Context: an optimization exercise on an open-source flow, tuned for small area, a short achievable clock period and few clock cycles per item. The choices shown serve that exercise and are no tape-out recipe. The RTL was checked by simulation tests, not by an equivalence proof against the original design. Some runs may be left out. An edit can pass the tests and still lose a function that they never use.

==> flow/design.v <==
module vmicro16_bram # (
    parameter MEM_WIDTH     = 16,
    parameter MEM_DEPTH     = 64,
    parameter NAME          = "BRAM"
) (
    input clk,
    input reset,
    input      [$clog2(MEM_DEPTH)-1:0] mem_addr,
    input      [MEM_WIDTH-1:0]         mem_in,
    input                              mem_we,
    output reg [MEM_WIDTH-1:0]         mem_out
);
    reg [MEM_WIDTH-1:0] mem [0:MEM_DEPTH-1];
    always @(posedge clk) begin
        if (mem_we)
            mem[mem_addr] <= mem_in;
        else
            mem_out <= mem[mem_addr];
    end
endmodule
module vmicro16_sregs # (
    parameter MEM_WIDTH = 16,
    parameter R0 = 0,
    parameter R1 = 0,
    parameter R2 = 0,
    parameter R3 = 0
) (
    input clk,
    input      [2:0]           mem_addr,
    output reg [MEM_WIDTH-1:0] mem_out
);
    always @(posedge clk)
        case (mem_addr)
            3'd0:    mem_out <= R0;
            3'd1:    mem_out <= R1;
            3'd2:    mem_out <= R2;
            3'd3:    mem_out <= R3;
            default: mem_out <= 0;
        endcase
endmodule
module vmicro16_core_mmu # (
    parameter MEM_WIDTH     = 16,
    parameter MEM_DEPTH     = 64,
    parameter CORE_ID       = 0,
    parameter CORE_ID_BITS  = $clog2(32)
) (
    input clk,
    input reset,
    input  req,
    output busy,
    input      [MEM_WIDTH-1:0]  mmu_addr,
    input      [MEM_WIDTH-1:0]  mmu_in,
    input                       mmu_we,
    input                       mmu_lwex,
    input                       mmu_swex,
    output reg [MEM_WIDTH-1:0]  mmu_out,
    output reg [16*8-1:0] ints_vector,
    output reg [8-1:0]             ints_mask,
    output reg [(2 + $clog2(32) + 16)-1:0]  M_PADDR,
    output reg                   M_PWRITE,
    output reg                   M_PSELx,
    output reg                   M_PENABLE,
    output reg [MEM_WIDTH-1:0]   M_PWDATA,
    input      [MEM_WIDTH-1:0]   M_PRDATA,
    input                        M_PREADY
);
    localparam MMU_STATE_T1  = 0;
    localparam MMU_STATE_T2  = 1;
    localparam MMU_STATE_T3  = 2;
    reg [1:0]  mmu_state;
    reg  [MEM_WIDTH-1:0] per_out;
    wire [MEM_WIDTH-1:0] tim0_out;
    assign busy = req || (mmu_state == MMU_STATE_T2);
    wire tim0_en = ~mmu_addr[12] && ~mmu_addr[9] && ~mmu_addr[7];
    wire sreg_en = mmu_addr[7] && ~mmu_addr[4] && ~mmu_addr[5];
    wire intv_en = mmu_addr[8] && ~mmu_addr[3];
    wire intm_en = mmu_addr[8] && mmu_addr[3];
    wire apb_en    = !(|{tim0_en, sreg_en, intv_en, intm_en});
    wire tim0_we   = (tim0_en && mmu_we);
    wire intv_we   = (intv_en && mmu_we);
    wire intm_we   = (intm_en && mmu_we);
    localparam SPECIAL_REGS = 8;
    wire [MEM_WIDTH-1:0] sr_val;
    wire [2:0] intv_addr = mmu_addr[$clog2(8)-1:0];
    always @(posedge clk)
        if (intv_we)
            ints_vector[intv_addr*16 +: 16] <= mmu_in;
    always @(posedge clk)
        if (intm_we)
            ints_mask <= mmu_in;
    always @(*)
        if      (tim0_en) mmu_out = tim0_out;
        else if (sreg_en) mmu_out = sr_val;
        else if (intv_en) mmu_out = ints_vector[mmu_addr[2:0]*16
                                                    +: 16];
        else if (intm_en) mmu_out = ints_mask;
        else              mmu_out = per_out;
    always @(posedge clk)
        if (reset) begin
            mmu_state <= MMU_STATE_T1;
            M_PENABLE <= 0;
            M_PADDR   <= 0;
            M_PWDATA  <= 0;
            M_PSELx   <= 0;
            M_PWRITE  <= 0;
        end
        else
            casex (mmu_state)
                MMU_STATE_T1: begin
                    if (req && apb_en) begin
                        M_PADDR   <= {mmu_lwex,
                                      mmu_swex,
                                      CORE_ID[CORE_ID_BITS-1:0],
                                      mmu_addr[MEM_WIDTH-1:0]};
                        M_PWDATA  <= mmu_in;
                        M_PSELx   <= 1;
                        M_PWRITE  <= mmu_we;
                        mmu_state <= MMU_STATE_T2;
                    end
                end
                MMU_STATE_T2: begin
                    if (M_PREADY == 1'b1) begin
                        M_PENABLE <= 0;
                        M_PADDR   <= 0;
                        M_PWDATA  <= 0;
                        M_PSELx   <= 0;
                        M_PWRITE  <= 0;
                        per_out   <= M_PRDATA;
                        mmu_state <= MMU_STATE_T1;
                    end else begin
                        M_PENABLE <= 1;
                    end
                end
            endcase
    vmicro16_sregs # (
        .MEM_WIDTH  (MEM_WIDTH),
        .R0         (CORE_ID),
        .R1         (32),
        .R2         (4096),
        .R3         (9)
    ) ram_sr (
        .clk        (clk),
        .mem_addr   (mmu_addr[$clog2(SPECIAL_REGS)-1:0]),
        .mem_out    (sr_val)
    );
    vmicro16_bram # (
        .MEM_WIDTH  (MEM_WIDTH),
        .MEM_DEPTH  (MEM_DEPTH),
        .NAME       ("TIM0")
    ) TIM0 (
        .clk        (clk),
        .reset      (reset),
        .mem_addr   (mmu_addr[$clog2(MEM_DEPTH)-1:0]),
        .mem_in     (mmu_in),
        .mem_we     (tim0_we),
        .mem_out    (tim0_out)
    );
endmodule
module vmicro16_regs # (
    parameter CELL_WIDTH        = 16,
    parameter CELL_DEPTH        = 8,
    parameter CELL_SEL_BITS     = $clog2(CELL_DEPTH),
    parameter PARAM_DEFAULTS_R0 = 16'h0000,
    parameter PARAM_DEFAULTS_R1 = 16'h0000
) (
    input clk,
    input reset,
    input      [CELL_SEL_BITS-1:0]  rs1,  
    output     [CELL_WIDTH-1   :0]  rd1,
    input                           we,
    input [CELL_SEL_BITS-1:0]       ws1,
    input [CELL_WIDTH-1:0]          wd
);
    reg [CELL_WIDTH-1:0] regs [0:CELL_DEPTH-1];
    integer i;
    always @(posedge clk)
        if (reset) begin
            for(i = 0; i < CELL_DEPTH; i = i + 1)
                regs[i] <= 0;
            regs[0] <= PARAM_DEFAULTS_R0;
            regs[1] <= PARAM_DEFAULTS_R1;
        end
        else if (we) begin
            regs[ws1] <= wd;
        end
    assign rd1 = regs[rs1];
endmodule
module vmicro16_dec # (
    parameter INSTR_WIDTH    = 16,
    parameter INSTR_OP_WIDTH = 5,
    parameter INSTR_RS_WIDTH = 3,
    parameter ALU_OP_WIDTH   = 5
) (
    input  [INSTR_WIDTH-1:0]    instr,
    output [INSTR_OP_WIDTH-1:0] opcode,
    output [INSTR_RS_WIDTH-1:0] rd,
    output [INSTR_RS_WIDTH-1:0] ra,
    output [3:0]                imm4,
    output [7:0]                imm8,
    output [11:0]               imm12,
    output [4:0]                simm5,
    output reg [ALU_OP_WIDTH-1:0] alu_op,
    output reg has_imm4,
    output reg has_imm8,
    output reg has_we,
    output reg has_br,
    output reg has_mem,
    output reg has_mem_we,
    output reg has_cmp,
    output halt,
    output intr,
    output reg has_lwex,
    output reg has_swex
);
    assign opcode = instr[15:11];
    assign rd     = instr[10:8];
    assign ra     = instr[7:5];
    assign imm4   = instr[3:0];
    assign imm8   = instr[7:0];
    assign imm12  = instr[11:0];
    assign simm5  = instr[4:0];
    always @(*) case (opcode)
        5'b00000:            alu_op = 5'h08;
        5'b00001:              alu_op = 5'h06;
        5'b00010:              alu_op = 5'h07;
        5'b01101:            alu_op = 5'h06;
        5'b01110:            alu_op = 5'h07;
        5'b00100:             alu_op = 5'h09;
        5'b00101:            alu_op = 5'h0a;
        5'b01000:              alu_op = 5'h1d;
        5'b01011:            alu_op = 5'h1e;
        5'b01001:             alu_op = 5'h19;
        5'b01010:            alu_op = 5'h1a;
        5'b00011:     casez (simm5)
            5'b00000:      alu_op = 5'h00;
            5'b00001:     alu_op = 5'h01;
            5'b00010:     alu_op = 5'h02;
            5'b00011:     alu_op = 5'h03;
            5'b00100:   alu_op = 5'h04;
            5'b00101:   alu_op = 5'h05;
            default:                  alu_op = 5'h1f; endcase
        5'b00110:     casez (simm5)
            5'b11111:  alu_op = 5'h0c;
            5'b10000:  alu_op = 5'h0d;
            5'b0????: alu_op = 5'h1b;
            default:                  alu_op = 5'h1f; endcase
        5'b00111:     casez (simm5)
            5'b11111:  alu_op = 5'h0e;
            5'b10000:  alu_op = 5'h0f;
            5'b0????: alu_op = 5'h1c;
            default:                  alu_op = 5'h1f; endcase
        default:                      alu_op = 5'h08;
    endcase
    assign halt = ((opcode == 5'b00000) &   instr[0]);
    assign intr = ((opcode == 5'b00000) &   instr[1]);
    always @(*) case (opcode)
        5'b01101,
        5'b01110,
        5'b00001,
        5'b00100,
        5'b00101,
        5'b00110,
        5'b00111,
        5'b01010,
        5'b00011,
        5'b01011:      has_we = 1'b1;
        default:                has_we = 1'b0;
    endcase
    always @(*)
        if( ((opcode == 5'b00110) && (simm5[4] == 0)) ||
            ((opcode == 5'b00111) && (simm5[4] == 0)) )
            has_imm4 = 1'b1;
        else
            has_imm4 = 1'b0;
    always @(*) case (opcode)
        5'b00101,
        5'b01000:        has_imm8 = 1'b1;
        default:                has_imm8 = 1'b0;
    endcase
    always @(*) case (opcode)
        5'b01000:    has_br = 1'b1;
        default:            has_br = 1'b0;
    endcase
    always @(*) case (opcode)
        5'b00001,
        5'b00010,
        5'b01101,
        5'b01110:  has_mem = 1'b1;
        default:            has_mem = 1'b0;
    endcase
    always @(*) case (opcode)
        5'b00010,
        5'b01110:  has_mem_we = 1'b1;
        default:            has_mem_we = 1'b0;
    endcase
    always @(*) case (opcode)
        5'b01001:   has_cmp = 1'b1;
        default:            has_cmp = 1'b0;
    endcase
    always @(*) case (opcode)
        5'b01101:   has_lwex = 1'b1;
        default:             has_lwex = 1'b0;
    endcase
    always @(*) case (opcode)
        5'b01110:   has_swex = 1'b1;
        default:             has_swex = 1'b0;
    endcase
endmodule
module vmicro16_alu # (
    parameter OP_WIDTH   = 5,
    parameter DATA_WIDTH = 16,
    parameter CORE_ID    = 0
) (
    input      [OP_WIDTH-1:0]   op,
    input      [DATA_WIDTH-1:0] a,  
    input      [DATA_WIDTH-1:0] b,  
    input      [3:0]            flags,
    output reg [DATA_WIDTH-1:0] c
);
    localparam TOP_BIT = (DATA_WIDTH-1);
    reg [DATA_WIDTH:0] cmp_tmp;  
    wire r_setc;
    always @(*) begin
        cmp_tmp = 0;
        case (op)
        5'h1d,
        5'h08:          c = {DATA_WIDTH{1'b0}};
        5'h06,
        5'h07:           c = b;
        5'h00:       c = a | b;
        5'h01:      c = a ^ b;
        5'h02:      c = a & b;
        5'h03:      c = ~(b);
        5'h04:    c = a << b;
        5'h05:    c = a >> b;
        5'h09:          c = b;
        5'h0a:         c = b;
        5'h0b:       c = b;
        5'h0c:   c = a + b;
        5'h0d:   c = a - b;
        5'h1b:  c = a + b;
        5'h1e:         c = a * b;
        5'h0e:   c = $signed(a) + $signed(b);
        5'h0f:   c = $signed(a) - $signed(b);
        5'h1c:  c = $signed(a) - $signed(b);
        5'h19: begin
            cmp_tmp = a - b;
            c = 0;
            c[4'h03] = cmp_tmp[TOP_BIT];
            c[4'h02] = (cmp_tmp == 0);
            c[4'h01] = 0;
            case(cmp_tmp[TOP_BIT+1:TOP_BIT])
                2'b01:   c[4'h00] = 1;
                2'b10:   c[4'h00] = 1;
                default: c[4'h00] = 0;
            endcase
        end
        5'h1a: c = { {15{1'b0}}, r_setc };
        default: begin
            c       = 0;
            cmp_tmp = 0;
        end
        endcase
    end
    branch setc_check (
        .flags      (flags),
        .cond       (b[7:0]),
        .en         (r_setc)
    );
endmodule
module branch (
    input [3:0] flags,
    input [7:0] cond,
    output reg  en
);
    always @(*)
        case (cond)
            8'h00:  en = 1;
            8'h01:  en = (flags[4'h02] == 1);
            8'h02: en = (flags[4'h02] == 0);
            8'h03:  en = (flags[4'h02] == 0) &&
                                     (flags[4'h03] == flags[4'h00]);
            8'h05:  en = (flags[4'h02] != flags[4'h03]);
            8'h04: en = (flags[4'h02] == flags[4'h03]);
            8'h06: en = (flags[4'h02] == 1) ||
                                     (flags[4'h03] != flags[4'h00]);
            default:            en = 0;
        endcase
endmodule
module vmicro16_core # (
    parameter DATA_WIDTH        = 16,
    parameter MEM_INSTR_DEPTH   = 4096,
    parameter MEM_SCRATCH_DEPTH = 64,
    parameter MEM_WIDTH         = 16,
    parameter CORE_ID           = 0
) (
    input        clk,
    input        reset,
    output [7:0] dbug,
    output       halt,
    input  [8-1:0]             ints,
    input  [8*16-1:0] ints_data,
    output [8-1:0]             ints_ack,
    output  [(2 + $clog2(32) + 16)-1:0]    w_PADDR,
    output                      w_PWRITE,
    output                      w_PSELx,
    output                      w_PENABLE,
    output  [DATA_WIDTH-1:0]    w_PWDATA,
    input   [DATA_WIDTH-1:0]    w_PRDATA,
    input                       w_PREADY,
    output reg [(2 + $clog2(32) + 16)-1:0]    w2_PADDR,
    output reg                     w2_PWRITE,
    output reg                     w2_PSELx,
    output reg                     w2_PENABLE,
    output reg [DATA_WIDTH-1:0]    w2_PWDATA,
    input      [DATA_WIDTH-1:0]    w2_PRDATA,
    input                          w2_PREADY
);
    localparam STATE_IF = 0;
    localparam STATE_R1 = 1;
    localparam STATE_R2 = 2;
    localparam STATE_ME = 3;
    localparam STATE_WB = 4;
    localparam STATE_FE = 5;
    localparam STATE_IDLE = 6;
    localparam STATE_HALT = 7;
    reg  [2:0] r_state;
    reg  [DATA_WIDTH-1:0] r_pc;
    reg  [DATA_WIDTH-1:0] r_instr;
    wire                  w_halt;
    assign dbug = {7'h00, w_halt};
    assign halt = w_halt;
    assign ints_ack = {8{1'b0}};
    wire [8*16-1:0] ints_vector;
    wire [8-1:0]             ints_mask;
    wire [4:0]            r_instr_alu_op;
    wire [2:0]            r_instr_rsd;
    wire [2:0]            r_instr_rsa;
    reg  [DATA_WIDTH-1:0] r_instr_rdd;
    reg  [DATA_WIDTH-1:0] r_instr_rda;
    wire [3:0]            r_instr_imm4;
    wire [7:0]            r_instr_imm8;
    wire [4:0]            r_instr_simm5;
    wire                  r_instr_has_imm4;
    wire                  r_instr_has_imm8;
    wire                  r_instr_has_we;
    wire                  r_instr_has_br;
    wire                  r_instr_has_cmp;
    wire                  r_instr_has_mem;
    wire                  r_instr_has_mem_we;
    wire                  r_instr_has_lwex;
    wire                  r_instr_has_swex;
    wire [DATA_WIDTH-1:0] r_alu_out;
    wire [DATA_WIDTH-1:0] r_mem_scratch_addr = $signed(r_alu_out) + $signed(r_instr_simm5);
    wire [DATA_WIDTH-1:0] r_mem_scratch_in   = r_instr_rdd;
    wire [DATA_WIDTH-1:0] r_mem_scratch_out;
    wire                  r_mem_scratch_we   = r_instr_has_mem_we && (r_state == STATE_ME);
    reg                   r_mem_scratch_req;
    wire                  r_mem_scratch_busy;
    reg  [2:0]            r_reg_rs1;
    wire [DATA_WIDTH-1:0] r_reg_rd1;
    wire [DATA_WIDTH-1:0] r_reg_wd = (r_instr_has_mem) ? r_mem_scratch_out : r_alu_out;
    wire                  r_reg_we = r_instr_has_we && (r_state == STATE_WB);
    wire        w_intr;
    wire        w_branch_en;
    wire        w_branching   = r_instr_has_br && w_branch_en;
    reg  [3:0]  r_cmp_flags;  
    always @(*) begin
        r_reg_rs1 = 0;
        if (r_state == STATE_R1)
            r_reg_rs1 = r_instr_rsd;
        else if (r_state == STATE_R2)
            r_reg_rs1 = r_instr_rsa;
        else
            r_reg_rs1 = 3'h0;
    end
    always @(posedge clk)
        if (reset)
            r_pc <= 0;
        else if (r_state == STATE_WB) begin
            if (w_branching) begin
                r_pc            <= r_instr_rdd;
            end else if (r_pc < (MEM_INSTR_DEPTH-1)) begin
                r_pc            <= r_pc + 1;
            end
        end
    always @(posedge clk)
        if (reset) begin
            r_state           <= STATE_IF;
            r_instr           <= 0;
            r_mem_scratch_req <= 0;
            r_instr_rdd       <= 0;
            r_instr_rda       <= 0;
            r_cmp_flags       <= 0;
            w2_PSELx          <= 0;
            w2_PENABLE        <= 0;
            w2_PADDR          <= 0;
            w2_PWRITE         <= 0;
            w2_PWDATA         <= 0;
        end
        else begin
            if (r_state == STATE_IF) begin
                if (!w2_PREADY) begin
                    w2_PSELx   <= 1;
                    w2_PWRITE  <= 0;
                    w2_PENABLE <= 1;
                    w2_PWDATA  <= 0;
                    w2_PADDR   <= r_pc;
                end else begin
                    w2_PSELx   <= 0;
                    w2_PWRITE  <= 0;
                    w2_PENABLE <= 0;
                    w2_PWDATA  <= 0;
                    r_instr <= w2_PRDATA;
                    r_state <= STATE_R1;
                end
            end
            else if (r_state == STATE_R1) begin
                if (w_halt) begin
                    r_state <= STATE_HALT;
                end else begin
                    r_instr_rdd <= r_reg_rd1;
                    r_state     <= STATE_R2;
                end
            end
            else if (r_state == STATE_R2) begin
                if      (r_instr_has_imm8)  r_instr_rda <= r_instr_imm8;
                else if (r_instr_has_imm4)  r_instr_rda <= r_reg_rd1 + r_instr_imm4;
                else                        r_instr_rda <= r_reg_rd1;
                if (r_instr_has_mem) begin
                    r_state           <= STATE_ME;
                    r_mem_scratch_req <= 1;
                end else
                    r_state <= STATE_WB;
            end
            else if (r_state == STATE_ME) begin
                r_mem_scratch_req <= 0;
                if (!r_mem_scratch_busy)
                    r_state <= STATE_WB;
            end
            else if (r_state == STATE_WB) begin
                if (r_instr_has_cmp) begin
                    r_cmp_flags <= r_alu_out[3:0];
                end
                r_state <= STATE_FE;
            end
            else if (r_state == STATE_FE)
                r_state <= STATE_IF;
        end
    vmicro16_core_mmu # (
        .MEM_WIDTH      (DATA_WIDTH),
        .MEM_DEPTH      (MEM_SCRATCH_DEPTH),
        .CORE_ID        (CORE_ID)
    ) mmu (
        .clk            (clk),
        .reset          (reset),
        .req            (r_mem_scratch_req),
        .busy           (r_mem_scratch_busy),
        .ints_vector    (ints_vector),
        .ints_mask      (ints_mask),
        .mmu_addr       (r_mem_scratch_addr),
        .mmu_in         (r_mem_scratch_in),
        .mmu_we         (r_mem_scratch_we),
        .mmu_lwex       (r_instr_has_lwex),
        .mmu_swex       (r_instr_has_swex),
        .mmu_out        (r_mem_scratch_out),
        .M_PADDR        (w_PADDR),
        .M_PWRITE       (w_PWRITE),
        .M_PSELx        (w_PSELx),
        .M_PENABLE      (w_PENABLE),
        .M_PWDATA       (w_PWDATA),
        .M_PRDATA       (w_PRDATA),
        .M_PREADY       (w_PREADY)
    );
    vmicro16_dec dec (
        .instr          (r_instr),
        .opcode         (),
        .rd             (r_instr_rsd),
        .ra             (r_instr_rsa),
        .imm4           (r_instr_imm4),
        .imm8           (r_instr_imm8),
        .imm12          (),
        .simm5          (r_instr_simm5),
        .alu_op         (r_instr_alu_op),
        .has_imm4       (r_instr_has_imm4),
        .has_imm8       (r_instr_has_imm8),
        .has_we         (r_instr_has_we),
        .has_br         (r_instr_has_br),
        .has_cmp        (r_instr_has_cmp),
        .has_mem        (r_instr_has_mem),
        .has_mem_we     (r_instr_has_mem_we),
        .halt           (w_halt),
        .intr           (w_intr),
        .has_lwex       (r_instr_has_lwex),
        .has_swex       (r_instr_has_swex)
    );
    vmicro16_regs # (
        .CELL_WIDTH (16)
    ) regs (
        .clk        (clk),
        .reset      (reset),
        .rs1        (r_reg_rs1),
        .rd1        (r_reg_rd1),
        .we         (r_reg_we),
        .ws1        (r_instr_rsd),
        .wd         (r_reg_wd)
    );
    vmicro16_alu # (
        .CORE_ID(CORE_ID)
    ) alu (
        .op         (r_instr_alu_op),
        .a          (r_instr_rdd),
        .b          (r_instr_rda),
        .flags      (r_cmp_flags),
        .c          (r_alu_out)
    );
    branch branch_check (
        .flags      (r_cmp_flags),
        .cond       (r_instr_imm8),
        .en         (w_branch_en)
    );
endmodule
==> flow/run.sh <==
#!/bin/bash
# synth_recipe.tcl (not shown) runs the flow's synth.tcl, then flattens the netlist and writes it again
# the make line also repeats each setting of config.mk as NAME=value (left out here)
make -C /OpenROAD-flow-scripts/flow DESIGN_CONFIG=/design/flow/config.mk WORK_HOME=/design/flow/orfs CLKGATE_MAP_FILE= SYNTH_SCRIPT=/design/flow/synth_recipe.tcl finish
==> flow/config.mk <==
export PLATFORM = sky130hd
export DESIGN_NAME = vmicro16_core
export DESIGN_NICKNAME = vmicro16_core
export VERILOG_FILES = /design/flow/design.v
export SDC_FILE = /design/flow/constraint.sdc
export NUM_CORES = 4
export LEC_CHECK = 0
export CAP_MARGIN = 20
export CORE_MARGIN = 2
export CORE_UTILIZATION = 40
export SLEW_MARGIN = 20
==> flow/constraint.sdc <==
create_clock -name core_clock -period 10.0 [get_ports {clk}]
set_input_delay 2.0000 -clock core_clock [delete_from_list [all_inputs] [get_ports {clk}]]
set_output_delay 2.0000 -clock core_clock [all_outputs]
set_load 0.01 [all_outputs]
Fig. 1: run 1, M2 wires
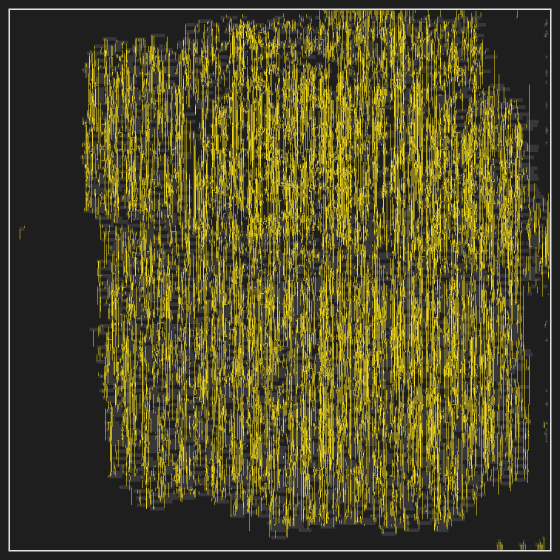
share of all routed wire: 45%
main direction: vertical

Fig. 2: run 1, the worst timing path
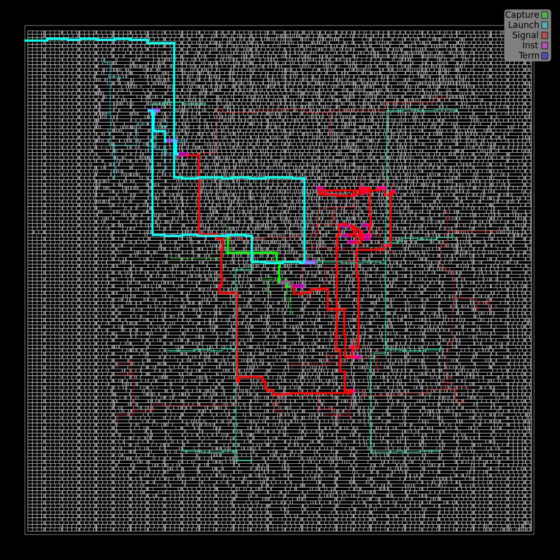
setup TNS: 0 ns
worst path setup slack after routing: 1.08 ns
post-layout min period: 8.92 ns
final core utilization: 46.6%

==> reports/metrics.csv, run 1 <==
stage,metric,value,unit
placed_design,hpwl,142,mm
route,route.met2.wl,98.1,mm
placed_design,placed_area,71200,um2
timing,worstMarginPinSlew,1.13,ns
timing,maxSlewViolCount,0,
timing,fmax,112,MHz
cts,tritoncts,done,
critical_path,end_kind,register,
synthesis,ys_seq_area_share,64.2,%
cts,cts_setup_buffers,0,
cts,htreeDepth,4,
min_path,min_to,w2_PADDR[0],
route,drt_iter0_markers,6826,
timing,finalHoldViolations,0,
cts,clock_latency,0.82,ns
placed_design,place_congestion,0.985,
final_layout,fin_nets,5572,
synthesis,synth_cells,4955,
route,ant_nets,0,
synthesis,yosysWarnings,8,
final_layout,drive_gt1_share,13.6,%
critical_path,worst-path-stages,24,
critical_path,crit_fanout,51,
final_layout,instances_no_fill,7491,
synthesis,synth_seq_cells,1449,
min_path,hold_path_depth,2,
timing,whs,0.458,ns
grt,groute.usage.overall,25.3,%
cts,clockRootBuffer,clkbuf_16,
cts,clock_sinks,1449,
die,fp.dieArea,168000,um2
cts,clkTransAtPathRegs,0.06,ns
route,drc,0,
critical_path,rrSetupSlack,1.08,ns
critical_path,cp_top_family,adder cells,
critical_path,critPathBufInv,6,
timing,post-route-period-util,89.2,%
critical_path,crit_path_max_incr_delay,0.82,ns
route,met3_length,22.2,mm
grt,grt_pass1_vias,43900,
synthesis,synthArstFlopShare,0,%
critical_path,critPathRequiredTime,10.49,ns
route,firstDrtPassIters,8,
grt,grt_first_pass_wirelength,312,mm
final_layout,largest_reg_flops,1024,
final_layout,area_growth_syn_to_layout,15.5,%
synthesis,yosysUniqueCellTypes,105,
die,core-area,163000,um2
cts,cts_buffers,151,
critical_path,cpMostUsedCell,fa_1,
final_layout,layout_common_cells,"1320 x edfxtp_1, 416 x nor2_1, 329 x nand2_1",
run,maxCapViolCount,0,
placed_design,pre_cts_slack,1.25,ns
final_layout,fill_cells,14300,
min_path,min_from,w2_PADDR[0],
min_path,hold_path.class,reg -> reg,
grt,grt_max_degree,129,
critical_path,r2r-end,mmu.TIM0.mem[55][9],
placed_design,dp_cells,7211,
critical_path,crit_slowest_cell,dfxtp_4,
final_layout,final_area,76000,um2
die,start_util,40.3,%
cts,cts_buffer_depth,3,
grt,antenna_found_initial,5,
critical_path,path_class,reg -> reg,
die,die-height,410,um
route,vias_per_cell,6.10,
placed_design,port_buffers,92,
die,io_pins,273,
timing,maxSlewHeadroom,22.5,%
final_layout,n_antenna_cell,0,
critical_path,worstPathArrival,9.41,ns
critical_path,crit_path_end,mmu.TIM0.mem[55][9],
critical_path,reg2reg_depth,24,
critical_path,start_kind,register,
die,die_w,410,um
route,vias,45700,
synthesis,synth_flop_cell,edfxtp_1,
synthesis,syn_avg_cell_area,13.3,um2
cts,hold_buffers,0,
status,outcome,"complete, no violations",
synthesis,synth_edf_count,1320,
synthesis,synth_area,65800,um2
critical_path,r2r-start,r_instr_rdd[7],
route,top_layer_used,met4,
die,rows,148,
grt,grt.overflow.total,0,
timing,clock_skew,0.0439,ns
critical_path,crit_start,r_instr_rdd[7],
route,wl_per_cell,28.9,um
cts,cts-resized-gates,0,
timing,finalSetupViolations,0,
final_layout,final_common_cell,edfxtp_1,
timing,rsz0062_at_grt,false,
critical_path,crit_chain,buf_4 -> nand2_1 -> fa_1 -> fa_1 -> inv_1 -> fa_1 -> inv_1 -> fa_1 -> inv_1 -> fa_1 -> fa_1 -> ha_1 -> nand2_1 -> o31ai_1 -> xnor2_1 -> nor2_1 -> or4b_4 -> ha_1 -> a21boi_1 -> o21ai_2 -> buf_4 -> or3_1 -> nor2_1 -> buf_12,
route,wl_met1,89.6,mm
Testbench counts for the RTL of run 1, summed over its fixed seeds: cycles 36,618, items 5,575.
Fig. 3: run 1, met1 routing
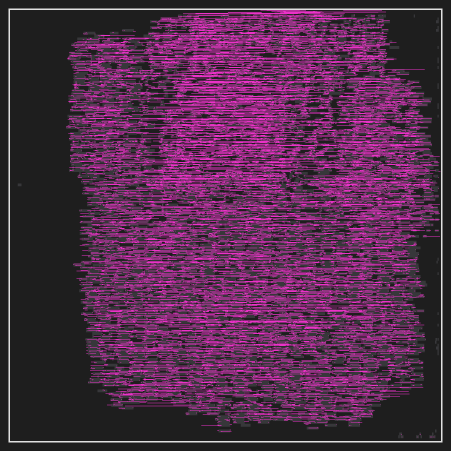
longest straight run: 80.5 um
nets with wire on the layer: 5170
main direction: horizontal
GR Layer Usage met1: 35.9%
final WL: 217 mm

## run 1: metal layers
metal	up-vias	global-route usage, %
li1	19600	-
met1	23300	35.9
met3	331	5.50
met2	2466	38.7
met5	-	0
met4	0	8.28
## run 1: kinds of logic (layout without fill, tap and decap cells)
group / after synthesis / in the layout / synth area share [%]
flops: 1449 / 1449 / 64.2
compound gates: 1249 / 1249 / 14.3
simple gates: 1151 / 1151 / 7.89
buf+inv: 671 / 989 / 4.24
fa+ha+maj: 211 / 211 / 4.97
mux: 137 / 137 / 3.25
xor+xnor: 86 / 86 / 1.17
other cells: 1 / 44 / 0.00570
## run 1: cells in the mapped netlist (16+ instances only)
cell | count | area share [%]
a211oi_1 | 81 | 0.92
nand4_1 | 19 | 0.18
and3_1 | 21 | 0.20
nand2_1 | 329 | 1.9
clkbuf_1 | 228 | 1.3
xnor2_1 | 61 | 0.81
o22ai_1 | 39 | 0.37
o211ai_1 | 33 | 0.38
mux2_2 | 18 | 0.31
buf_1 | 72 | 0.41
nor2b_1 | 18 | 0.17
ha_1 | 127 | 2.4
nor3b_1 | 17 | 0.19
a221oi_1 | 75 | 1.0
mux4_2 | 50 | 1.7
a21oi_1 | 278 | 2.1
a22o_1 | 139 | 1.8
mux2i_1 | 59 | 0.90
a22oi_1 | 126 | 1.4
nor4_1 | 21 | 0.20
or3_1 | 21 | 0.20
nor3_1 | 63 | 0.48
a222oi_1 | 204 | 3.1
o21ai_0 | 94 | 0.71
fa_1 | 84 | 2.6
buf_2 | 41 | 0.31
buf_4 | 52 | 0.59
edfxtp_1 | 1320 | 60
nand2b_1 | 28 | 0.27
nand3_1 | 139 | 1.1
inv_1 | 268 | 1.5
nor2_1 | 425 | 2.4
o21a_1 | 16 | 0.18
dfxtp_1 | 129 | 3.9
xor2_1 | 24 | 0.32
## run 1: final cells by class
class	instances	area (um2)	share of cell area (%)
Tap cell	2175	2720	3.58
Inverter	275	1040	1.36
Timing Repair Buffer	434	3950	5.19
Clock inverter	90	883	1.16
Sequential cell	1449	42300	55.6
Clock buffer	190	3990	5.24
Multi-Input combinational cell	2878	21200	27.8
==> run 2: a larger rewrite; changed files in full <==
==> flow/design.v <==
module vmicro16_core # (
    parameter DATA_WIDTH = 16,
    parameter CORE_ID    = 0
) (
    input         clk,
    input         reset,
    output [7:0]  dbug,
    output        halt,
    input  [7:0]   ints,
    input  [127:0] ints_data,
    output [7:0]   ints_ack,
    output reg [22:0] w_PADDR,
    output reg        w_PWRITE,
    output reg        w_PSELx,
    output reg        w_PENABLE,
    output reg [15:0] w_PWDATA,
    input      [15:0] w_PRDATA,
    input             w_PREADY,
    output [22:0] w2_PADDR,
    output        w2_PWRITE,
    output        w2_PSELx,
    output        w2_PENABLE,
    output [15:0] w2_PWDATA,
    input  [15:0] w2_PRDATA,
    input         w2_PREADY
);
    reg  [15:0] regs [0:7];
    reg  [3:0]  flags;               
    reg  [15:0] tim0 [0:63];         
    reg  [15:0] intv [0:7];          
    reg  [7:0]  intm;                
    reg         freq;                
    reg  [11:0] faddr;               
    reg  [11:0] npc;                 
    reg         fdrop;               
    reg  [15:0] ir, sb;              
    reg         iv, sv;
    reg         ldw;                 
    reg  [5:0]  prevb;               
    assign w2_PADDR   = {11'd0, faddr};
    assign w2_PSELx   = freq;
    assign w2_PENABLE = freq;
    assign w2_PWRITE  = 1'b0;
    assign w2_PWDATA  = 16'd0;
    assign ints_ack   = 8'd0;
    wire [4:0] op   = ir[15:11];
    wire [2:0] rd   = ir[10:8];
    wire [2:0] ra   = ir[7:5];
    wire [4:0] s5   = ir[4:0];
    wire [7:0] imm8 = ir[7:0];
    wire op_spcl  = (op == 5'b00000);
    wire op_lw    = (op == 5'b00001);
    wire op_sw    = (op == 5'b00010);
    wire op_bit   = (op == 5'b00011);
    wire op_mov   = (op == 5'b00100);
    wire op_movi  = (op == 5'b00101);
    wire op_aru   = (op == 5'b00110);
    wire op_ars   = (op == 5'b00111);
    wire op_br    = (op == 5'b01000);
    wire op_cmp   = (op == 5'b01001);
    wire op_setc  = (op == 5'b01010);
    wire op_mult  = (op == 5'b01011);
    wire op_lwex  = (op == 5'b01101);
    wire op_swex  = (op == 5'b01110);
    wire is_halt  = op_spcl & ir[0];
    wire is_mem   = op_lw | op_sw | op_lwex | op_swex;
    wire is_st    = op_sw | op_swex;
    wire is_ld    = op_lw | op_lwex | op_swex;       
    wire has_we   = op_lw | op_lwex | op_swex | op_mov | op_movi | op_aru |
                    op_ars | op_setc | op_bit | op_mult;
    wire [15:0] A = regs[rd];
    wire [15:0] B = regs[ra];
    function cond_ok(input [3:0] f, input [7:0] c);
        reg n, z, v;
        begin
            n = f[3]; z = f[2]; v = f[0];
            case (c)
                8'd0:    cond_ok = 1'b1;
                8'd1:    cond_ok = z;
                8'd2:    cond_ok = ~z;
                8'd3:    cond_ok = ~z & (n == v);
                8'd4:    cond_ok = (z == n);
                8'd5:    cond_ok = (z != n);
                8'd6:    cond_ok = z | (n != v);
                default: cond_ok = 1'b0;
            endcase
        end
    endfunction
    wire        ar_sub  = (op_aru & (s5 == 5'b10000)) |
                          (op_ars & (s5 == 5'b10000 || !s5[4]));
    wire        ar_imm  = !s5[4];
    wire [15:0] ar_i    = ar_imm ? {12'd0, s5[3:0]} : 16'd0;
    wire [15:0] ar_sum  = ar_sub ? (A - B - ar_i) : (A + B + ar_i);
    wire        ar_ok   = (s5 == 5'b11111) | (s5 == 5'b10000) | !s5[4];
    wire [16:0] cmp_t   = {1'b0, A} - {1'b0, B};
    wire [3:0]  cmp_f   = {cmp_t[15], (cmp_t[15:0] == 16'd0), 1'b0,
                           cmp_t[16] ^ cmp_t[15]};
    reg  [15:0] bit_res;
    always @(*)
        case (s5)
            5'd0:    bit_res = A | B;
            5'd1:    bit_res = A ^ B;
            5'd2:    bit_res = A & B;
            5'd3:    bit_res = ~B;
            5'd4:    bit_res = A << B;
            5'd5:    bit_res = A >> B;
            default: bit_res = 16'd0;
        endcase
    wire [15:0] mul_res = A * B;
    reg  [15:0] alu_res;
    always @(*) begin
        alu_res = 16'd0;
        if (op_bit)                 alu_res = bit_res;
        if (op_mov)                 alu_res = B;
        if (op_movi)                alu_res = {8'd0, imm8};
        if ((op_aru | op_ars) & ar_ok) alu_res = ar_sum;
        if (op_setc)                alu_res = {15'd0, cond_ok(flags, B[7:0])};
        if (op_mult)                alu_res = mul_res;
    end
    wire [15:0] addr    = B + {{11{s5[4]}}, s5};
    wire        tim0_en = ~addr[12] & ~addr[9] & ~addr[7];
    wire        sreg_en = addr[7] & ~addr[5] & ~addr[4];
    wire        intv_en = addr[8] & ~addr[3];
    wire        intm_en = addr[8] & addr[3];
    wire        apb_en  = ~(tim0_en | sreg_en | intv_en | intm_en);
    reg  [15:0] sr_val;
    always @(*)
        case (addr[2:0])
            3'd0:    sr_val = CORE_ID;
            3'd1:    sr_val = 16'd32;
            3'd2:    sr_val = 16'd4096;
            3'd3:    sr_val = 16'd9;
            default: sr_val = 16'd0;
        endcase
    wire [5:0]  rd_a6  = op_swex ? prevb + {s5[4], s5} : addr[5:0];
    wire [15:0] loc_rd = tim0_en ? tim0[rd_a6] :
                         sreg_en ? sr_val :
                         intv_en ? intv[addr[2:0]] :
                                   {8'd0, intm};
    wire mem_apb  = is_mem & apb_en;
    wire bus_done = w_PSELx & w_PENABLE & w_PREADY;
    wire bus_free = ~w_PSELx | bus_done;
    wire issue_bus = iv & mem_apb & ~ldw & bus_free;
    wire ex_go     = iv & ~is_halt &
                     (~mem_apb | (op_sw & bus_free) | (ldw & bus_done));
    wire redirect  = ex_go & op_br & cond_ok(flags, imm8);
    assign halt = iv & is_halt & ~w_PSELx;
    assign dbug = {7'd0, halt};
    wire [15:0] wdata = ldw ? w_PRDATA : (is_ld ? loc_rd : alu_res);
    wire        reg_we = ex_go & has_we;
    wire        loc_we = ex_go & is_st & ~apb_en;
    integer i;
    always @(posedge clk)
        if (reset) begin
            for (i = 0; i < 8; i = i + 1)
                regs[i] <= 16'd0;
            flags <= 4'd0;
            prevb <= 6'd0;
        end else begin
            if (reg_we)
                regs[rd] <= wdata;
            if (ex_go & op_cmp)
                flags <= cmp_f;
            if (ex_go)
                prevb <= (op_movi | op_br) ? imm8[5:0] :
                         ((op_aru | op_ars) & ar_imm) ? B[5:0] + s5[3:0] :
                         B[5:0];
        end
    always @(posedge clk) begin
        if (loc_we & tim0_en)
            tim0[addr[5:0]] <= A;
        if (loc_we & intv_en)
            intv[addr[2:0]] <= A;
        if (loc_we & intm_en)
            intm <= A[7:0];
    end
    always @(posedge clk)
        if (reset) begin
            w_PSELx   <= 1'b0;
            w_PENABLE <= 1'b0;
            ldw       <= 1'b0;
        end else begin
            if (issue_bus) begin
                w_PSELx   <= 1'b1;
                w_PENABLE <= 1'b0;
            end else if (bus_done) begin
                w_PSELx   <= 1'b0;
                w_PENABLE <= 1'b0;
            end else if (w_PSELx)
                w_PENABLE <= 1'b1;
            if (issue_bus & is_ld)
                ldw <= 1'b1;
            else if (ex_go)
                ldw <= 1'b0;
        end
    always @(posedge clk)
        if (issue_bus) begin
            w_PADDR  <= {op_lwex, op_swex, 5'd0, addr};
            w_PWRITE <= is_st;
            w_PWDATA <= A;
        end
    wire        fin    = freq & w2_PREADY;
    wire        fgood  = fin & ~fdrop & ~redirect;
    wire        ir_free = ~iv | ex_go;
    reg         iv_n, sv_n;
    always @(*) begin
        if (redirect) begin
            iv_n = 1'b0; sv_n = 1'b0;
        end else if (ir_free) begin
            iv_n = sv | fgood;
            sv_n = sv & fgood;
        end else begin
            iv_n = iv;
            sv_n = sv | fgood;
        end
    end
    wire        still  = freq & ~w2_PREADY;
    wire        issue  = ~still & ~(iv_n & sv_n);
    wire [11:0] npc_e  = redirect ? A[11:0] : npc;
    always @(posedge clk)
        if (reset) begin
            iv    <= 1'b0;
            sv    <= 1'b0;
            freq  <= 1'b1;
            faddr <= 12'd0;
            npc   <= 12'd1;
            fdrop <= 1'b0;
        end else begin
            iv <= iv_n;
            sv <= sv_n;
            freq <= still | issue;
            if (issue) begin
                faddr <= npc_e;
                npc   <= (npc_e == 12'hfff) ? npc_e : npc_e + 12'd1;
            end else if (redirect)
                npc <= npc_e;
            if (redirect & still)
                fdrop <= 1'b1;
            else if (fin)
                fdrop <= 1'b0;
        end
    always @(posedge clk) begin
        if (ir_free) begin
            if (sv)
                ir <= sb;
            else
                ir <= w2_PRDATA;
        end
        if (fin & (ir_free ? sv : ~sv))
            sb <= w2_PRDATA;
    end
endmodule
==> reports/metrics.csv, run 2 <==
stage,metric,value,unit,change
run,maxCapViolCount,0,,unchanged
die,io_pins,273,,unchanged
final_layout,drive_gt1_share,12.4,%,was 13.6%
critical_path,critPathRequiredTime,10.52,ns,was 10.49 ns
synthesis,synth_common_cells,"1355 x edfxtp_1, 977 x nand2_1, 401 x nor2_1, 387 x nand3_1, 184 x a21oi_1",,"was 1320 x edfxtp_1, 425 x nor2_1, 329 x nand2_1, 278 x a21oi_1, 268 x inv_1"
grt,grt.overflow.total,0,,unchanged
timing,finalHoldViolations,0,,unchanged
synthesis,yosysTopAreaCell,edfxtp_1,,unchanged
cts,cts_setup_buffers,0,,unchanged
cts,cts-resized-gates,0,,unchanged
cts,clkTransAtPathRegs,0.06,ns,about the same
route,drt_iter0_markers,5634,,was 6826
final_layout,fin_nets,6040,,was 5572
critical_path,rrSetupSlack,1.34,ns,was 1.08 ns
route,vias_per_cell,5.88,,was 6.10
final_layout,final_common_cell,edfxtp_1,,unchanged
final_layout,largest_reg_flops,1024,,unchanged
synthesis,ys_seq_area_share,60.8,%,was 64.2%
cts,clock_sinks,1401,,was 1449
synthesis,yosysMostFrequentCell,edfxtp_1,,unchanged
timing,rsz0062_at_grt,false,,unchanged
route,ant_nets,0,,unchanged
synthesis,synthArstFlopShare,0,%,unchanged
die,die-height,418,um,was 410 um
placed_design,pre_cts_slack,1.50,ns,was 1.25 ns
synthesis,synth_cells,5504,,was 4955
synthesis,synthSimpleGateAreaFrac,13.7,%,was 7.89%
route,wl_per_cell,27.2,um,was 28.9 um
timing,maxSlewViolCount,0,,unchanged
critical_path,worstPathArrival,9.17,ns,was 9.41 ns
synthesis,synth_flop_cell,edfxtp_1,,unchanged
cts,cts_buffers,150,,was 151
route,firstDrtPassIters,6,,was 8
synthesis,synth_top_area_share,59.5,%,was 60.2%
grt,grt_pass1_vias,45400,,was 43900
grt,antenna_found_initial,6,,was 5
critical_path,start_kind,register,,unchanged
min_path,min_to,prevb[5],,was w2_PADDR[0]
min_path,hold_path.class,reg -> reg,,unchanged
grt,grt_max_degree,131,,was 129
die,die_w,418,um,was 410 um
critical_path,path_class,reg -> reg,,unchanged
cts,hold_buffers,0,,unchanged
status,outcome,"complete, no violations",,unchanged
timing,whs,0.481,ns,was 0.458 ns
final_layout,area_growth_syn_to_layout,12.5,%,was 15.5%
final_layout,layout_common_cells,"1355 x edfxtp_1, 976 x nand2_1, 387 x nand3_1",,"was 1320 x edfxtp_1, 416 x nor2_1, 329 x nand2_1"
critical_path,reg2reg_depth,23,,was 24
critical_path,end_kind,register,,unchanged
timing,setup_tns,0,ns,unchanged
synthesis,yosysUniqueCellTypes,106,,was 105
timing,maxSlewHeadroom,26.0,%,was 22.5%
timing,fmax,116,MHz,was 112 MHz
synthesis,synth_edf_count,1355,,was 1320
cts,tritoncts,done,,unchanged
placed_design,port_buffers,88,,was 92
timing,worstMarginPinSlew,1.11,ns,was 1.13 ns
timing,post-route-period-util,86.6,%,was 89.2%
placed_design,place_congestion,0.956,,was 0.985
synthesis,synth_seq_cells,1401,,was 1449
synthesis,synth_area,68400,um2,was 65800 um2
synthesis,syn_avg_cell_area,12.4,um2,was 13.3 um2
die,fp.dieArea,174000,um2,was 168000 um2
synthesis,synth.area.top_cells,"edfxtp_1 59%, nand2_1 5.4%, mux4_2 4.7%, ha_1 2.9%, nand3_1 2.8%",,"was edfxtp_1 60%, dfxtp_1 3.9%, a222oi_1 3.1%, fa_1 2.6%, nor2_1 2.4%"
cts,cts_buffer_depth,3,,unchanged
synthesis,synth_top_family_by_area,simple AND/OR/NAND/NOR gates,,was compound AO/OA/AOI/OAI gates
die,start_util,40.3,%,about the same
synthesis,muxShareOfSynthArea,6.93,%,was 3.25%
synthesis,synth_compound_area_share,7.69,%,was 14.3%
timing,finalSetupViolations,0,,unchanged
route,drc,0,,unchanged
grt,groute.usage.overall,24.5,%,was 25.3%
route,wl,216,mm,was 217 mm
timing,clock_skew,0.0726,ns,was 0.0439 ns
cts,clockRootBuffer,clkbuf_16,,unchanged
grt,grt_first_pass_wirelength,314,mm,was 312 mm
die,core-area,170000,um2,was 163000 um2
placed_design,hpwl,136,mm,was 142 mm
min_path,hold_path_depth,2,,unchanged
cts,clock_latency,0.81,ns,was 0.82 ns
critical_path,r2r-end,regs[0][14],,was mmu.TIM0.mem[55][9]
min_path,min_from,prevb[5],,was w2_PADDR[0]
synthesis,synthAdderAreaFrac,5.58,%,was 4.97%
synthesis,synth_xor_area_share,1.37,%,was 1.17%
synthesis,yosysWarnings,1,,was 8
critical_path,crit_fanout,26,,was 51
cts,htreeDepth,4,,unchanged
die,rows,151,,was 148
Testbench counts for the RTL of run 2, summed over its fixed seeds: cycles 6,046, items 5,575.
run 2: cell families (layout without fill, tap and decap cells):
| family | Yosys count | in the layout |
|---|---|---|
| AND/OR/NAND/NOR | 2136 | 2136 |
| flip-flops | 1401 | 1401 |
| AO/OA/AOI/OAI | 769 | 769 |
| buffers and inverters | 567 | 749 |
| multiplexers | 276 | 276 |
| adder cells (fa/ha/maj) | 250 | 250 |
| XOR/XNOR | 104 | 104 |
| other | 1 | 49 |
run 2: critical path, stage by stage (launching register included):
cell and delay, ns:
dfxtp_2 0.88, mux2i_1 0.25, mux4_2 0.73, inv_1 0.50, ha_1 0.43, fa_1 0.48
inv_1 0.08, fa_1 0.43, fa_1 0.41, fa_1 0.49, inv_1 0.05, fa_1 0.53
inv_1 0.06, fa_1 0.50, inv_1 0.06, ha_1 0.32, a21o_1 0.19, a41oi_1 0.25
o21ai_0 0.17, xnor2_1 0.30, o21ai_1 0.17, a211oi_1 0.71, or2_1 0.31, nor2_1 0.06
run 2: cell type report:
cell class                      count  area [um2]
Inverter                          186         707
Antenna cell                        1        2.50
Clock buffer                      191        3940
Multi-Input combinational cell   3583       24600
Sequential cell                  1401       41600
Tap cell                         2218        2780
Fill cell                       15200       92700
Clock inverter                     76         786
Timing Repair Buffer              296        2590
run 2: stage by stage:
step | instances | cell area [um2]
after global routing | 7951 | 77000
after CTS | 7951 | 77000
final | 7952 | 77000
after floorplan | 5551 | 68600
after detailed placement | 7684 | 72300
after global placement | 7683 | 72200
run 2: worst max path at each step:
stage | slack [ns] | end | cells past startpoint | start
floorplan | 1.67 | w_PADDR[0] | 18 | register
CTS | 1.43 | regs[0][14] | 23 | register
global route | 1.09 | regs[0][14] | 23 | register
global placement | 1.54 | regs[0][14] | 22 | register
finish | 1.34 | regs[0][14] | 23 | register
detailed placement | 1.50 | regs[4][14] | 23 | register
run 2: layer usage:
layer	up-vias	part of all wire (%)	global-route usage [%]
li1	20500	-	-
met1	23600	41	33.9
met2	2278	46	38.0
met3	444	8.2	3.84
met4	2	4.8	11.3
met5	-	0.0060	0
Fig. 4: run 2, the worst timing path
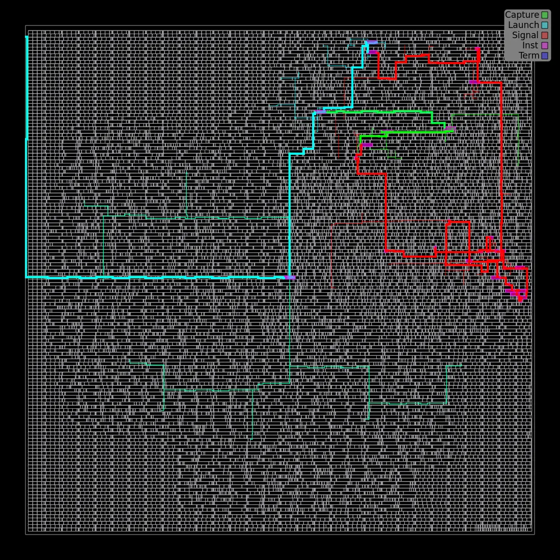
Layout Cells excl Fill: 7952
final core utilization: 45.4%
worst path setup slack after routing: 1.34 ns
post-layout min period: 8.66 ns

Fig. 5: run 2, met1 routing
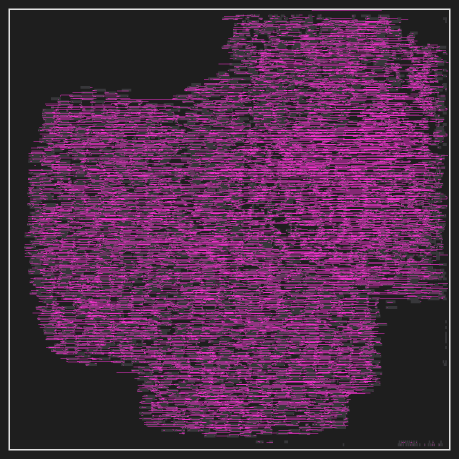
main direction: horizontal
longest straight run: 109 um
wire length on this layer: 88.7 mm

Fig. 6: run 2, M2 wires
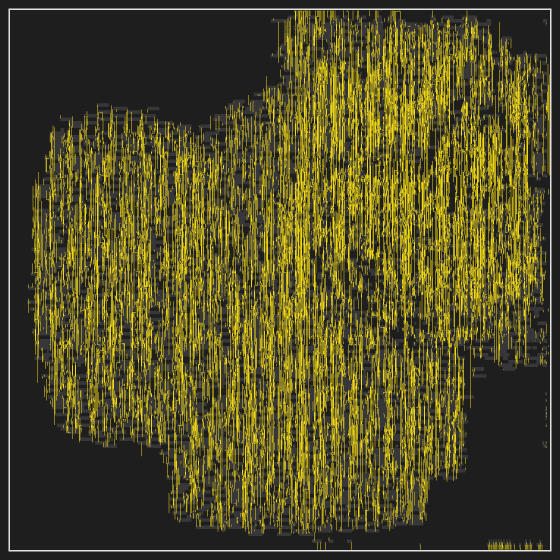
longest straight run: 152 um
main direction: vertical
via count: 46800
M2 GR Usage: 38.0%

==> run 3: a larger rewrite; changed files in full <==
==> flow/design.v <==
module vmicro16_core # (
    parameter DATA_WIDTH = 16,
    parameter CORE_ID    = 0
) (
    input         clk,
    input         reset,
    output [7:0]  dbug,
    output        halt,
    input  [7:0]   ints,
    input  [127:0] ints_data,
    output [7:0]   ints_ack,
    output reg [22:0] w_PADDR,
    output reg        w_PWRITE,
    output reg        w_PSELx,
    output reg        w_PENABLE,
    output reg [15:0] w_PWDATA,
    input      [15:0] w_PRDATA,
    input             w_PREADY,
    output [22:0] w2_PADDR,
    output        w2_PWRITE,
    output        w2_PSELx,
    output        w2_PENABLE,
    output [15:0] w2_PWDATA,
    input  [15:0] w2_PRDATA,
    input         w2_PREADY
);
    reg  [15:0] regs [0:7];
    reg  [3:0]  flags;               
    reg  [15:0] tim0 [0:63];         
    reg  [15:0] intv [0:7];          
    reg  [7:0]  intm;                
    reg         freq;                
    reg  [11:0] faddr;               
    reg  [11:0] npc;                 
    reg         fdrop;               
    reg  [15:0] ir, sb;              
    reg         iv, sv;
    reg  [15:0] ex;                  
    reg         ev;
    reg  [15:0] opA, opB;            
    reg         pl;                  
    reg  [2:0]  pl_rd;               
    reg         mph;                 
    reg  [15:0] ms, mc;              
    reg  [7:0]  mhs, mhc;
    reg  [5:0]  prevb;               
    assign w2_PADDR   = {11'd0, faddr};
    assign w2_PSELx   = freq;
    assign w2_PENABLE = freq;
    assign w2_PWRITE  = 1'b0;
    assign w2_PWDATA  = 16'd0;
    assign ints_ack   = 8'd0;
    function cond_ok(input [3:0] f, input [7:0] c);
        reg n, z, v;
        begin
            n = f[3]; z = f[2]; v = f[0];
            case (c)
                8'd0:    cond_ok = 1'b1;
                8'd1:    cond_ok = z;
                8'd2:    cond_ok = ~z;
                8'd3:    cond_ok = ~z & (n == v);
                8'd4:    cond_ok = (z == n);
                8'd5:    cond_ok = (z != n);
                8'd6:    cond_ok = z | (n != v);
                default: cond_ok = 1'b0;
            endcase
        end
    endfunction
    wire [4:0] op   = ex[15:11];
    wire [2:0] rd   = ex[10:8];
    wire [4:0] s5   = ex[4:0];
    wire [7:0] imm8 = ex[7:0];
    wire op_spcl  = (op == 5'b00000);
    wire op_lw    = (op == 5'b00001);
    wire op_sw    = (op == 5'b00010);
    wire op_bit   = (op == 5'b00011);
    wire op_mov   = (op == 5'b00100);
    wire op_movi  = (op == 5'b00101);
    wire op_aru   = (op == 5'b00110);
    wire op_ars   = (op == 5'b00111);
    wire op_br    = (op == 5'b01000);
    wire op_cmp   = (op == 5'b01001);
    wire op_setc  = (op == 5'b01010);
    wire op_mult  = (op == 5'b01011);
    wire op_lwex  = (op == 5'b01101);
    wire op_swex  = (op == 5'b01110);
    wire is_halt  = op_spcl & ex[0];
    wire is_mem   = op_lw | op_sw | op_lwex | op_swex;
    wire is_st    = op_sw | op_swex;
    wire is_ld    = op_lw | op_lwex | op_swex;       
    wire has_we   = op_lw | op_lwex | op_swex | op_mov | op_movi | op_aru |
                    op_ars | op_setc | op_bit | op_mult;
    wire [15:0] A = opA;
    wire [15:0] B = opB;
    wire        ar_sub  = (op_aru & (s5 == 5'b10000)) |
                          (op_ars & (s5 == 5'b10000 || !s5[4]));
    wire        ar_imm  = !s5[4];
    wire [15:0] ar_i    = ar_imm ? {12'd0, s5[3:0]} : 16'd0;
    wire [15:0] ar_sum  = ar_sub ? (A - B - ar_i) : (A + B + ar_i);
    wire        ar_ok   = (s5 == 5'b11111) | (s5 == 5'b10000) | !s5[4];
    wire [16:0] cmp_t   = {1'b0, A} - {1'b0, B};
    wire [3:0]  cmp_f   = {cmp_t[15], (cmp_t[15:0] == 16'd0), 1'b0,
                           cmp_t[16] ^ cmp_t[15]};
    reg  [15:0] bit_res;
    always @(*)
        case (s5)
            5'd0:    bit_res = A | B;
            5'd1:    bit_res = A ^ B;
            5'd2:    bit_res = A & B;
            5'd3:    bit_res = ~B;
            5'd4:    bit_res = A << B;
            5'd5:    bit_res = A >> B;
            default: bit_res = 16'd0;
        endcase
    wire [15:0] pp0 = B[0] ? A << 0 : 16'd0;
    wire [15:0] pp1 = B[1] ? A << 1 : 16'd0;
    wire [15:0] pp2 = B[2] ? A << 2 : 16'd0;
    wire [15:0] pp3 = B[3] ? A << 3 : 16'd0;
    wire [15:0] pp4 = B[4] ? A << 4 : 16'd0;
    wire [15:0] pp5 = B[5] ? A << 5 : 16'd0;
    wire [15:0] pp6 = B[6] ? A << 6 : 16'd0;
    wire [15:0] pp7 = B[7] ? A << 7 : 16'd0;
    wire [7:0]  pp8 = B[8] ? A[7:0] << 0 : 8'd0;
    wire [7:0]  pp9 = B[9] ? A[7:0] << 1 : 8'd0;
    wire [7:0]  pp10 = B[10] ? A[7:0] << 2 : 8'd0;
    wire [7:0]  pp11 = B[11] ? A[7:0] << 3 : 8'd0;
    wire [7:0]  pp12 = B[12] ? A[7:0] << 4 : 8'd0;
    wire [7:0]  pp13 = B[13] ? A[7:0] << 5 : 8'd0;
    wire [7:0]  pp14 = B[14] ? A[7:0] << 6 : 8'd0;
    wire [7:0]  pp15 = B[15] ? A[7:0] << 7 : 8'd0;
    wire [15:0] cl0s = pp0 ^ pp1 ^ pp2;
    wire [15:0] cl0c = ((pp0 & pp1) | (pp0 & pp2) | (pp1 & pp2)) << 1;
    wire [15:0] cl1s = pp3 ^ pp4 ^ pp5;
    wire [15:0] cl1c = ((pp3 & pp4) | (pp3 & pp5) | (pp4 & pp5)) << 1;
    wire [15:0] cl2s = cl0s ^ cl0c ^ cl1s;
    wire [15:0] cl2c = ((cl0s & cl0c) | (cl0s & cl1s) | (cl0c & cl1s)) << 1;
    wire [15:0] cl3s = cl1c ^ pp6 ^ pp7;
    wire [15:0] cl3c = ((cl1c & pp6) | (cl1c & pp7) | (pp6 & pp7)) << 1;
    wire [15:0] cl4s = cl2s ^ cl2c ^ cl3s;
    wire [15:0] cl4c = ((cl2s & cl2c) | (cl2s & cl3s) | (cl2c & cl3s)) << 1;
    wire [15:0] cl5s = cl4s ^ cl4c ^ cl3c;
    wire [15:0] cl5c = ((cl4s & cl4c) | (cl4s & cl3c) | (cl4c & cl3c)) << 1;
    wire [7:0] ch0s = pp8 ^ pp9 ^ pp10;
    wire [7:0] ch0c = ((pp8 & pp9) | (pp8 & pp10) | (pp9 & pp10)) << 1;
    wire [7:0] ch1s = pp11 ^ pp12 ^ pp13;
    wire [7:0] ch1c = ((pp11 & pp12) | (pp11 & pp13) | (pp12 & pp13)) << 1;
    wire [7:0] ch2s = ch0s ^ ch0c ^ ch1s;
    wire [7:0] ch2c = ((ch0s & ch0c) | (ch0s & ch1s) | (ch0c & ch1s)) << 1;
    wire [7:0] ch3s = ch1c ^ pp14 ^ pp15;
    wire [7:0] ch3c = ((ch1c & pp14) | (ch1c & pp15) | (pp14 & pp15)) << 1;
    wire [7:0] ch4s = ch2s ^ ch2c ^ ch3s;
    wire [7:0] ch4c = ((ch2s & ch2c) | (ch2s & ch3s) | (ch2c & ch3s)) << 1;
    wire [7:0] ch5s = ch4s ^ ch4c ^ ch3c;
    wire [7:0] ch5c = ((ch4s & ch4c) | (ch4s & ch3c) | (ch4c & ch3c)) << 1;
    always @(posedge clk) begin
        ms  <= cl5s;
        mc  <= cl5c;
        mhs <= ch5s;
        mhc <= ch5c;
    end
    wire [15:0] m2a = {mhs, 8'd0};
    wire [15:0] m2b = {mhc, 8'd0};
    wire [15:0] m3s = ms ^ mc ^ m2a;
    wire [15:0] m3c = ((ms & mc) | (ms & m2a) | (mc & m2a)) << 1;
    wire [15:0] m4s = m3s ^ m3c ^ m2b;
    wire [15:0] m4c = ((m3s & m3c) | (m3s & m2b) | (m3c & m2b)) << 1;
    wire [15:0] mul_res = m4s + m4c;
    reg  [15:0] alu_res;
    always @(*) begin
        alu_res = 16'd0;
        if (op_bit)                    alu_res = bit_res;
        if (op_mov)                    alu_res = B;
        if (op_movi)                   alu_res = {8'd0, imm8};
        if ((op_aru | op_ars) & ar_ok) alu_res = ar_sum;
        if (op_setc)                   alu_res = {15'd0, cond_ok(flags, B[7:0])};
        if (op_mult)                   alu_res = mul_res;
    end
    wire [15:0] addr    = B + {{11{s5[4]}}, s5};
    wire        tim0_en = ~addr[12] & ~addr[9] & ~addr[7];
    wire        sreg_en = addr[7] & ~addr[5] & ~addr[4];
    wire        intv_en = addr[8] & ~addr[3];
    wire        intm_en = addr[8] & addr[3];
    wire        apb_en  = ~(tim0_en | sreg_en | intv_en | intm_en);
    reg  [15:0] sr_val;
    always @(*)
        case (addr[2:0])
            3'd0:    sr_val = CORE_ID;
            3'd1:    sr_val = 16'd32;
            3'd2:    sr_val = 16'd4096;
            3'd3:    sr_val = 16'd9;
            default: sr_val = 16'd0;
        endcase
    wire [5:0]  rd_a6  = op_swex ? prevb + {s5[4], s5} : addr[5:0];
    wire [15:0] loc_rd = tim0_en ? tim0[rd_a6] :
                         sreg_en ? sr_val :
                         intv_en ? intv[addr[2:0]] :
                                   {8'd0, intm};
    wire busy     = w_PSELx;
    wire bus_done = w_PSELx & w_PENABLE & w_PREADY;
    wire pl_done  = pl & bus_done;
    wire hz       = pl & ((rd == pl_rd) |
                          ((ex[7:5] == pl_rd) & ~op_movi & ~op_br));
    wire stall     = is_halt | (op_mult & ~mph) | hz |
                     (is_mem & busy & ~bus_done) | (pl_done & has_we);
    wire e_go      = ev & ~stall;
    wire issue_bus = e_go & is_mem & apb_en;
    wire redirect  = e_go & op_br & cond_ok(flags, imm8);
    assign halt = ev & is_halt & ~busy;
    assign dbug = {7'd0, halt};
    wire [15:0] e_wdata = is_ld ? loc_rd : alu_res;
    wire        wp_en   = (e_go & has_we) | pl_done;
    wire [2:0]  wp_idx  = pl_done ? pl_rd : rd;
    wire [15:0] wp_data = pl_done ? w_PRDATA : e_wdata;
    wire        loc_we  = e_go & is_st;
    integer i;
    always @(posedge clk)
        if (reset) begin
            for (i = 0; i < 8; i = i + 1)
                regs[i] <= 16'd0;
            flags <= 4'd0;
            prevb <= 6'd0;
        end else begin
            if (wp_en)
                regs[wp_idx] <= wp_data;
            if (e_go & op_cmp)
                flags <= cmp_f;
            if (e_go)
                prevb <= (op_movi | op_br) ? imm8[5:0] :
                         ((op_aru | op_ars) & ar_imm) ? B[5:0] + s5[3:0] :
                         B[5:0];
        end
    always @(posedge clk) begin
        if (loc_we & tim0_en)
            tim0[addr[5:0]] <= A;
        if (loc_we & intv_en)
            intv[addr[2:0]] <= A;
        if (loc_we & intm_en)
            intm <= A[7:0];
    end
    always @(posedge clk)
        if (reset) begin
            w_PSELx   <= 1'b0;
            w_PENABLE <= 1'b0;
            pl        <= 1'b0;
            mph       <= 1'b0;
        end else begin
            mph <= ev & op_mult & ~e_go & ~hz;
            if (issue_bus) begin
                w_PSELx   <= 1'b1;
                w_PENABLE <= 1'b0;
            end else if (bus_done) begin
                w_PSELx   <= 1'b0;
                w_PENABLE <= 1'b0;
            end else if (w_PSELx)
                w_PENABLE <= 1'b1;
            if (issue_bus & is_ld)
                pl <= 1'b1;
            else if (bus_done)
                pl <= 1'b0;
        end
    always @(posedge clk)
        if (issue_bus & is_ld)
            pl_rd <= rd;
    always @(posedge clk)
        if (issue_bus) begin
            w_PADDR  <= {op_lwex, op_swex, 5'd0, addr};
            w_PWRITE <= is_st;
            w_PWDATA <= A;
        end
    wire [2:0]  d_rd = ir[10:8];
    wire [2:0]  d_ra = ir[7:5];
    wire [15:0] d_A  = (wp_en && wp_idx == d_rd) ? wp_data : regs[d_rd];
    wire [15:0] d_B  = (wp_en && wp_idx == d_ra) ? wp_data : regs[d_ra];
    wire        e_free = ~ev | e_go;
    wire        d_go   = iv & e_free & ~redirect;
    always @(posedge clk)
        if (reset)
            ev <= 1'b0;
        else if (e_free)
            ev <= d_go;
    always @(posedge clk) begin
        if (d_go)
            ex <= ir;
        if (d_go)
            opA <= d_A;
        else if (pl_done & (rd == pl_rd))
            opA <= w_PRDATA;
        if (d_go)
            opB <= d_B;
        else if (pl_done & (ex[7:5] == pl_rd))
            opB <= w_PRDATA;
    end
    wire        fin     = freq & w2_PREADY;
    wire        fgood   = fin & ~fdrop & ~redirect;
    wire        ir_free = ~iv | d_go;
    reg         iv_n, sv_n;
    always @(*) begin
        if (redirect) begin
            iv_n = 1'b0; sv_n = 1'b0;
        end else if (ir_free) begin
            iv_n = sv | fgood;
            sv_n = sv & fgood;
        end else begin
            iv_n = iv;
            sv_n = sv | fgood;
        end
    end
    wire        still  = freq & ~w2_PREADY;
    wire        issue  = ~still & ~(iv_n & sv_n);
    wire [11:0] npc_e  = redirect ? A[11:0] : npc;
    wire [11:0] npc_inc = (npc == 12'hfff) ? npc : npc + 12'd1;
    wire [11:0] tgt_inc = (A[11:0] == 12'hfff) ? A[11:0] : A[11:0] + 12'd1;
    always @(posedge clk)
        if (reset) begin
            iv    <= 1'b0;
            sv    <= 1'b0;
            freq  <= 1'b1;
            faddr <= 12'd0;
            npc   <= 12'd1;
            fdrop <= 1'b0;
        end else begin
            iv <= iv_n;
            sv <= sv_n;
            freq <= still | issue;
            if (issue)
                faddr <= npc_e;
            if (issue)
                npc <= redirect ? tgt_inc : npc_inc;
            else if (redirect)
                npc <= A[11:0];
            if (redirect & still)
                fdrop <= 1'b1;
            else if (fin)
                fdrop <= 1'b0;
        end
    always @(posedge clk) begin
        if (ir_free) begin
            if (sv)
                ir <= sb;
            else
                ir <= w2_PRDATA;
        end
        if (fin & (ir_free ? sv : ~sv))
            sb <= w2_PRDATA;
    end
endmodule
==> flow/config.mk <==
export PLATFORM = sky130hd
export DESIGN_NAME = vmicro16_core
export DESIGN_NICKNAME = vmicro16_core
export VERILOG_FILES = /design/flow/design.v
export SDC_FILE = /design/flow/constraint.sdc
export NUM_CORES = 4
export LEC_CHECK = 0
export CAP_MARGIN = 20
export CORE_MARGIN = 2
export CORE_UTILIZATION = 40
export SETUP_SLACK_MARGIN = 5
export SLEW_MARGIN = 20
==> reports/metrics.csv, run 3 <==
stage,metric,value,unit,change
synthesis,synth_common_cells,"1406 x edfxtp_1, 526 x nand2_1, 462 x nor2_1, 185 x a211oi_1",,"was 1355 x edfxtp_1, 977 x nand2_1, 401 x nor2_1, 387 x nand3_1, 184 x a21oi_1"
timing,clock_skew,0.0603,ns,was 0.0726 ns
timing,rsz0062_at_grt,true,,was false
synthesis,synth_cells,5435,,was 5504
placed_design,port_buffers,88,,unchanged
timing,setup_tns,0,ns,unchanged
synthesis,yosysTopAreaCell,edfxtp_1,,unchanged
min_path,hold_path_depth,0,,was 2
critical_path,crit_path_max_incr_delay,0.73,ns,was 0.88 ns
grt,grt.overflow.total,0,,unchanged
timing,finalHoldViolations,0,,unchanged
synthesis,syn_avg_cell_area,13.3,um2,was 12.4 um2
critical_path,crit_chain,nor4_1 -> nand3_1 -> or4_1 -> a221oi_1 -> a211oi_1 -> o21ai_1 -> nand4_1 -> o211ai_1 -> buf_4 -> a21oi_4 -> buf_12 -> nor2_1,,was mux2i_1 -> mux4_2 -> inv_1 -> ha_1 -> fa_1 -> inv_1 -> fa_1 -> fa_1 -> fa_1 -> inv_1 -> fa_1 -> inv_1 -> fa_1 -> inv_1 -> ha_1 -> a21o_1 -> a41oi_1 -> o21ai_0 -> xnor2_1 -> o21ai_1 -> a211oi_1 -> or2_1 -> nor2_1
synthesis,ys_seq_area_share,61.0,%,was 60.8%
synthesis,synth_seq_cells,1492,,was 1401
route,vias,50300,,was 46800
route,vias_per_cell,6.21,,was 5.88
grt,use_met3,5.56,%,was 3.84%
route,wl_per_cell,30.0,um,was 27.2 um
cts,cts_buffer_depth,3,,unchanged
route,met3_length,26.0,mm,was 17.8 mm
final_layout,final_common_cell,edfxtp_1,,unchanged
min_path,min_to,ex[14],,was prevb[5]
route,ant_nets,0,,unchanged
critical_path,crit_fanout,15,,was 26
critical_path,critPathRequiredTime,10.65,ns,was 10.52 ns
die,start_util,40.3,%,about the same
die,die-height,428,um,was 418 um
critical_path,worstPathArrival,5.65,ns,was 9.17 ns
timing,worstMarginPinSlew,1.10,ns,was 1.11 ns
cts,clockRootBuffer,clkbuf_16,,unchanged
min_path,min_from,ir[14],,was prevb[5]
cts,tritoncts,done,,unchanged
placed_design,hpwl,148,mm,was 136 mm
die,core-area,179000,um2,was 170000 um2
timing,maxSlewHeadroom,26.8,%,was 26.0%
grt,grt_max_degree,80,,was 131
grt,grtUsageMet1,35.2,%,was 33.9%
cts,clkTransAtPathRegs,0.06,ns,about the same
final_layout,largest_reg_flops,1024,,unchanged
critical_path,r2r-start,opB[13],,
timing,maxSlewViolCount,0,,unchanged
status,outcome,"complete, no violations",,unchanged
timing,post-route-period-util,50.0,%,was 86.6%
route,route.met2.wl,107,mm,was 99.2 mm
synthesis,synth_edf_count,1406,,was 1355
cts,htreeDepth,4,,unchanged
die,fp.dieArea,184000,um2,was 174000 um2
final_layout,layout_common_cells,"1406 x edfxtp_1, 502 x nand2_1, 434 x nor2_1",,"was 1355 x edfxtp_1, 976 x nand2_1, 387 x nand3_1"
grt,groute.usage.overall,25.6,%,was 24.5%
final_layout,fin_nets,6030,,was 6040
synthesis,synth_flop_cell,edfxtp_1,,unchanged
cts,cts_buffers,155,,was 150
critical_path,crit_start,opB[13],,
synthesis,yosysWarnings,1,,unchanged
route,wl,243,mm,was 216 mm
grt,use_met2,38.6,%,was 38.0%
critical_path,r2r-end,regs[3][1],,was regs[0][14]
route,firstDrtPassIters,8,,was 6
cts,clock_sinks,1492,,was 1401
critical_path,rrSetupSlack,5.00,ns,was 1.34 ns
final_layout,area_growth_syn_to_layout,14.9,%,was 12.5%
Testbench counts for the RTL of run 3, summed over its fixed seeds: cycles 6,322, items 5,575.
[run 3: cell count changes after synthesis, moves of 40 or more]
cell      delta
nand2_1    -451
nand3_1    -262
a211oi_1   +103
and3_1      +76
a311oi_1    -68
nor2_1      +61
o21ai_0     +57
edfxtp_1    +51
clkbuf_1    +43
nor2b_1     -43
dfxtp_1     +40
[run 3: worst max-delay path: cells and delay by family (launching register included)]
kind,cells,cell delay [ns]
buffers and inverters,2,0.38
and+or+nand+nor,5,2.43
AOI/OAI and AO/OA,5,1.40
DFF,1,0.61
[run 3: what timing repair did]
item,CTS,global route
pin swaps,22,9
buffers inserted,35,13
cloned,16,5
endpoints found under the setup margin,466,589
resized for setup,149,70
[run 3: cell type report]
cell class,count,area [um2]
fillers,15700,96000
flip-flops and latches,1492,43900
multi-input cells,3437,26800
clock buffers,195,4070
repair buffers,353,3460
well taps,2355,2950
clock inverters,87,943
inverters,174,687
repair inverters,1,5.00
diodes,1,2.50
[run 3: worst max-delay path by stage]
| stage | cells past startpoint | slack, ns | to |
|---|---|---|---|
| floorplan | 12 | 5.10 | sb[0] |
| finish | 12 | 5.00 | regs[3][1] |
| global route | 18 | 4.99 | opB[13] |
| global placement | 12 | 3.10 | sb[8] |
| detailed placement | 12 | 3.05 | sb[8] |
| CTS | 9 | 4.67 | regs[1][12] |
[run 3: logic make-up (layout without fill, tap and decap cells)]
family,Yosys count,in the layout,synth area share [%]
muxes,327,327,7.70
and+or+nand+nor,1629,1640,10.6
other,1,49,0.00520
DFF,1492,1492,61.0
AOI/OAI and AO/OA,1069,1070,10.5
buffers and inverters,565,810,3.60
xor gates and xnor gates,108,108,1.34
adders and majority gates,244,244,5.24
[run 3: through the flow]
stage | worst slack [ns] | area (um2) | instances | utilization (%) | hold slack (ns)
floorplan | 5.10 | 72300 | 5482 | - | 0.400
global placement | 3.10 | 76000 | 7742 | 42.5 | 0.407
detailed placement | 3.05 | 76000 | 7743 | 42.5 | 0.405
CTS | 4.67 | 82300 | 8076 | 46.0 | 0.420
global route | 4.99 | 82800 | 8095 | 46.3 | 0.434
finish | 5.00 | 82800 | 8095 | 46.3 | 0.424
Fig. 7: run 3, clock wires, drivers and flops
Scale bar: 100 um.
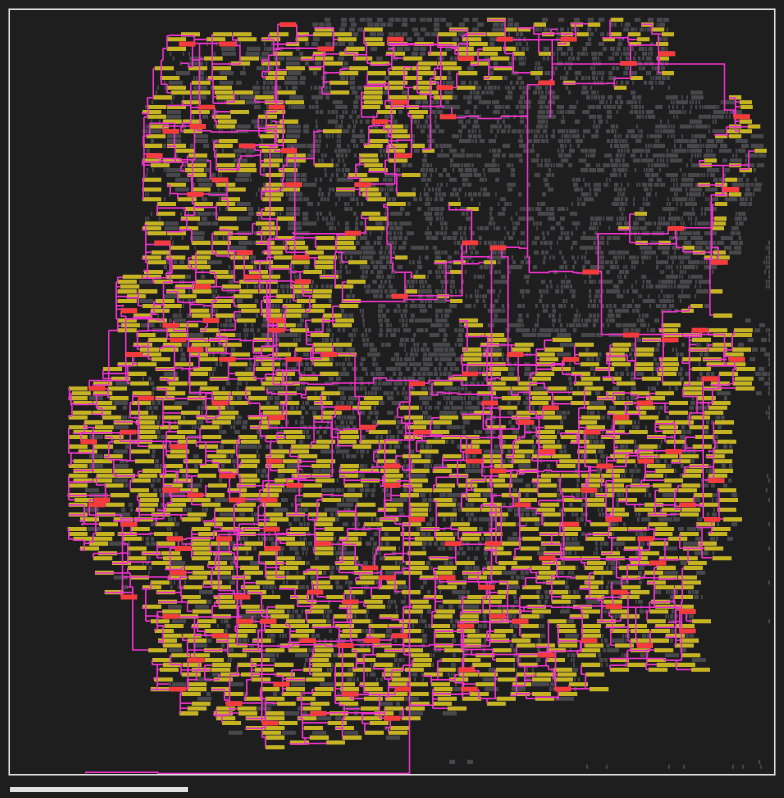
[red] clock drivers | count: 155
[yellow] flip-flops | count: 1492
[magenta] clock wires | length: 18300 um
flops lie: all over the die

Fig. 8: run 3, the worst timing path
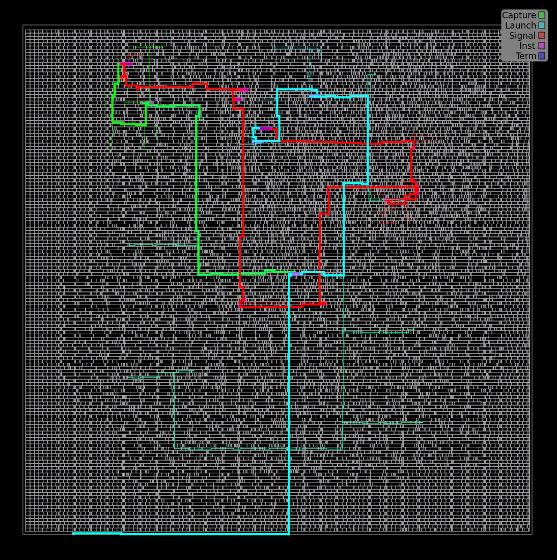
post-layout min period: 5.00 ns
Layout Cells excl Fill: 8095
worst path setup slack after routing: 5.00 ns
final core utilization: 46.3%

Fig. 9: run 3, M2 wires
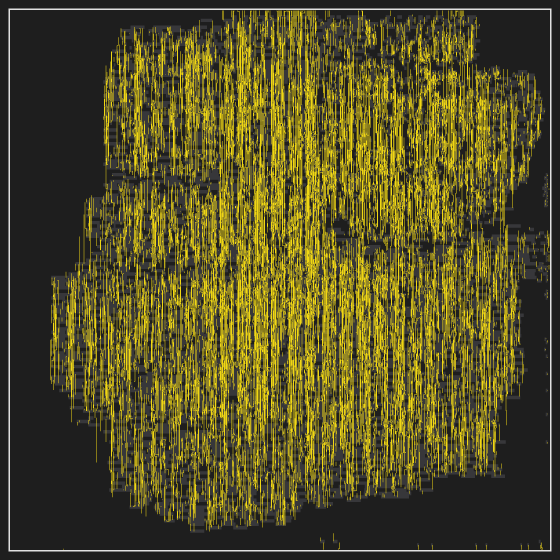
main direction: vertical
longest straight run: 155 um
nets with wire on the layer: 4842
share of all routed wire: 44%
wire length on this layer: 107 mm

==> run 4: changes to the inputs <==
--- a/flow/config.mk
+++ b/flow/config.mk
@@ -9,3 +9,3 @@
 export CORE_MARGIN = 2
-export CORE_UTILIZATION = 40
+export CORE_UTILIZATION = 60
 export SETUP_SLACK_MARGIN = 5
==> reports/metrics.csv, run 4 <==
stage,metric,value,unit,change
cts,clkTransAtPathRegs,0.06,ns,about the same
route,drc,0,,unchanged
timing,rsz0062_at_grt,true,,unchanged
final_layout,drive_gt1_share,16.1,%,was 16.0%
cts,clock_latency,0.81,ns,was 0.86 ns
die,core-area,119000,um2,was 179000 um2
timing,whs,0.423,ns,was 0.424 ns
die,die_w,351,um,was 428 um
critical_path,crit_chain,clkdlybuf4s50_1 -> a21boi_0 -> nand4_1 -> o211ai_1 -> a211oi_1 -> a31oi_1 -> nor3_1 -> nand3_1 -> nand2b_4,,was nor4_1 -> nand3_1 -> or4_1 -> a221oi_1 -> a211oi_1 -> o21ai_1 -> nand4_1 -> o211ai_1 -> buf_4 -> a21oi_4 -> buf_12 -> nor2_1
timing,finalHoldViolations,0,,unchanged
synthesis,synth_top_area_share,58.6,%,unchanged
critical_path,worstPathArrival,5.61,ns,was 5.65 ns
grt,top_usage_layer,met1,,was met2
synthesis,synth_common_cells,"1406 x edfxtp_1, 526 x nand2_1, 462 x nor2_1, 185 x a211oi_1",,unchanged
placed_design,port_buffers,88,,unchanged
final_layout,n_antenna_cell,0,,was 1
final_layout,final_area,82000,um2,was 82800 um2
synthesis,yosysUniqueCellTypes,109,,unchanged
route,ant_nets,0,,unchanged
cts,htreeDepth,4,,unchanged
placed_design,place_congestion,1.01,,was 0.957
grt,groute.usage.overall,37.6,%,was 25.6%
cts,cts_buffers,152,,was 155
route,firstDrtPassIters,7,,was 8
timing,finalSetupViolations,0,,unchanged
synthesis,synth_edf_count,1406,,unchanged
final_layout,area_growth_syn_to_layout,13.7,%,was 14.9%
die,die-height,351,um,was 428 um
final_layout,largest_reg_flops,1024,,unchanged
die,rows,127,,was 155
cts,clockRootBuffer,clkbuf_16,,unchanged
die,io_pins,273,,unchanged
timing,maxSlewHeadroom,22.9,%,was 26.8%
final_layout,layout_common_cells,"1406 x edfxtp_1, 509 x nand2_1, 430 x nor2_1",,"was 1406 x edfxtp_1, 502 x nand2_1, 434 x nor2_1"
timing,maxSlewViolCount,0,,unchanged
run,maxCapViolCount,0,,unchanged
timing,worstMarginPinSlew,1.16,ns,was 1.10 ns
synthesis,synth.area.top_cells,"edfxtp_1 59%, mux4_2 5.6%, nand2_1 2.7%, fa_1 2.7%, ha_1 2.6%",,unchanged
synthesis,ys_seq_area_share,61.0,%,unchanged
critical_path,end_kind,register,,unchanged
placed_design,hpwl,143,mm,was 148 mm
grt,grt.overflow.total,0,,unchanged
placed_design,dp_cells,6990,,was 7743
grt,grt_pass1_vias,46500,,was 47100
cts,hold_buffers,0,,unchanged
grt,grtUsageMet1,54.4,%,was 35.2%
grt,use_met3,8.78,%,was 5.56%
synthesis,synth_cells,5435,,unchanged
critical_path,crit_fanout,17,,was 15
route,wl_per_cell,31.8,um,was 30.0 um
grt,grt_max_degree,82,,was 80
final_layout,instances_no_fill,7332,,was 8095
timing,post-route-period-util,51.7,%,was 50.0%
synthesis,synth_seq_cells,1492,,unchanged
synthesis,yosysTopAreaCell,edfxtp_1,,unchanged
timing,fmax,193,MHz,was 200 MHz
final_layout,fin_nets,6016,,was 6030
min_path,hold_path.class,reg -> reg,,unchanged
status,outcome,"complete, no violations",,unchanged
route,vias_per_cell,6.83,,was 6.21
synthesis,synth_area,72100,um2,unchanged
grt,antenna_found_initial,3,,was 7
grt,grt_first_pass_wirelength,328,mm,was 341 mm
synthesis,synthArstFlopShare,0,%,unchanged
route,drt_iter0_markers,7457,,was 7375
synthesis,yosysWarnings,1,,unchanged
critical_path,critPathRequiredTime,10.44,ns,was 10.65 ns
critical_path,path_class,in -> reg,,was reg -> reg
placed_design,placed_area,75000,um2,was 76000 um2
cts,cts_buffer_depth,3,,unchanged
critical_path,crit_slowest_cell,nand3_1,,was or4_1
final_layout,final_common_cell,edfxtp_1,,unchanged
cts,tritoncts,done,,unchanged
synthesis,yosysMostFrequentCell,edfxtp_1,,unchanged
critical_path,start_kind,input pin,,was register
critical_path,crit_path_max_incr_delay,0.82,ns,was 0.73 ns
timing,setup_tns,0,ns,unchanged
die,start_util,60.3,%,was 40.3%
cts,clock_sinks,1492,,unchanged
die,fp.dieArea,123000,um2,was 184000 um2
synthesis,syn_avg_cell_area,13.3,um2,unchanged
timing,clock_skew,0.0283,ns,was 0.0603 ns
synthesis,synth_flop_cell,edfxtp_1,,unchanged
[run 4: cell types whose count changed in the layout (fill, tap and decap cells not counted), sizes merged, moves of 2 or more]
cell / change
inv: +4
buf: -3
nor2: -2
nand2b: -2
bufinv: +3
clkinv: -16
nand2: -3
[run 4: path summary, 6_finish.rpt]
path | slack, ns | cells past startpoint | start | endpoint
setup / recovery | 4.83 | 9 | w_PREADY | regs[1][9]
hold / removal | 0.42 | 0 | ir[4] | ex[4]
setup reg to reg | 4.98 | 12 | opB[8] | regs[0][1]
hold reg to reg | 0.42 | 0 | ir[4] | ex[4]
[run 4: metal layers]
metal  wire length (um)  part of all wire [%]  vias up
met4              11500                   4.9        0
met2             102000                    44     3271
met3              28300                    12      565
met1              91600                    39    25100
met5                  0                     0        -
li1                   -                     -    21100
[run 4: through the flow]
step                utilization, %  setup WS [ns]
global route                  68.6           4.68
global placement              62.7           3.70
CTS                           68.1           4.80
detailed placement            62.7           3.62
finish                        68.6           4.83
floorplan                        -           5.10
[run 4: worst max-delay path: cells and delay by family]
family / cells / cell delay (ns)
buffers and inverters: 1 / 0.49
AO/OA/AOI/OAI: 4 / 1.00
AND/OR/NAND/NOR: 4 / 2.13
[run 4: cell type report]
class                   count  area, um2
flip-flops and latches   1492      43900
clock buffers             194       4120
well taps                1612       2020
repair buffers            351       3530
inverters                 174        687
clock inverters            80        857
multi-input cells        3429      26800
fillers                  8565      37500
[run 4: cells by family after synthesis]
group / share of synthesized area (%)
compound gates: 10.5
simple gates: 10.6
flops: 61.0
fa+ha+maj: 5.24
xor+xnor: 1.34
other cells: 0.00520
buf+inv: 3.60
mux: 7.70
[run 4: timing repair]
item	CTS	global route
setup buffers	30	21
cloned	11	5
setup endpoints to repair	981	534
resized for setup	170	67
pin swaps	20	10
Fig. 10: run 4, met1 routing
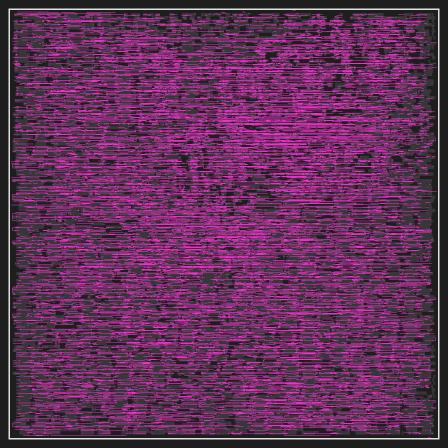
longest straight run: 81.4 um
nets with wire on the layer: 5521
main direction: horizontal

Fig. 11: run 4, M2 wires
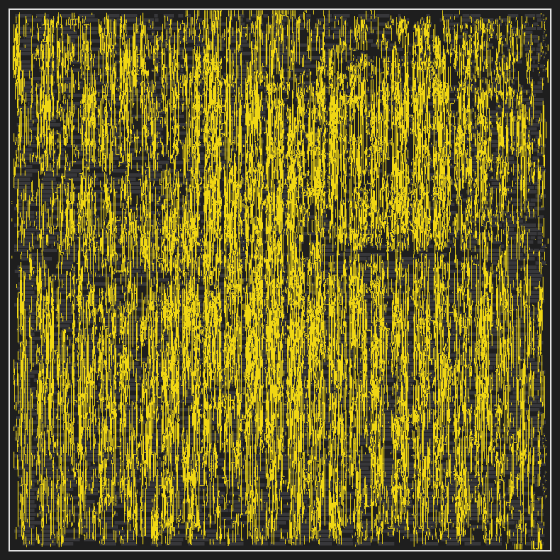
longest straight run: 117 um
main direction: vertical
wire length on this layer: 102 mm
final WL: 233 mm
via count: 50100
M2 GR Usage: 54.3%

Fig. 12: run 4, the worst timing path
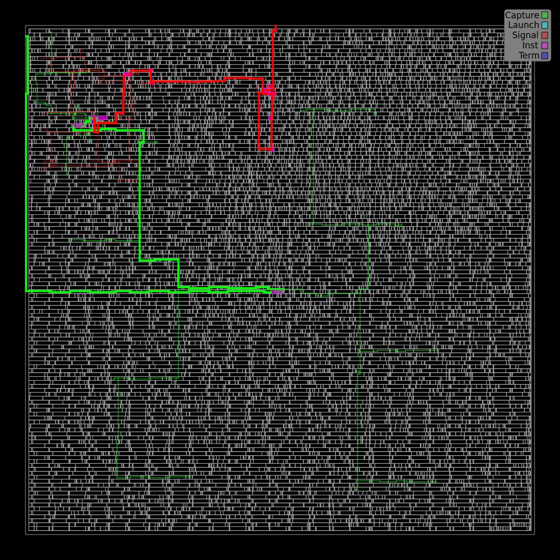
final core utilization: 68.6%
post-layout min period: 5.17 ns
worst path setup slack after routing: 4.83 ns

==> run 5: changes to the inputs <==
--- a/flow/design.v
+++ b/flow/design.v
@@ -33,3 +33,4 @@
     reg  [11:0] faddr;               
-    reg  [11:0] npc;                 
+    reg  [11:0] rtgt;                
+    reg         rpend;
     reg         fdrop;               
@@ -38,2 +39,5 @@
     reg  [15:0] ex;                  
+    reg  [21:0] ec;                  
+    reg         ex_res;              
+    reg         dres;                
     reg         ev;
@@ -42,2 +46,4 @@
     reg  [2:0]  pl_rd;               
+    reg         ld_rdy;              
+    reg  [15:0] ld_data;
     reg         mph;                 
@@ -68,2 +74,33 @@
     endfunction
+    function [21:0] decode(input [15:0] in);
+        reg [4:0] o, f;
+        reg lw, sw, bt, mv, mvi, aru, ars, br, cmp, setc, mult, lwex, swex;
+        begin
+            o = in[15:11]; f = in[4:0];
+            lw   = (o == 5'b00001);
+            sw   = (o == 5'b00010);
+            bt   = (o == 5'b00011);
+            mv   = (o == 5'b00100);
+            mvi  = (o == 5'b00101);
+            aru  = (o == 5'b00110);
+            ars  = (o == 5'b00111);
+            br   = (o == 5'b01000);
+            cmp  = (o == 5'b01001);
+            setc = (o == 5'b01010);
+            mult = (o == 5'b01011);
+            lwex = (o == 5'b01101);
+            swex = (o == 5'b01110);
+            decode = {
+                (aru | ars) & ~f[4],                             
+                (aru | ars) & ((f == 5'b11111) | (f == 5'b10000) | ~f[4]),  
+                (aru & (f == 5'b10000)) | (ars & ((f == 5'b10000) | ~f[4])),  
+                ~(mvi | br),                                     
+                lw | lwex | swex | mv | mvi | aru | ars | setc | bt | mult,  
+                lw | lwex | swex,                                
+                sw | swex,                                       
+                lw | sw | lwex | swex,                           
+                (o == 5'b00000) & in[0],                         
+                swex, lwex, mult, setc, cmp, br, ars, aru, mvi, mv, bt, sw, lw};
+        end
+    endfunction
     wire [4:0] op   = ex[15:11];
@@ -72,30 +109,28 @@
     wire [7:0] imm8 = ex[7:0];
-    wire op_spcl  = (op == 5'b00000);
-    wire op_lw    = (op == 5'b00001);
-    wire op_sw    = (op == 5'b00010);
-    wire op_bit   = (op == 5'b00011);
-    wire op_mov   = (op == 5'b00100);
-    wire op_movi  = (op == 5'b00101);
-    wire op_aru   = (op == 5'b00110);
-    wire op_ars   = (op == 5'b00111);
-    wire op_br    = (op == 5'b01000);
-    wire op_cmp   = (op == 5'b01001);
-    wire op_setc  = (op == 5'b01010);
-    wire op_mult  = (op == 5'b01011);
-    wire op_lwex  = (op == 5'b01101);
-    wire op_swex  = (op == 5'b01110);
-    wire is_halt  = op_spcl & ex[0];
-    wire is_mem   = op_lw | op_sw | op_lwex | op_swex;
-    wire is_st    = op_sw | op_swex;
-    wire is_ld    = op_lw | op_lwex | op_swex;       
-    wire has_we   = op_lw | op_lwex | op_swex | op_mov | op_movi | op_aru |
-                    op_ars | op_setc | op_bit | op_mult;
+    wire op_lw    = ec[0];
+    wire op_sw    = ec[1];
+    wire op_bit   = ec[2];
+    wire op_mov   = ec[3];
+    wire op_movi  = ec[4];
+    wire op_aru   = ec[5];
+    wire op_ars   = ec[6];
+    wire op_br    = ec[7];
+    wire op_cmp   = ec[8];
+    wire op_setc  = ec[9];
+    wire op_mult  = ec[10];
+    wire op_lwex  = ec[11];
+    wire op_swex  = ec[12];
+    wire is_halt  = ec[13];
+    wire is_mem   = ec[14];
+    wire is_st    = ec[15];
+    wire is_ld    = ec[16];              
+    wire has_we   = ec[17];
+    wire uses_ra  = ec[18];
+    wire ar_sub   = ec[19];
+    wire ar_res   = ec[20];              
+    wire ar_imm   = ec[21];              
     wire [15:0] A = opA;
     wire [15:0] B = opB;
-    wire        ar_sub  = (op_aru & (s5 == 5'b10000)) |
-                          (op_ars & (s5 == 5'b10000 || !s5[4]));
-    wire        ar_imm  = !s5[4];
     wire [15:0] ar_i    = ar_imm ? {12'd0, s5[3:0]} : 16'd0;
     wire [15:0] ar_sum  = ar_sub ? (A - B - ar_i) : (A + B + ar_i);
-    wire        ar_ok   = (s5 == 5'b11111) | (s5 == 5'b10000) | !s5[4];
     wire [16:0] cmp_t   = {1'b0, A} - {1'b0, B};
@@ -173,3 +208,3 @@
         if (op_movi)                   alu_res = {8'd0, imm8};
-        if ((op_aru | op_ars) & ar_ok) alu_res = ar_sum;
+        if (ar_res)                    alu_res = ar_sum;
         if (op_setc)                   alu_res = {15'd0, cond_ok(flags, B[7:0])};
@@ -199,10 +234,10 @@
     wire bus_done = w_PSELx & w_PENABLE & w_PREADY;
-    wire pl_done  = pl & bus_done;
+    wire pl_done  = ld_rdy;              
     wire hz       = pl & ((rd == pl_rd) |
-                          ((ex[7:5] == pl_rd) & ~op_movi & ~op_br));
+                          ((ex[7:5] == pl_rd) & uses_ra));
     wire stall     = is_halt | (op_mult & ~mph) | hz |
-                     (is_mem & busy & ~bus_done) | (pl_done & has_we);
+                     (is_mem & busy) | (pl_done & has_we);
     wire e_go      = ev & ~stall;
     wire issue_bus = e_go & is_mem & apb_en;
-    wire redirect  = e_go & op_br & cond_ok(flags, imm8);
+    wire redirect  = e_go & op_br & ~ex_res & cond_ok(flags, imm8);
     assign halt = ev & is_halt & ~busy;
@@ -212,3 +247,3 @@
     wire [2:0]  wp_idx  = pl_done ? pl_rd : rd;
-    wire [15:0] wp_data = pl_done ? w_PRDATA : e_wdata;
+    wire [15:0] wp_data = pl_done ? ld_data : e_wdata;
     wire        loc_we  = e_go & is_st;
@@ -228,3 +263,3 @@
                 prevb <= (op_movi | op_br) ? imm8[5:0] :
-                         ((op_aru | op_ars) & ar_imm) ? B[5:0] + s5[3:0] :
+                         ar_imm ? B[5:0] + s5[3:0] :
                          B[5:0];
@@ -244,2 +279,3 @@
             pl        <= 1'b0;
+            ld_rdy    <= 1'b0;
             mph       <= 1'b0;
@@ -257,6 +293,10 @@
                 pl <= 1'b1;
-            else if (bus_done)
+            else if (ld_rdy)
                 pl <= 1'b0;
+            ld_rdy <= pl & bus_done;
         end
     always @(posedge clk)
+        if (bus_done)
+            ld_data <= w_PRDATA;
+    always @(posedge clk)
         if (issue_bus & is_ld)
@@ -275,2 +315,9 @@
     wire        d_go   = iv & e_free & ~redirect;
+    wire        d_br     = iv & (ir[15:11] == 5'b01000);
+    wire        e_wr_rd  = ev & has_we & (rd == d_rd);
+    wire        d_tgt_ok = ~(ev & op_cmp) & ~(pl & (pl_rd == d_rd)) &
+                           (~e_wr_rd | op_movi);
+    wire [11:0] d_tgt    = e_wr_rd ? {4'd0, imm8} : regs[d_rd][11:0];
+    wire        d_res    = d_br & d_tgt_ok & ~dres & ~redirect;
+    wire        d_redir  = d_res & cond_ok(flags, ir[7:0]);
     always @(posedge clk)
@@ -284,5 +331,9 @@
         if (d_go)
+            ec <= decode(ir);
+        if (d_go)
+            ex_res <= dres | d_res;
+        if (d_go)
             opA <= d_A;
         else if (pl_done & (rd == pl_rd))
-            opA <= w_PRDATA;
+            opA <= ld_data;
         if (d_go)
@@ -290,6 +341,6 @@
         else if (pl_done & (ex[7:5] == pl_rd))
-            opB <= w_PRDATA;
+            opB <= ld_data;
     end
     wire        fin     = freq & w2_PREADY;
-    wire        fgood   = fin & ~fdrop & ~redirect;
+    wire        fgood   = fin & ~fdrop & ~redirect & ~d_redir;
     wire        ir_free = ~iv | d_go;
@@ -299,2 +350,4 @@
             iv_n = 1'b0; sv_n = 1'b0;
+        end else if (d_redir) begin
+            iv_n = ~d_go; sv_n = 1'b0;
         end else if (ir_free) begin
@@ -309,5 +362,6 @@
     wire        issue  = ~still & ~(iv_n & sv_n);
-    wire [11:0] npc_e  = redirect ? A[11:0] : npc;
-    wire [11:0] npc_inc = (npc == 12'hfff) ? npc : npc + 12'd1;
-    wire [11:0] tgt_inc = (A[11:0] == 12'hfff) ? A[11:0] : A[11:0] + 12'd1;
+    wire        redir  = redirect | d_redir;
+    wire [11:0] tgt    = redirect ? A[11:0] : d_tgt;
+    wire [11:0] seq    = (faddr == 12'hfff) ? faddr : faddr + 12'd1;
+    wire [11:0] npc_e  = redir ? tgt : rpend ? rtgt : seq;
     always @(posedge clk)
@@ -318,4 +372,5 @@
             faddr <= 12'd0;
-            npc   <= 12'd1;
+            rpend <= 1'b0;
             fdrop <= 1'b0;
+            dres  <= 1'b0;
         end else begin
@@ -326,7 +381,7 @@
                 faddr <= npc_e;
-            if (issue)
-                npc <= redirect ? tgt_inc : npc_inc;
-            else if (redirect)
-                npc <= A[11:0];
-            if (redirect & still)
+            if (redir)
+                rtgt <= tgt;
+            rpend <= ~issue & (redir | rpend);
+            dres <= ~redirect & ~ir_free & (dres | d_res);
+            if (redir & still)
                 fdrop <= 1'b1;
--- a/flow/config.mk
+++ b/flow/config.mk
@@ -9,3 +9,3 @@
 export CORE_MARGIN = 2
-export CORE_UTILIZATION = 60
+export CORE_UTILIZATION = 40
 export SETUP_SLACK_MARGIN = 5
==> reports/metrics.csv, run 5 <==
stage,metric,value,unit,change
grt,grt_pass1_vias,44500,,was 46500
cts,tritoncts,done,,unchanged
cts,cts_buffer_depth,3,,unchanged
final_layout,drive_gt1_share,18.2,%,was 16.1%
synthesis,synth_flop_cell,edfxtp_1,,unchanged
grt,grt.overflow.total,0,,unchanged
status,outcome,"complete, no violations",,unchanged
grt,groute.usage.overall,23.5,%,was 37.6%
synthesis,synth_area,72400,um2,was 72100 um2
synthesis,syn_avg_cell_area,14.7,um2,was 13.3 um2
synthesis,yosysUniqueCellTypes,91,,was 109
grt,grt_first_pass_wirelength,317,mm,was 328 mm
timing,maxSlewHeadroom,24.2,%,was 22.9%
critical_path,crit_start,ex[0],,was w_PREADY
synthesis,ys_seq_area_share,62.2,%,was 61.0%
die,io_pins,273,,unchanged
cts,clkTransAtPathRegs,0.06,ns,about the same
critical_path,worst-path-stages,11,,was 9
critical_path,rrSetupSlack,4.93,ns,was 4.98 ns
die,die-height,430,um,was 351 um
critical_path,critPathBufInv,1,,unchanged
cts,cts_buffers,157,,was 152
grt,antenna_found_initial,3,,unchanged
synthesis,synthArstFlopShare,0,%,unchanged
cts,clock_sinks,1525,,was 1492
timing,post-route-period-util,50.7,%,was 51.7%
critical_path,crit_slowest_cell,fa_2,,was nand3_1
final_layout,fill_cells,15800,,was 8565
timing,fmax,197,MHz,was 193 MHz
timing,setup_tns,0,ns,unchanged
critical_path,reg2reg_depth,11,,was 12
critical_path,crit_fanout,32,,was 17
min_path,hold_path.class,reg -> reg,,unchanged
final_layout,fin_nets,5553,,was 6016
synthesis,yosysWarnings,1,,unchanged
timing,worstMarginPinSlew,1.14,ns,was 1.16 ns
critical_path,worstPathArrival,5.71,ns,was 5.61 ns
critical_path,crit_chain,buf_6 -> ha_1 -> fa_2 -> mux2_4 -> mux4_2 -> nand2_1 -> and3_1 -> o21ai_0 -> or4b_1 -> a21o_1 -> o21ai_0,,was clkdlybuf4s50_1 -> a21boi_0 -> nand4_1 -> o211ai_1 -> a211oi_1 -> a31oi_1 -> nor3_1 -> nand3_1 -> nand2b_4
route,drt_iter0_markers,5954,,was 7457
synthesis,synth.area.top_cells,"edfxtp_1 60%, mux4_2 9.9%, fa_1 2.7%, ha_1 2.5%, mux2i_1 2.5%",,"was edfxtp_1 59%, mux4_2 5.6%, nand2_1 2.7%, fa_1 2.7%, ha_1 2.6%"
synthesis,yosysTopAreaCell,edfxtp_1,,unchanged
die,start_util,40.2,%,was 60.3%
critical_path,critPathRequiredTime,10.64,ns,was 10.44 ns
timing,clock_skew,0.0317,ns,was 0.0283 ns
final_layout,final_common_cell,edfxtp_1,,unchanged
final_layout,area_growth_syn_to_layout,14.1,%,was 13.7%
synthesis,synth_common_cells,"1448 x edfxtp_1, 484 x nor2_1, 359 x nand2_1, 317 x mux4_2, 183 x mux2i_1",,"was 1406 x edfxtp_1, 526 x nand2_1, 462 x nor2_1, 185 x a211oi_1"
cts,htreeDepth,4,,unchanged
critical_path,path_class,reg -> reg,,was in -> reg
die,fp.dieArea,184000,um2,was 123000 um2
route,firstDrtPassIters,6,,was 7
route,wl,221,mm,was 233 mm
placed_design,hpwl,139,mm,was 143 mm
route,wl_per_cell,29.0,um,was 31.8 um
die,die_w,430,um,was 351 um
route,vias_per_cell,6.00,,was 6.83
die,rows,156,,was 127
timing,finalHoldViolations,0,,unchanged
critical_path,cpMostUsedCell,o21ai_0,,
final_layout,largest_reg_flops,1024,,unchanged
cts,hold_buffers,0,,unchanged
timing,maxSlewViolCount,0,,unchanged
synthesis,synth_seq_cells,1525,,was 1492
synthesis,synth_edf_count,1448,,was 1406
critical_path,crit_path_end,opA[8],,was regs[1][9]
synthesis,synth_cells,4929,,was 5435
route,vias,45800,,was 50100
critical_path,cp_top_family,compound AO/OA/AOI/OAI gates,,was simple AND/OR/NAND/NOR gates
run,maxCapViolCount,0,,unchanged
synthesis,yosysMostFrequentCell,edfxtp_1,,unchanged
route,ant_nets,0,,unchanged
final_layout,layout_common_cells,"1448 x edfxtp_1, 466 x nor2_1, 357 x nand2_1",,"was 1406 x edfxtp_1, 509 x nand2_1, 430 x nor2_1"
placed_design,port_buffers,88,,unchanged
timing,rsz0062_at_grt,true,,unchanged
placed_design,dp_cells,7307,,was 6990
placed_design,place_congestion,0.966,,was 1.01
cts,clockRootBuffer,clkbuf_16,,unchanged
critical_path,crit_path_max_incr_delay,0.75,ns,was 0.82 ns
cts,clock_latency,0.83,ns,was 0.81 ns
timing,finalSetupViolations,0,,unchanged
critical_path,start_kind,register,,was input pin
grt,grt_max_degree,87,,was 82
critical_path,r2r-end,opA[8],,was regs[0][1]
route,drc,0,,unchanged
synthesis,synth_top_area_share,60.0,%,was 58.6%
critical_path,end_kind,register,,unchanged
critical_path,r2r-start,ex[0],,was opB[8]
Testbench counts for the RTL of run 5, summed over its fixed seeds: cycles 6,292, items 5,575.
==> run 5: how the worst min path moves through the flow <==
stage / from / endpoint / slack [ns] / cells after the start
6_report: ec[11] / w_PADDR[22] / 0.45 / 0
5_1_grt: ec[11] / w_PADDR[22] / 0.46 / 0
4_1_cts: prevb[0] / prevb[0] / 0.46 / 2
3_5_place_dp: prevb[0] / prevb[0] / 0.46 / 2
3_3_place_gp: prevb[4] / prevb[4] / 0.45 / 2
2_1_floorplan: ec[11] / w_PADDR[22] / 0.40 / 0
==> run 5: kinds of logic (layout without fill, tap and decap cells) <==
family	Yosys count	count (layout)	synth area share [%]
other	1	49	0.00518
flip-flops	1525	1525	62.2
buffers and inverters	490	780	3.06
multiplexers	552	555	13.2
XOR/XNOR	117	117	1.41
adder cells (fa/ha/maj)	245	245	5.22
AND/OR/NAND/NOR	1248	1248	7.69
AO/OA/AOI/OAI	751	751	7.23
==> run 5: stage by stage <==
stage          worst slack [ns]  hold WS [ns]  cell area [um2]
5_1_grt                    4.87         0.461            82700
3_3_place_gp               3.94         0.449            76500
4_1_cts                    4.91         0.464            82200
2_1_floorplan              5.06         0.400            72600
3_5_place_dp               3.88         0.457            76500
6_report                   4.93         0.455            82700
==> run 5: what timing repair did <==
action | CTS | global route
gates resized for setup | 70 | 53
setup buffers | 19 | 15
pin swaps | 7 | 7
gates cloned | 5 | 2
setup endpoints to repair | 221 | 349
==> run 5: metal layers <==
metal	part of all wire, %	vias to the layer above	routed length, um	global-route usage, %
li1	-	19400	-	-
met1	42	23600	92200	33.7
met5	0	-	0	0
met3	9.0	396	20000	4.00
met4	3.9	0	8600	8.62
met2	45	2392	100000	36.1
==> run 5: cell type report <==
class	instances	area (um2)	share of cell area, %
Clock inverter	98	937	1.13
Multi-Input combinational cell	2964	26000	31.5
Antenna cell	1	2.50	0.00303
Clock buffer	192	4120	4.99
Timing Repair inverter	1	5.00	0.00605
Inverter	174	671	0.811
Timing Repair Buffer	315	2930	3.55
Sequential cell	1525	45000	54.5
Tap cell	2370	2970	3.59
Fig. 13: run 5, placement density heat map
Scale bar: 100 um. 21 x 21 tiles, from black (low) to pale yellow (high), 0 to 100% covered.
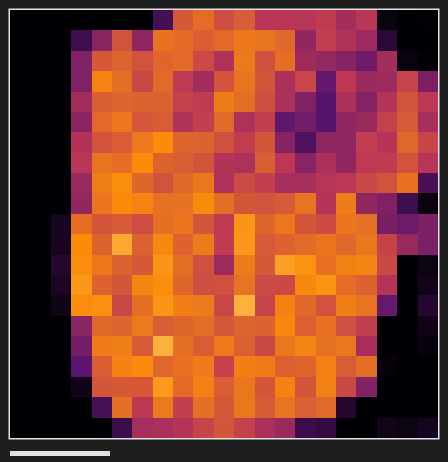
mean over tiles: 43%
fullest tile: 83%
nearly empty tiles: 20%
tiles over 75% full: 4.1%
final core utilization: 45.8%
core area: 180000 um2

Fig. 14: run 5, the worst timing path
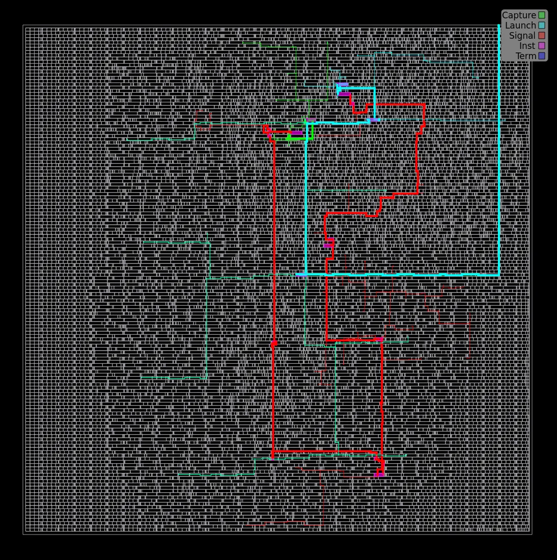
Layout Cells excl Fill: 7640
worst path setup slack after routing: 4.93 ns
post-layout min period: 5.07 ns

Fig. 15: run 5, M2 wires
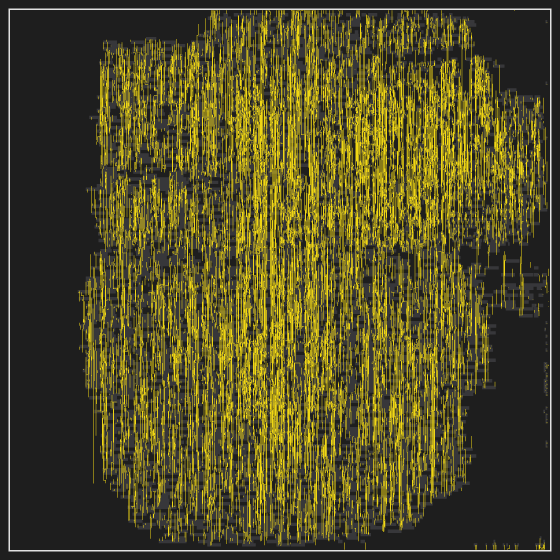
longest straight run: 150 um
wire length on this layer: 100 mm

==> run 6: changes to the inputs <==
==> flow/flow/run.sh (new file) <==
#!/bin/bash
set -euo pipefail
bash standard.sh SETUP_SLACK_MARGIN=7 finish > standard.log 2>&1
==> flow/standard.sh (new file) <==
#!/bin/bash
# synth_recipe.tcl (not shown) runs the flow's synth.tcl, then flattens the netlist and writes it again
# the make line also repeats each setting of config.mk as NAME=value (left out here)
make -C /OpenROAD-flow-scripts/flow DESIGN_CONFIG=/design/flow/config.mk WORK_HOME=/design/flow/orfs CLKGATE_MAP_FILE= SYNTH_SCRIPT=/design/flow/synth_recipe.tcl "${@:-finish}"
removed: flow/run.sh
==> reports/metrics.csv, run 6 <==
stage,metric,value,unit,change
cts,htreeDepth,4,,unchanged
timing,maxSlewViolCount,0,,unchanged
timing,finalSetupViolations,0,,unchanged
synthesis,syn_avg_cell_area,14.7,um2,unchanged
timing,worstMarginPinSlew,1.19,ns,was 1.14 ns
final_layout,area_growth_syn_to_layout,30.7,%,was 14.1%
cts,clock_latency,0.85,ns,was 0.83 ns
route,drt_iter0_markers,7505,,was 5954
synthesis,yosysWarnings,1,,unchanged
timing,setup_tns,0,ns,unchanged
die,die_w,430,um,unchanged
die,core-area,180000,um2,unchanged
final_layout,drive_gt1_share,34.5,%,was 18.2%
synthesis,yosysUniqueCellTypes,91,,unchanged
route,drc,0,,unchanged
synthesis,synth.area.top_cells,"edfxtp_1 60%, mux4_2 9.9%, fa_1 2.7%, ha_1 2.5%, mux2i_1 2.5%",,unchanged
synthesis,synthArstFlopShare,0,%,unchanged
timing,finalCriticalPeriod,4.65,ns,was 5.07 ns
die,die-height,430,um,unchanged
placed_design,hpwl,140,mm,was 139 mm
synthesis,synth_cells,4929,,unchanged
final_layout,fill_cells,14300,,was 15800
cts,cts_buffers,158,,was 157
synthesis,yosysMostFrequentCell,edfxtp_1,,unchanged
critical_path,crit_fanout,8,,was 32
grt,grt_max_degree,86,,was 87
final_layout,layout_common_cells,"1448 x edfxtp_1, 327 x nor2_1, 322 x nand2_1",,"was 1448 x edfxtp_1, 466 x nor2_1, 357 x nand2_1"
die,start_util,40.2,%,unchanged
critical_path,worstPathArrival,5.21,ns,was 5.71 ns
placed_design,dp_cells,7229,,was 7307
placed_design,place_congestion,0.969,,was 0.966
die,rows,156,,unchanged
synthesis,ys_seq_area_share,62.2,%,unchanged
cts,clock_sinks,1525,,unchanged
route,firstDrtPassIters,8,,was 6
critical_path,start_kind,register,,unchanged
grt,groute.usage.overall,27.2,%,was 23.5%
grt,antenna_found_initial,13,,was 3
synthesis,synth_area,72400,um2,unchanged
timing,rsz0062_at_grt,true,,unchanged
synthesis,synth_edf_count,1448,,unchanged
timing,clock_skew,0.0629,ns,was 0.0317 ns
run,maxCapViolCount,0,,unchanged
timing,post-route-period-util,46.5,%,was 50.7%
die,fp.dieArea,184000,um2,unchanged
route,vias,50400,,was 45800
synthesis,synth_flop_cell,edfxtp_1,,unchanged
route,wl,262,mm,was 221 mm
timing,fmax,215,MHz,was 197 MHz
placed_design,pre_cts_slack,3.78,ns,was 3.88 ns
status,outcome,"complete, no violations",,unchanged
critical_path,end_kind,register,,unchanged
grt,grt_pass1_vias,47900,,was 44500
grt,grt_first_pass_wirelength,359,mm,was 317 mm
die,io_pins,273,,unchanged
final_layout,instances_no_fill,8142,,was 7640
synthesis,synth_seq_cells,1525,,unchanged
grt,grt.overflow.total,0,,unchanged
min_path,hold_path.class,reg -> reg,,unchanged
final_layout,fin_nets,6057,,was 5553
cts,hold_buffers,0,,unchanged
cts,clkTransAtPathRegs,0.07,ns,was 0.06 ns
route,wl_per_cell,32.2,um,was 29.0 um
final_layout,largest_reg_flops,1024,,unchanged
synthesis,synth_top_area_share,60.0,%,unchanged
timing,maxSlewHeadroom,18.4,%,was 24.2%
cts,tritoncts,done,,unchanged
final_layout,final_common_cell,edfxtp_1,,unchanged
synthesis,synth_common_cells,"1448 x edfxtp_1, 484 x nor2_1, 359 x nand2_1, 317 x mux4_2, 183 x mux2i_1",,unchanged
timing,setup_slack,5.35,ns,was 4.93 ns
synthesis,yosysTopAreaCell,edfxtp_1,,unchanged
critical_path,critPathRequiredTime,10.55,ns,was 10.64 ns
cts,cts_buffer_depth,3,,unchanged
placed_design,port_buffers,88,,unchanged
critical_path,path_class,reg -> reg,,unchanged
cts,clockRootBuffer,clkbuf_16,,unchanged
route,ant_nets,0,,unchanged
timing,finalHoldViolations,0,,unchanged
route,vias_per_cell,6.19,,was 6.00
==> run 6: path summary, 6_finish.rpt <==
path             from    endpoint  slack [ns]  depth (start not counted)
max             ex[0]  regs[2][6]        5.35                         15
min reg2reg  prevb[3]    prevb[3]        0.47                          2
max reg2reg     ex[0]  regs[2][6]        5.35                         15
min          prevb[3]    prevb[3]        0.47                          2
==> run 6: logic make-up after synthesis <==
group	share of synthesized area [%]
flops	62.2
fa+ha+maj	5.22
simple gates	7.69
other cells	0.00518
mux	13.2
compound gates	7.23
xor+xnor	1.41
buf+inv	3.06
==> run 6: worst max-delay path, cell delays in order (launching register included) <==
cell and delay, ns:
edfxtp_1 0.44, buf_12 0.18, ha_4 0.17, fa_2 0.35
a211o_1 0.30, and3_4 0.21, o311ai_4 0.30, buf_12 0.16
buf_12 0.13, buf_16 0.14, mux2_4 0.30, o211ai_1 0.81
o22ai_4 0.28, o31ai_4 0.36, buf_12 0.19, nor2_1 0.04
==> run 6: layer usage <==
metal / part of all wire, % / wire [um] / GRT usage, %
met5: 0.017 / 44 / 0
met3: 11 / 29000 / 6.11
met2: 45 / 118000 / 41.3
met4: 5.9 / 15400 / 13.7
met1: 38 / 99800 / 36.7
==> run 6: final cells by class <==
cell class	instances	area, um2	area share (%)
Antenna cell	1	2.50	0.00264
Clock buffer	193	4180	4.41
Clock inverter	96	898	0.949
Inverter	174	768	0.812
Multi-Input combinational cell	2969	29700	31.4
Sequential cell	1525	45100	47.6
Tap cell	2370	2970	3.13
Timing Repair Buffer	813	11000	11.7
Timing Repair inverter	1	8.76	0.00925
==> run 6: repair_timing <==
item / 4_1_cts / 5_1_grt
gates resized for setup: 965 / 297
pin swaps: 210 / 176
cloned: 68 / 22
hold endpoints to repair: 0 / 0
setup endpoints to repair: 1713 / 1681
setup buffers: 415 / 118
==> run 6: stage by stage <==
| stage | hold slack (ns) | cell area (um2) | utilization (%) |
|---|---|---|---|
| floorplan | 0.400 | 74100 | - |
| global placement | 0.468 | 77200 | 42.8 |
| detailed placement | 0.471 | 77200 | 42.8 |
| CTS | 0.481 | 91900 | 50.9 |
| global route | 0.516 | 94700 | 52.5 |
| finish | 0.472 | 94700 | 52.5 |
Fig. 16: run 6, placement density heat map
Scale bar: 100 um. 21 x 21 tiles, from black (low) to pale yellow (high), 0 to 100% covered.
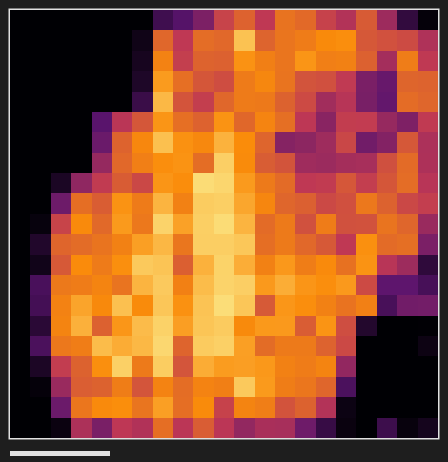
mean over tiles: 50%
densest ninth of the die: center
nearly empty tiles: 18%
emptiest ninth of the die: upper left
fullest tile: 93%

Fig. 17: run 6, clock wires, drivers and flops
Scale bar: 100 um.
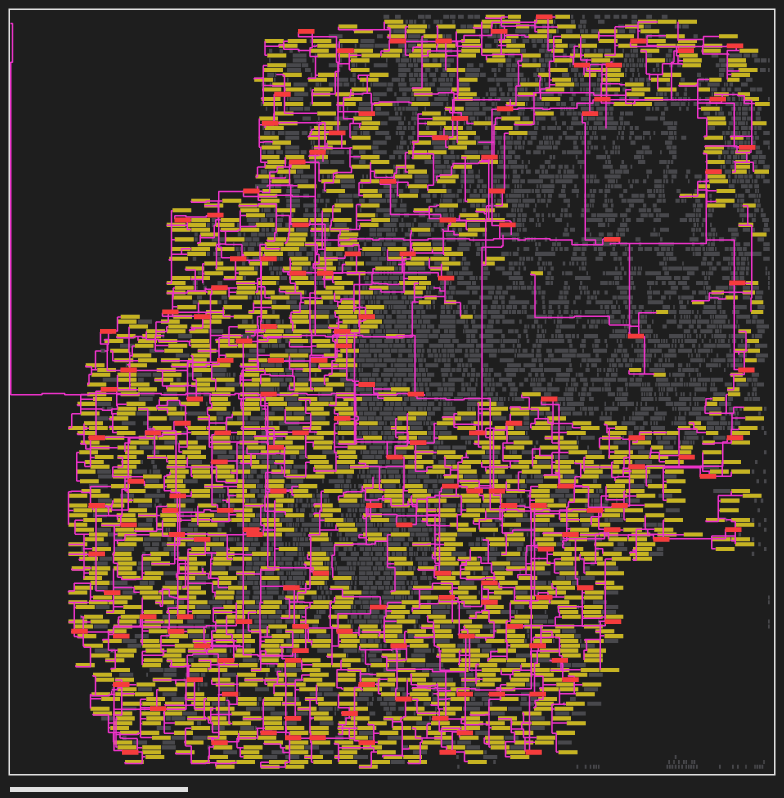
[magenta] clock wires | length: 19200 um
[red] clock drivers | count: 158
[yellow] flip-flops | count: 1525
routed clock nets: 159

Fig. 18: run 6, met1 routing
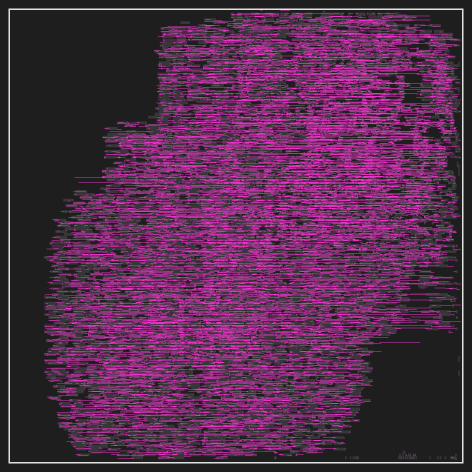
share of all routed wire: 38%
main direction: horizontal
longest straight run: 86.5 um
wire length on this layer: 99.8 mm
nets with wire on the layer: 5613

==> run 7: too many edits to list; what changed since run 6 <==
flow/design.v: 401 -> 456 lines; modules unchanged: 0
  vmicro16_core: edited, 401 -> 456 lines
==> reports/metrics.csv, run 7 <==
stage,metric,value,unit,change
synthesis,synth_seq_cells,1647,,was 1525
status,outcome,"complete, no violations",,unchanged
cts,cts_buffers,167,,was 158
route,wl_per_cell,30.5,um,was 32.2 um
placed_design,port_buffers,88,,unchanged
timing,maxSlewViolCount,0,,unchanged
die,rows,161,,was 156
die,core-area,192000,um2,was 180000 um2
critical_path,crit_chain,buf_6 -> buf_6 -> xnor2_2 -> fa_1 -> inv_2 -> ha_4 -> o21a_1 -> o211ai_1 -> buf_4 -> a211oi_4 -> nor3_2 -> or4_4 -> a32oi_4 -> buf_6 -> a2bb2oi_4 -> o22a_1,,was buf_12 -> ha_4 -> fa_2 -> a211o_1 -> and3_4 -> o311ai_4 -> buf_12 -> buf_12 -> buf_16 -> mux2_4 -> o211ai_1 -> o22ai_4 -> o31ai_4 -> buf_12 -> nor2_1
cts,clock_latency,0.82,ns,was 0.85 ns
die,die_w,443,um,was 430 um
route,drt_iter0_markers,6185,,was 7505
final_layout,area_growth_syn_to_layout,24.3,%,was 30.7%
route,ant_nets,0,,unchanged
placed_design,hpwl,148,mm,was 140 mm
final_layout,largest_reg_flops,1024,,unchanged
die,fp.dieArea,197000,um2,was 184000 um2
grt,grt_pass1_vias,46900,,was 47900
grt,antenna_found_initial,7,,was 13
timing,rsz0062_at_grt,true,,unchanged
timing,finalSetupViolations,0,,unchanged
route,drc,0,,unchanged
final_layout,drive_gt1_share,35.3,%,was 34.5%
synthesis,synth_flop_cell,edfxtp_1,,unchanged
grt,groute.usage.overall,24.5,%,was 27.2%
critical_path,rrSetupSlack,5.84,ns,was 5.35 ns
critical_path,cpMostUsedCell,buf_6,,was buf_12
final_layout,final_common_cell,edfxtp_1,,unchanged
critical_path,path_class,reg -> reg,,unchanged
route,firstDrtPassIters,8,,unchanged
run,maxCapViolCount,0,,unchanged
cts,cts_buffer_depth,3,,unchanged
synthesis,yosysMostFrequentCell,edfxtp_1,,unchanged
synthesis,syn_avg_cell_area,15.8,um2,was 14.7 um2
synthesis,synth_cells,4903,,was 4929
grt,grt_first_pass_wirelength,347,mm,was 359 mm
critical_path,worstPathArrival,4.79,ns,was 5.21 ns
synthesis,yosysWarnings,1,,unchanged
critical_path,crit_fanout,6,,was 8
timing,maxSlewHeadroom,13.7,%,was 18.4%
grt,grt.overflow.total,0,,unchanged
die,start_util,40.2,%,about the same
critical_path,end_kind,register,,unchanged
synthesis,synth_area,77200,um2,was 72400 um2
cts,clock_sinks,1647,,was 1525
critical_path,crit_path_max_incr_delay,0.51,ns,was 0.81 ns
critical_path,start_kind,register,,unchanged
timing,finalHoldViolations,0,,unchanged
critical_path,crit_slowest_cell,fa_1,,was o211ai_1
synthesis,synth_common_cells,"1560 x edfxtp_1, 418 x mux4_2, 334 x nor2_1, 291 x nand2_1, 227 x inv_1",,"was 1448 x edfxtp_1, 484 x nor2_1, 359 x nand2_1, 317 x mux4_2, 183 x mux2i_1"
cts,htreeDepth,4,,unchanged
synthesis,ys_seq_area_share,62.9,%,was 62.2%
timing,post-route-period-util,41.6,%,was 46.5%
Testbench counts for the RTL of run 7, summed over its fixed seeds: cycles 6,319, items 5,575.
==> run 7: changes by cell type after synthesis, sizes merged, moves of 23 or more <==
| cell | delta |
|---|---|
| nor2 | -149 |
| edfxtp | +112 |
| o21ai | -39 |
| nand2 | -68 |
| mux2 | +41 |
| inv | +62 |
| mux2i | -48 |
| o22ai | -40 |
| mux4 | +101 |
| and2 | +97 |
| nand3 | -49 |
| ha | -23 |
==> run 7: final timing paths <==
kind	start	end	depth (start not counted)
setup / recovery	ec[19]	mB[14]	16
hold / removal	ec[12]	w_PADDR[21]	0
setup reg to reg	ec[19]	mB[14]	16
hold reg to reg	ec[12]	w_PADDR[21]	0
==> run 7: kinds of logic after synthesis <==
family	after synthesis	share of synthesized area, %
flip-flops	1647	62.9
multiplexers	646	15.3
AO/OA/AOI/OAI	631	5.72
other	1	0.00485
XOR/XNOR	125	1.45
AND/OR/NAND/NOR	1058	6.56
adder cells (fa/ha/maj)	231	4.74
buffers and inverters	564	3.30
==> run 7: per-layer routing <==
layer  global-route usage (%)  wire, um
met1                     33.2     96700
met2                     38.5    115000
met3                     4.99     23600
met4                     10.2     12500
met5                        0        69
==> run 7: layout make-up <==
cell class                      count  area (um2)  area share (%)
Tap cell                         2526        3160            3.29
Inverter                          235         923           0.962
Multi-Input combinational cell   2743       30500            31.8
Clock buffer                      207        4490            4.68
Antenna cell                        3        7.51         0.00782
Clock inverter                    100         901           0.938
Sequential cell                  1647       48700            50.7
Timing Repair inverter              2        17.5          0.0182
Timing Repair Buffer              650        7340            7.64
==> run 7: through the flow <==
stage / setup WS [ns] / cell area, um2 / hold WS, ns
5_1_grt: 5.78 / 96000 / 0.433
6_report: 5.84 / 96000 / 0.424
2_1_floorplan: 6.30 / 77900 / 0.400
4_1_cts: 5.95 / 93700 / 0.426
3_3_place_gp: 4.50 / 81400 / 0.405
3_5_place_dp: 4.42 / 81500 / 0.408
==> run 7: what timing repair did <==
action                     in CTS  in global routing
hold buffers                    0                  0
pin swaps                     186                170
cloned                         38                  6
gates resized for setup       874                346
buffers inserted              309                 76
setup endpoints to repair    1791               1126
==> run 7: worst max-delay path: cells and delay by family, from the launching register on <==
family / cells / cell delay [ns]
AOI/OAI and AO/OA: 6 / 1.34
adders and majority gates: 2 / 0.77
buffers and inverters: 5 / 0.68
and+or+nand+nor: 2 / 0.58
DFF: 1 / 0.50
xor gates and xnor gates: 1 / 0.13
Fig. 19: run 7, the worst timing path
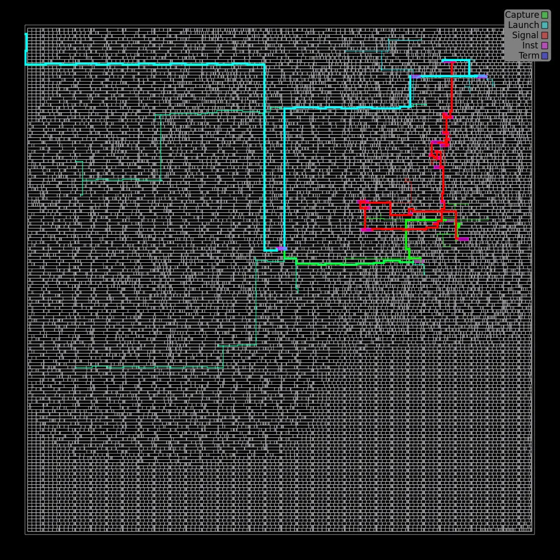
Layout Cells excl Fill: 8113
final core utilization: 50.0%
post-layout min period: 4.16 ns

Fig. 20: run 7, M2 wires
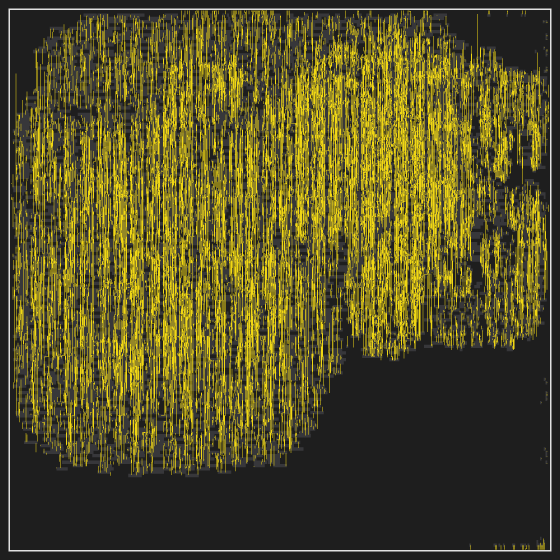
wire length on this layer: 115 mm
longest straight run: 149 um
share of all routed wire: 46%
nets with wire on the layer: 5139
via count: 48800
final WL: 248 mm
M2 GR Usage: 38.5%

Fig. 21: run 7, clock wires, drivers and flops
Scale bar: 100 um.
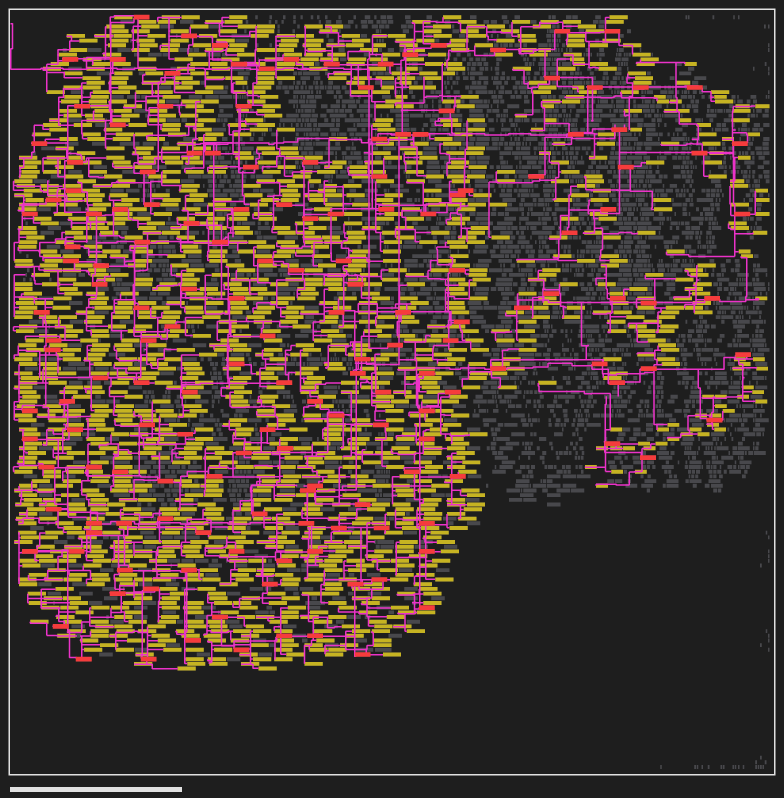
[red] clock drivers | count: 167
[yellow] flip-flops | count: 1647
[magenta] clock wires | length: 19500 um
routed clock nets: 168
flops lie: all over the die
Clock Skew: 0.0642 ns


==> notes/layouts.md <==
Pictures saved along the way, in no particular order.

Met1 routing.
picture 1
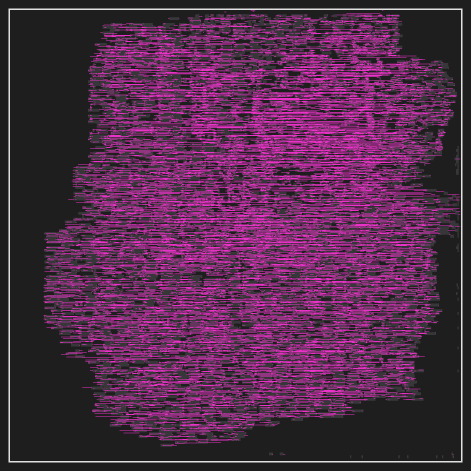
picture 2
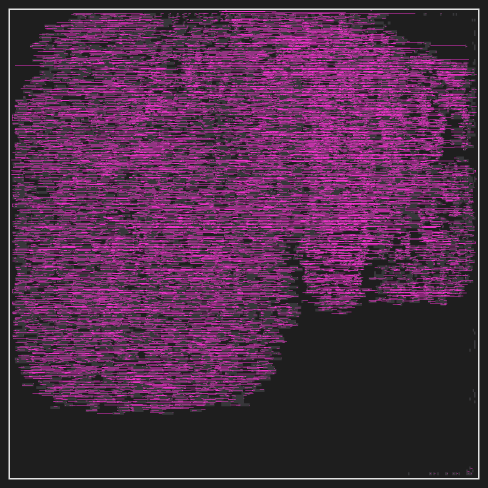
- picture 2 = run 7
- picture 1 = run 3


==> screenshots <==
Clock wires, drivers and flops.
Scale bar: 100 um.
image #1
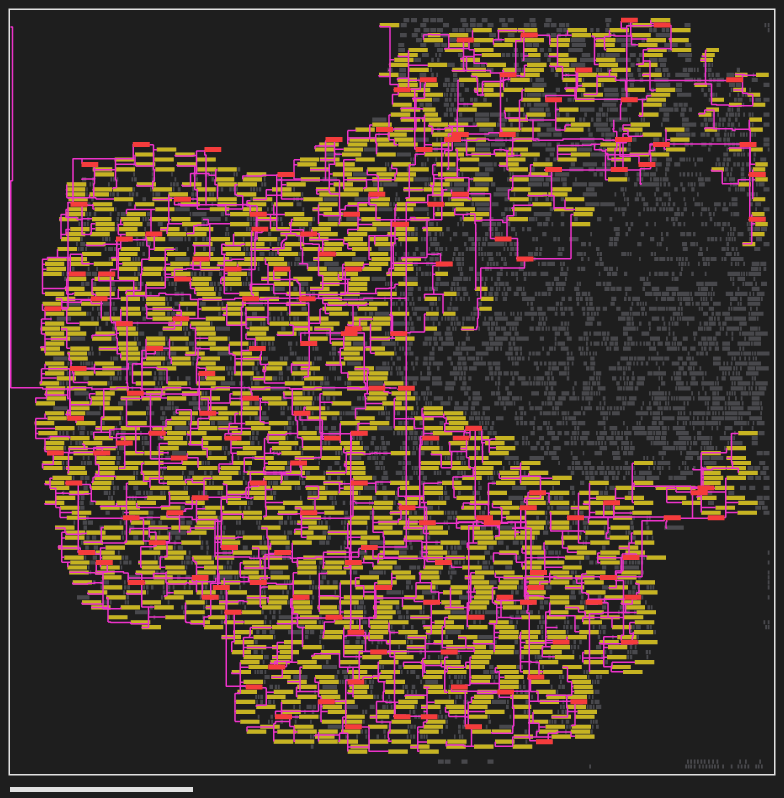
image #2
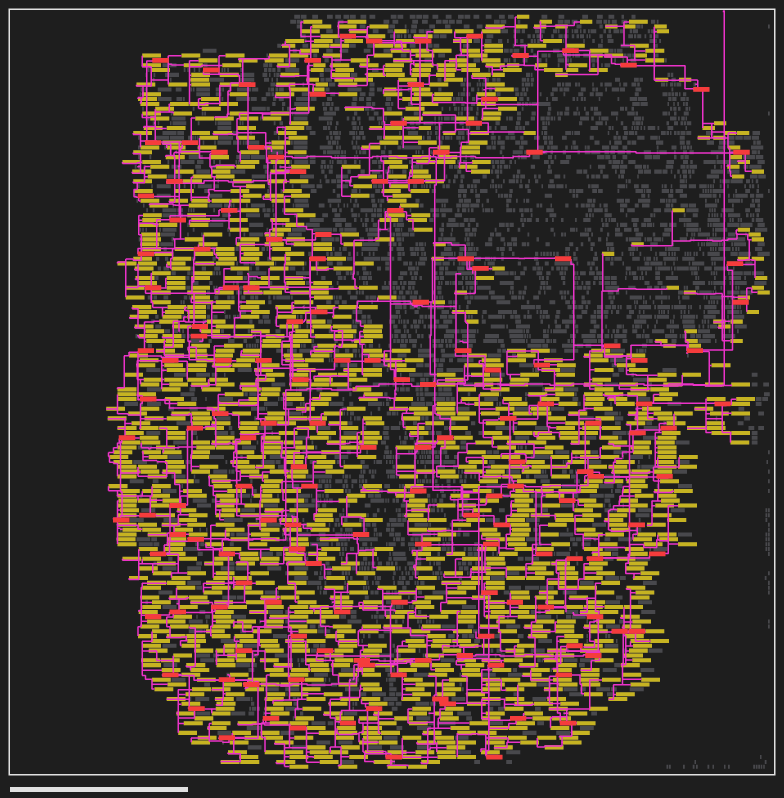
image #3
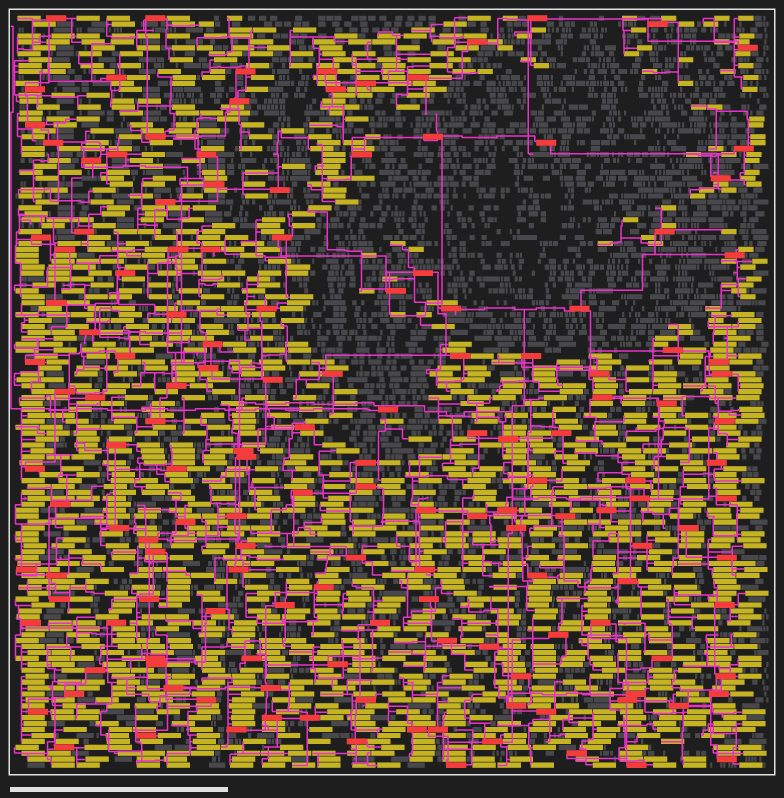
- image #3 = run 4
- image #2 = run 5
- image #1 = run 2

Key to image #3:
[red] clock drivers | count: 152
[yellow] flip-flops | count: 1492
[magenta] clock wires | length: 16800 um
routed clock nets: 153

## what the ideal ports hide
How much do the figures lean on ideal ports? The routed layouts below were timed once more, with nothing changed but the port constraints. Step 1: set_driving_cell puts a clkbuf_16 on clk and a buf_2 on each other input, an assumption about the parent block. Step 2 moves the port delays by t, midway between the first and last clock arrival at a register: inputs arrive t later, outputs are due t later. That takes back most of the time a late clock gives input paths. Slacks: ideal ports / drivers / drivers and shift; pairs: ideal ports / drivers.
| run | shift t [ns] | setup WS [ns] | worst hold slack (ns) |
|---|---|---|---|
| run 1 | 0.887 | 1.079 / 1.079 / 1.079 | 0.458 / 0.458 / 0.458 |
| run 2 | 0.864 | 1.344 / 1.344 / 1.344 | 0.481 / 0.481 / 0.481 |
| run 3 | 0.908 | 4.998 / 4.990 / 4.134 | 0.424 / 0.424 / 0.424 |
| run 4 | 0.874 | 4.825 / 4.847 / 3.973 | 0.423 / 0.423 / 0.423 |
| run 5 | 0.902 | 4.930 / 4.930 / 4.930 | 0.455 / 0.455 / 0.455 |
| run 6 | 0.906 | 5.347 / 5.347 / 5.347 | 0.472 / 0.472 / 0.472 |
| run 7 | 0.881 | 5.844 / 5.844 / 5.844 | 0.424 / 0.424 / 0.424 |
After both steps every run listed still meets setup and hold. The setup slack of run 3, which loses most, moves by -0.008 ns with the drivers and by -0.864 ns with both steps.
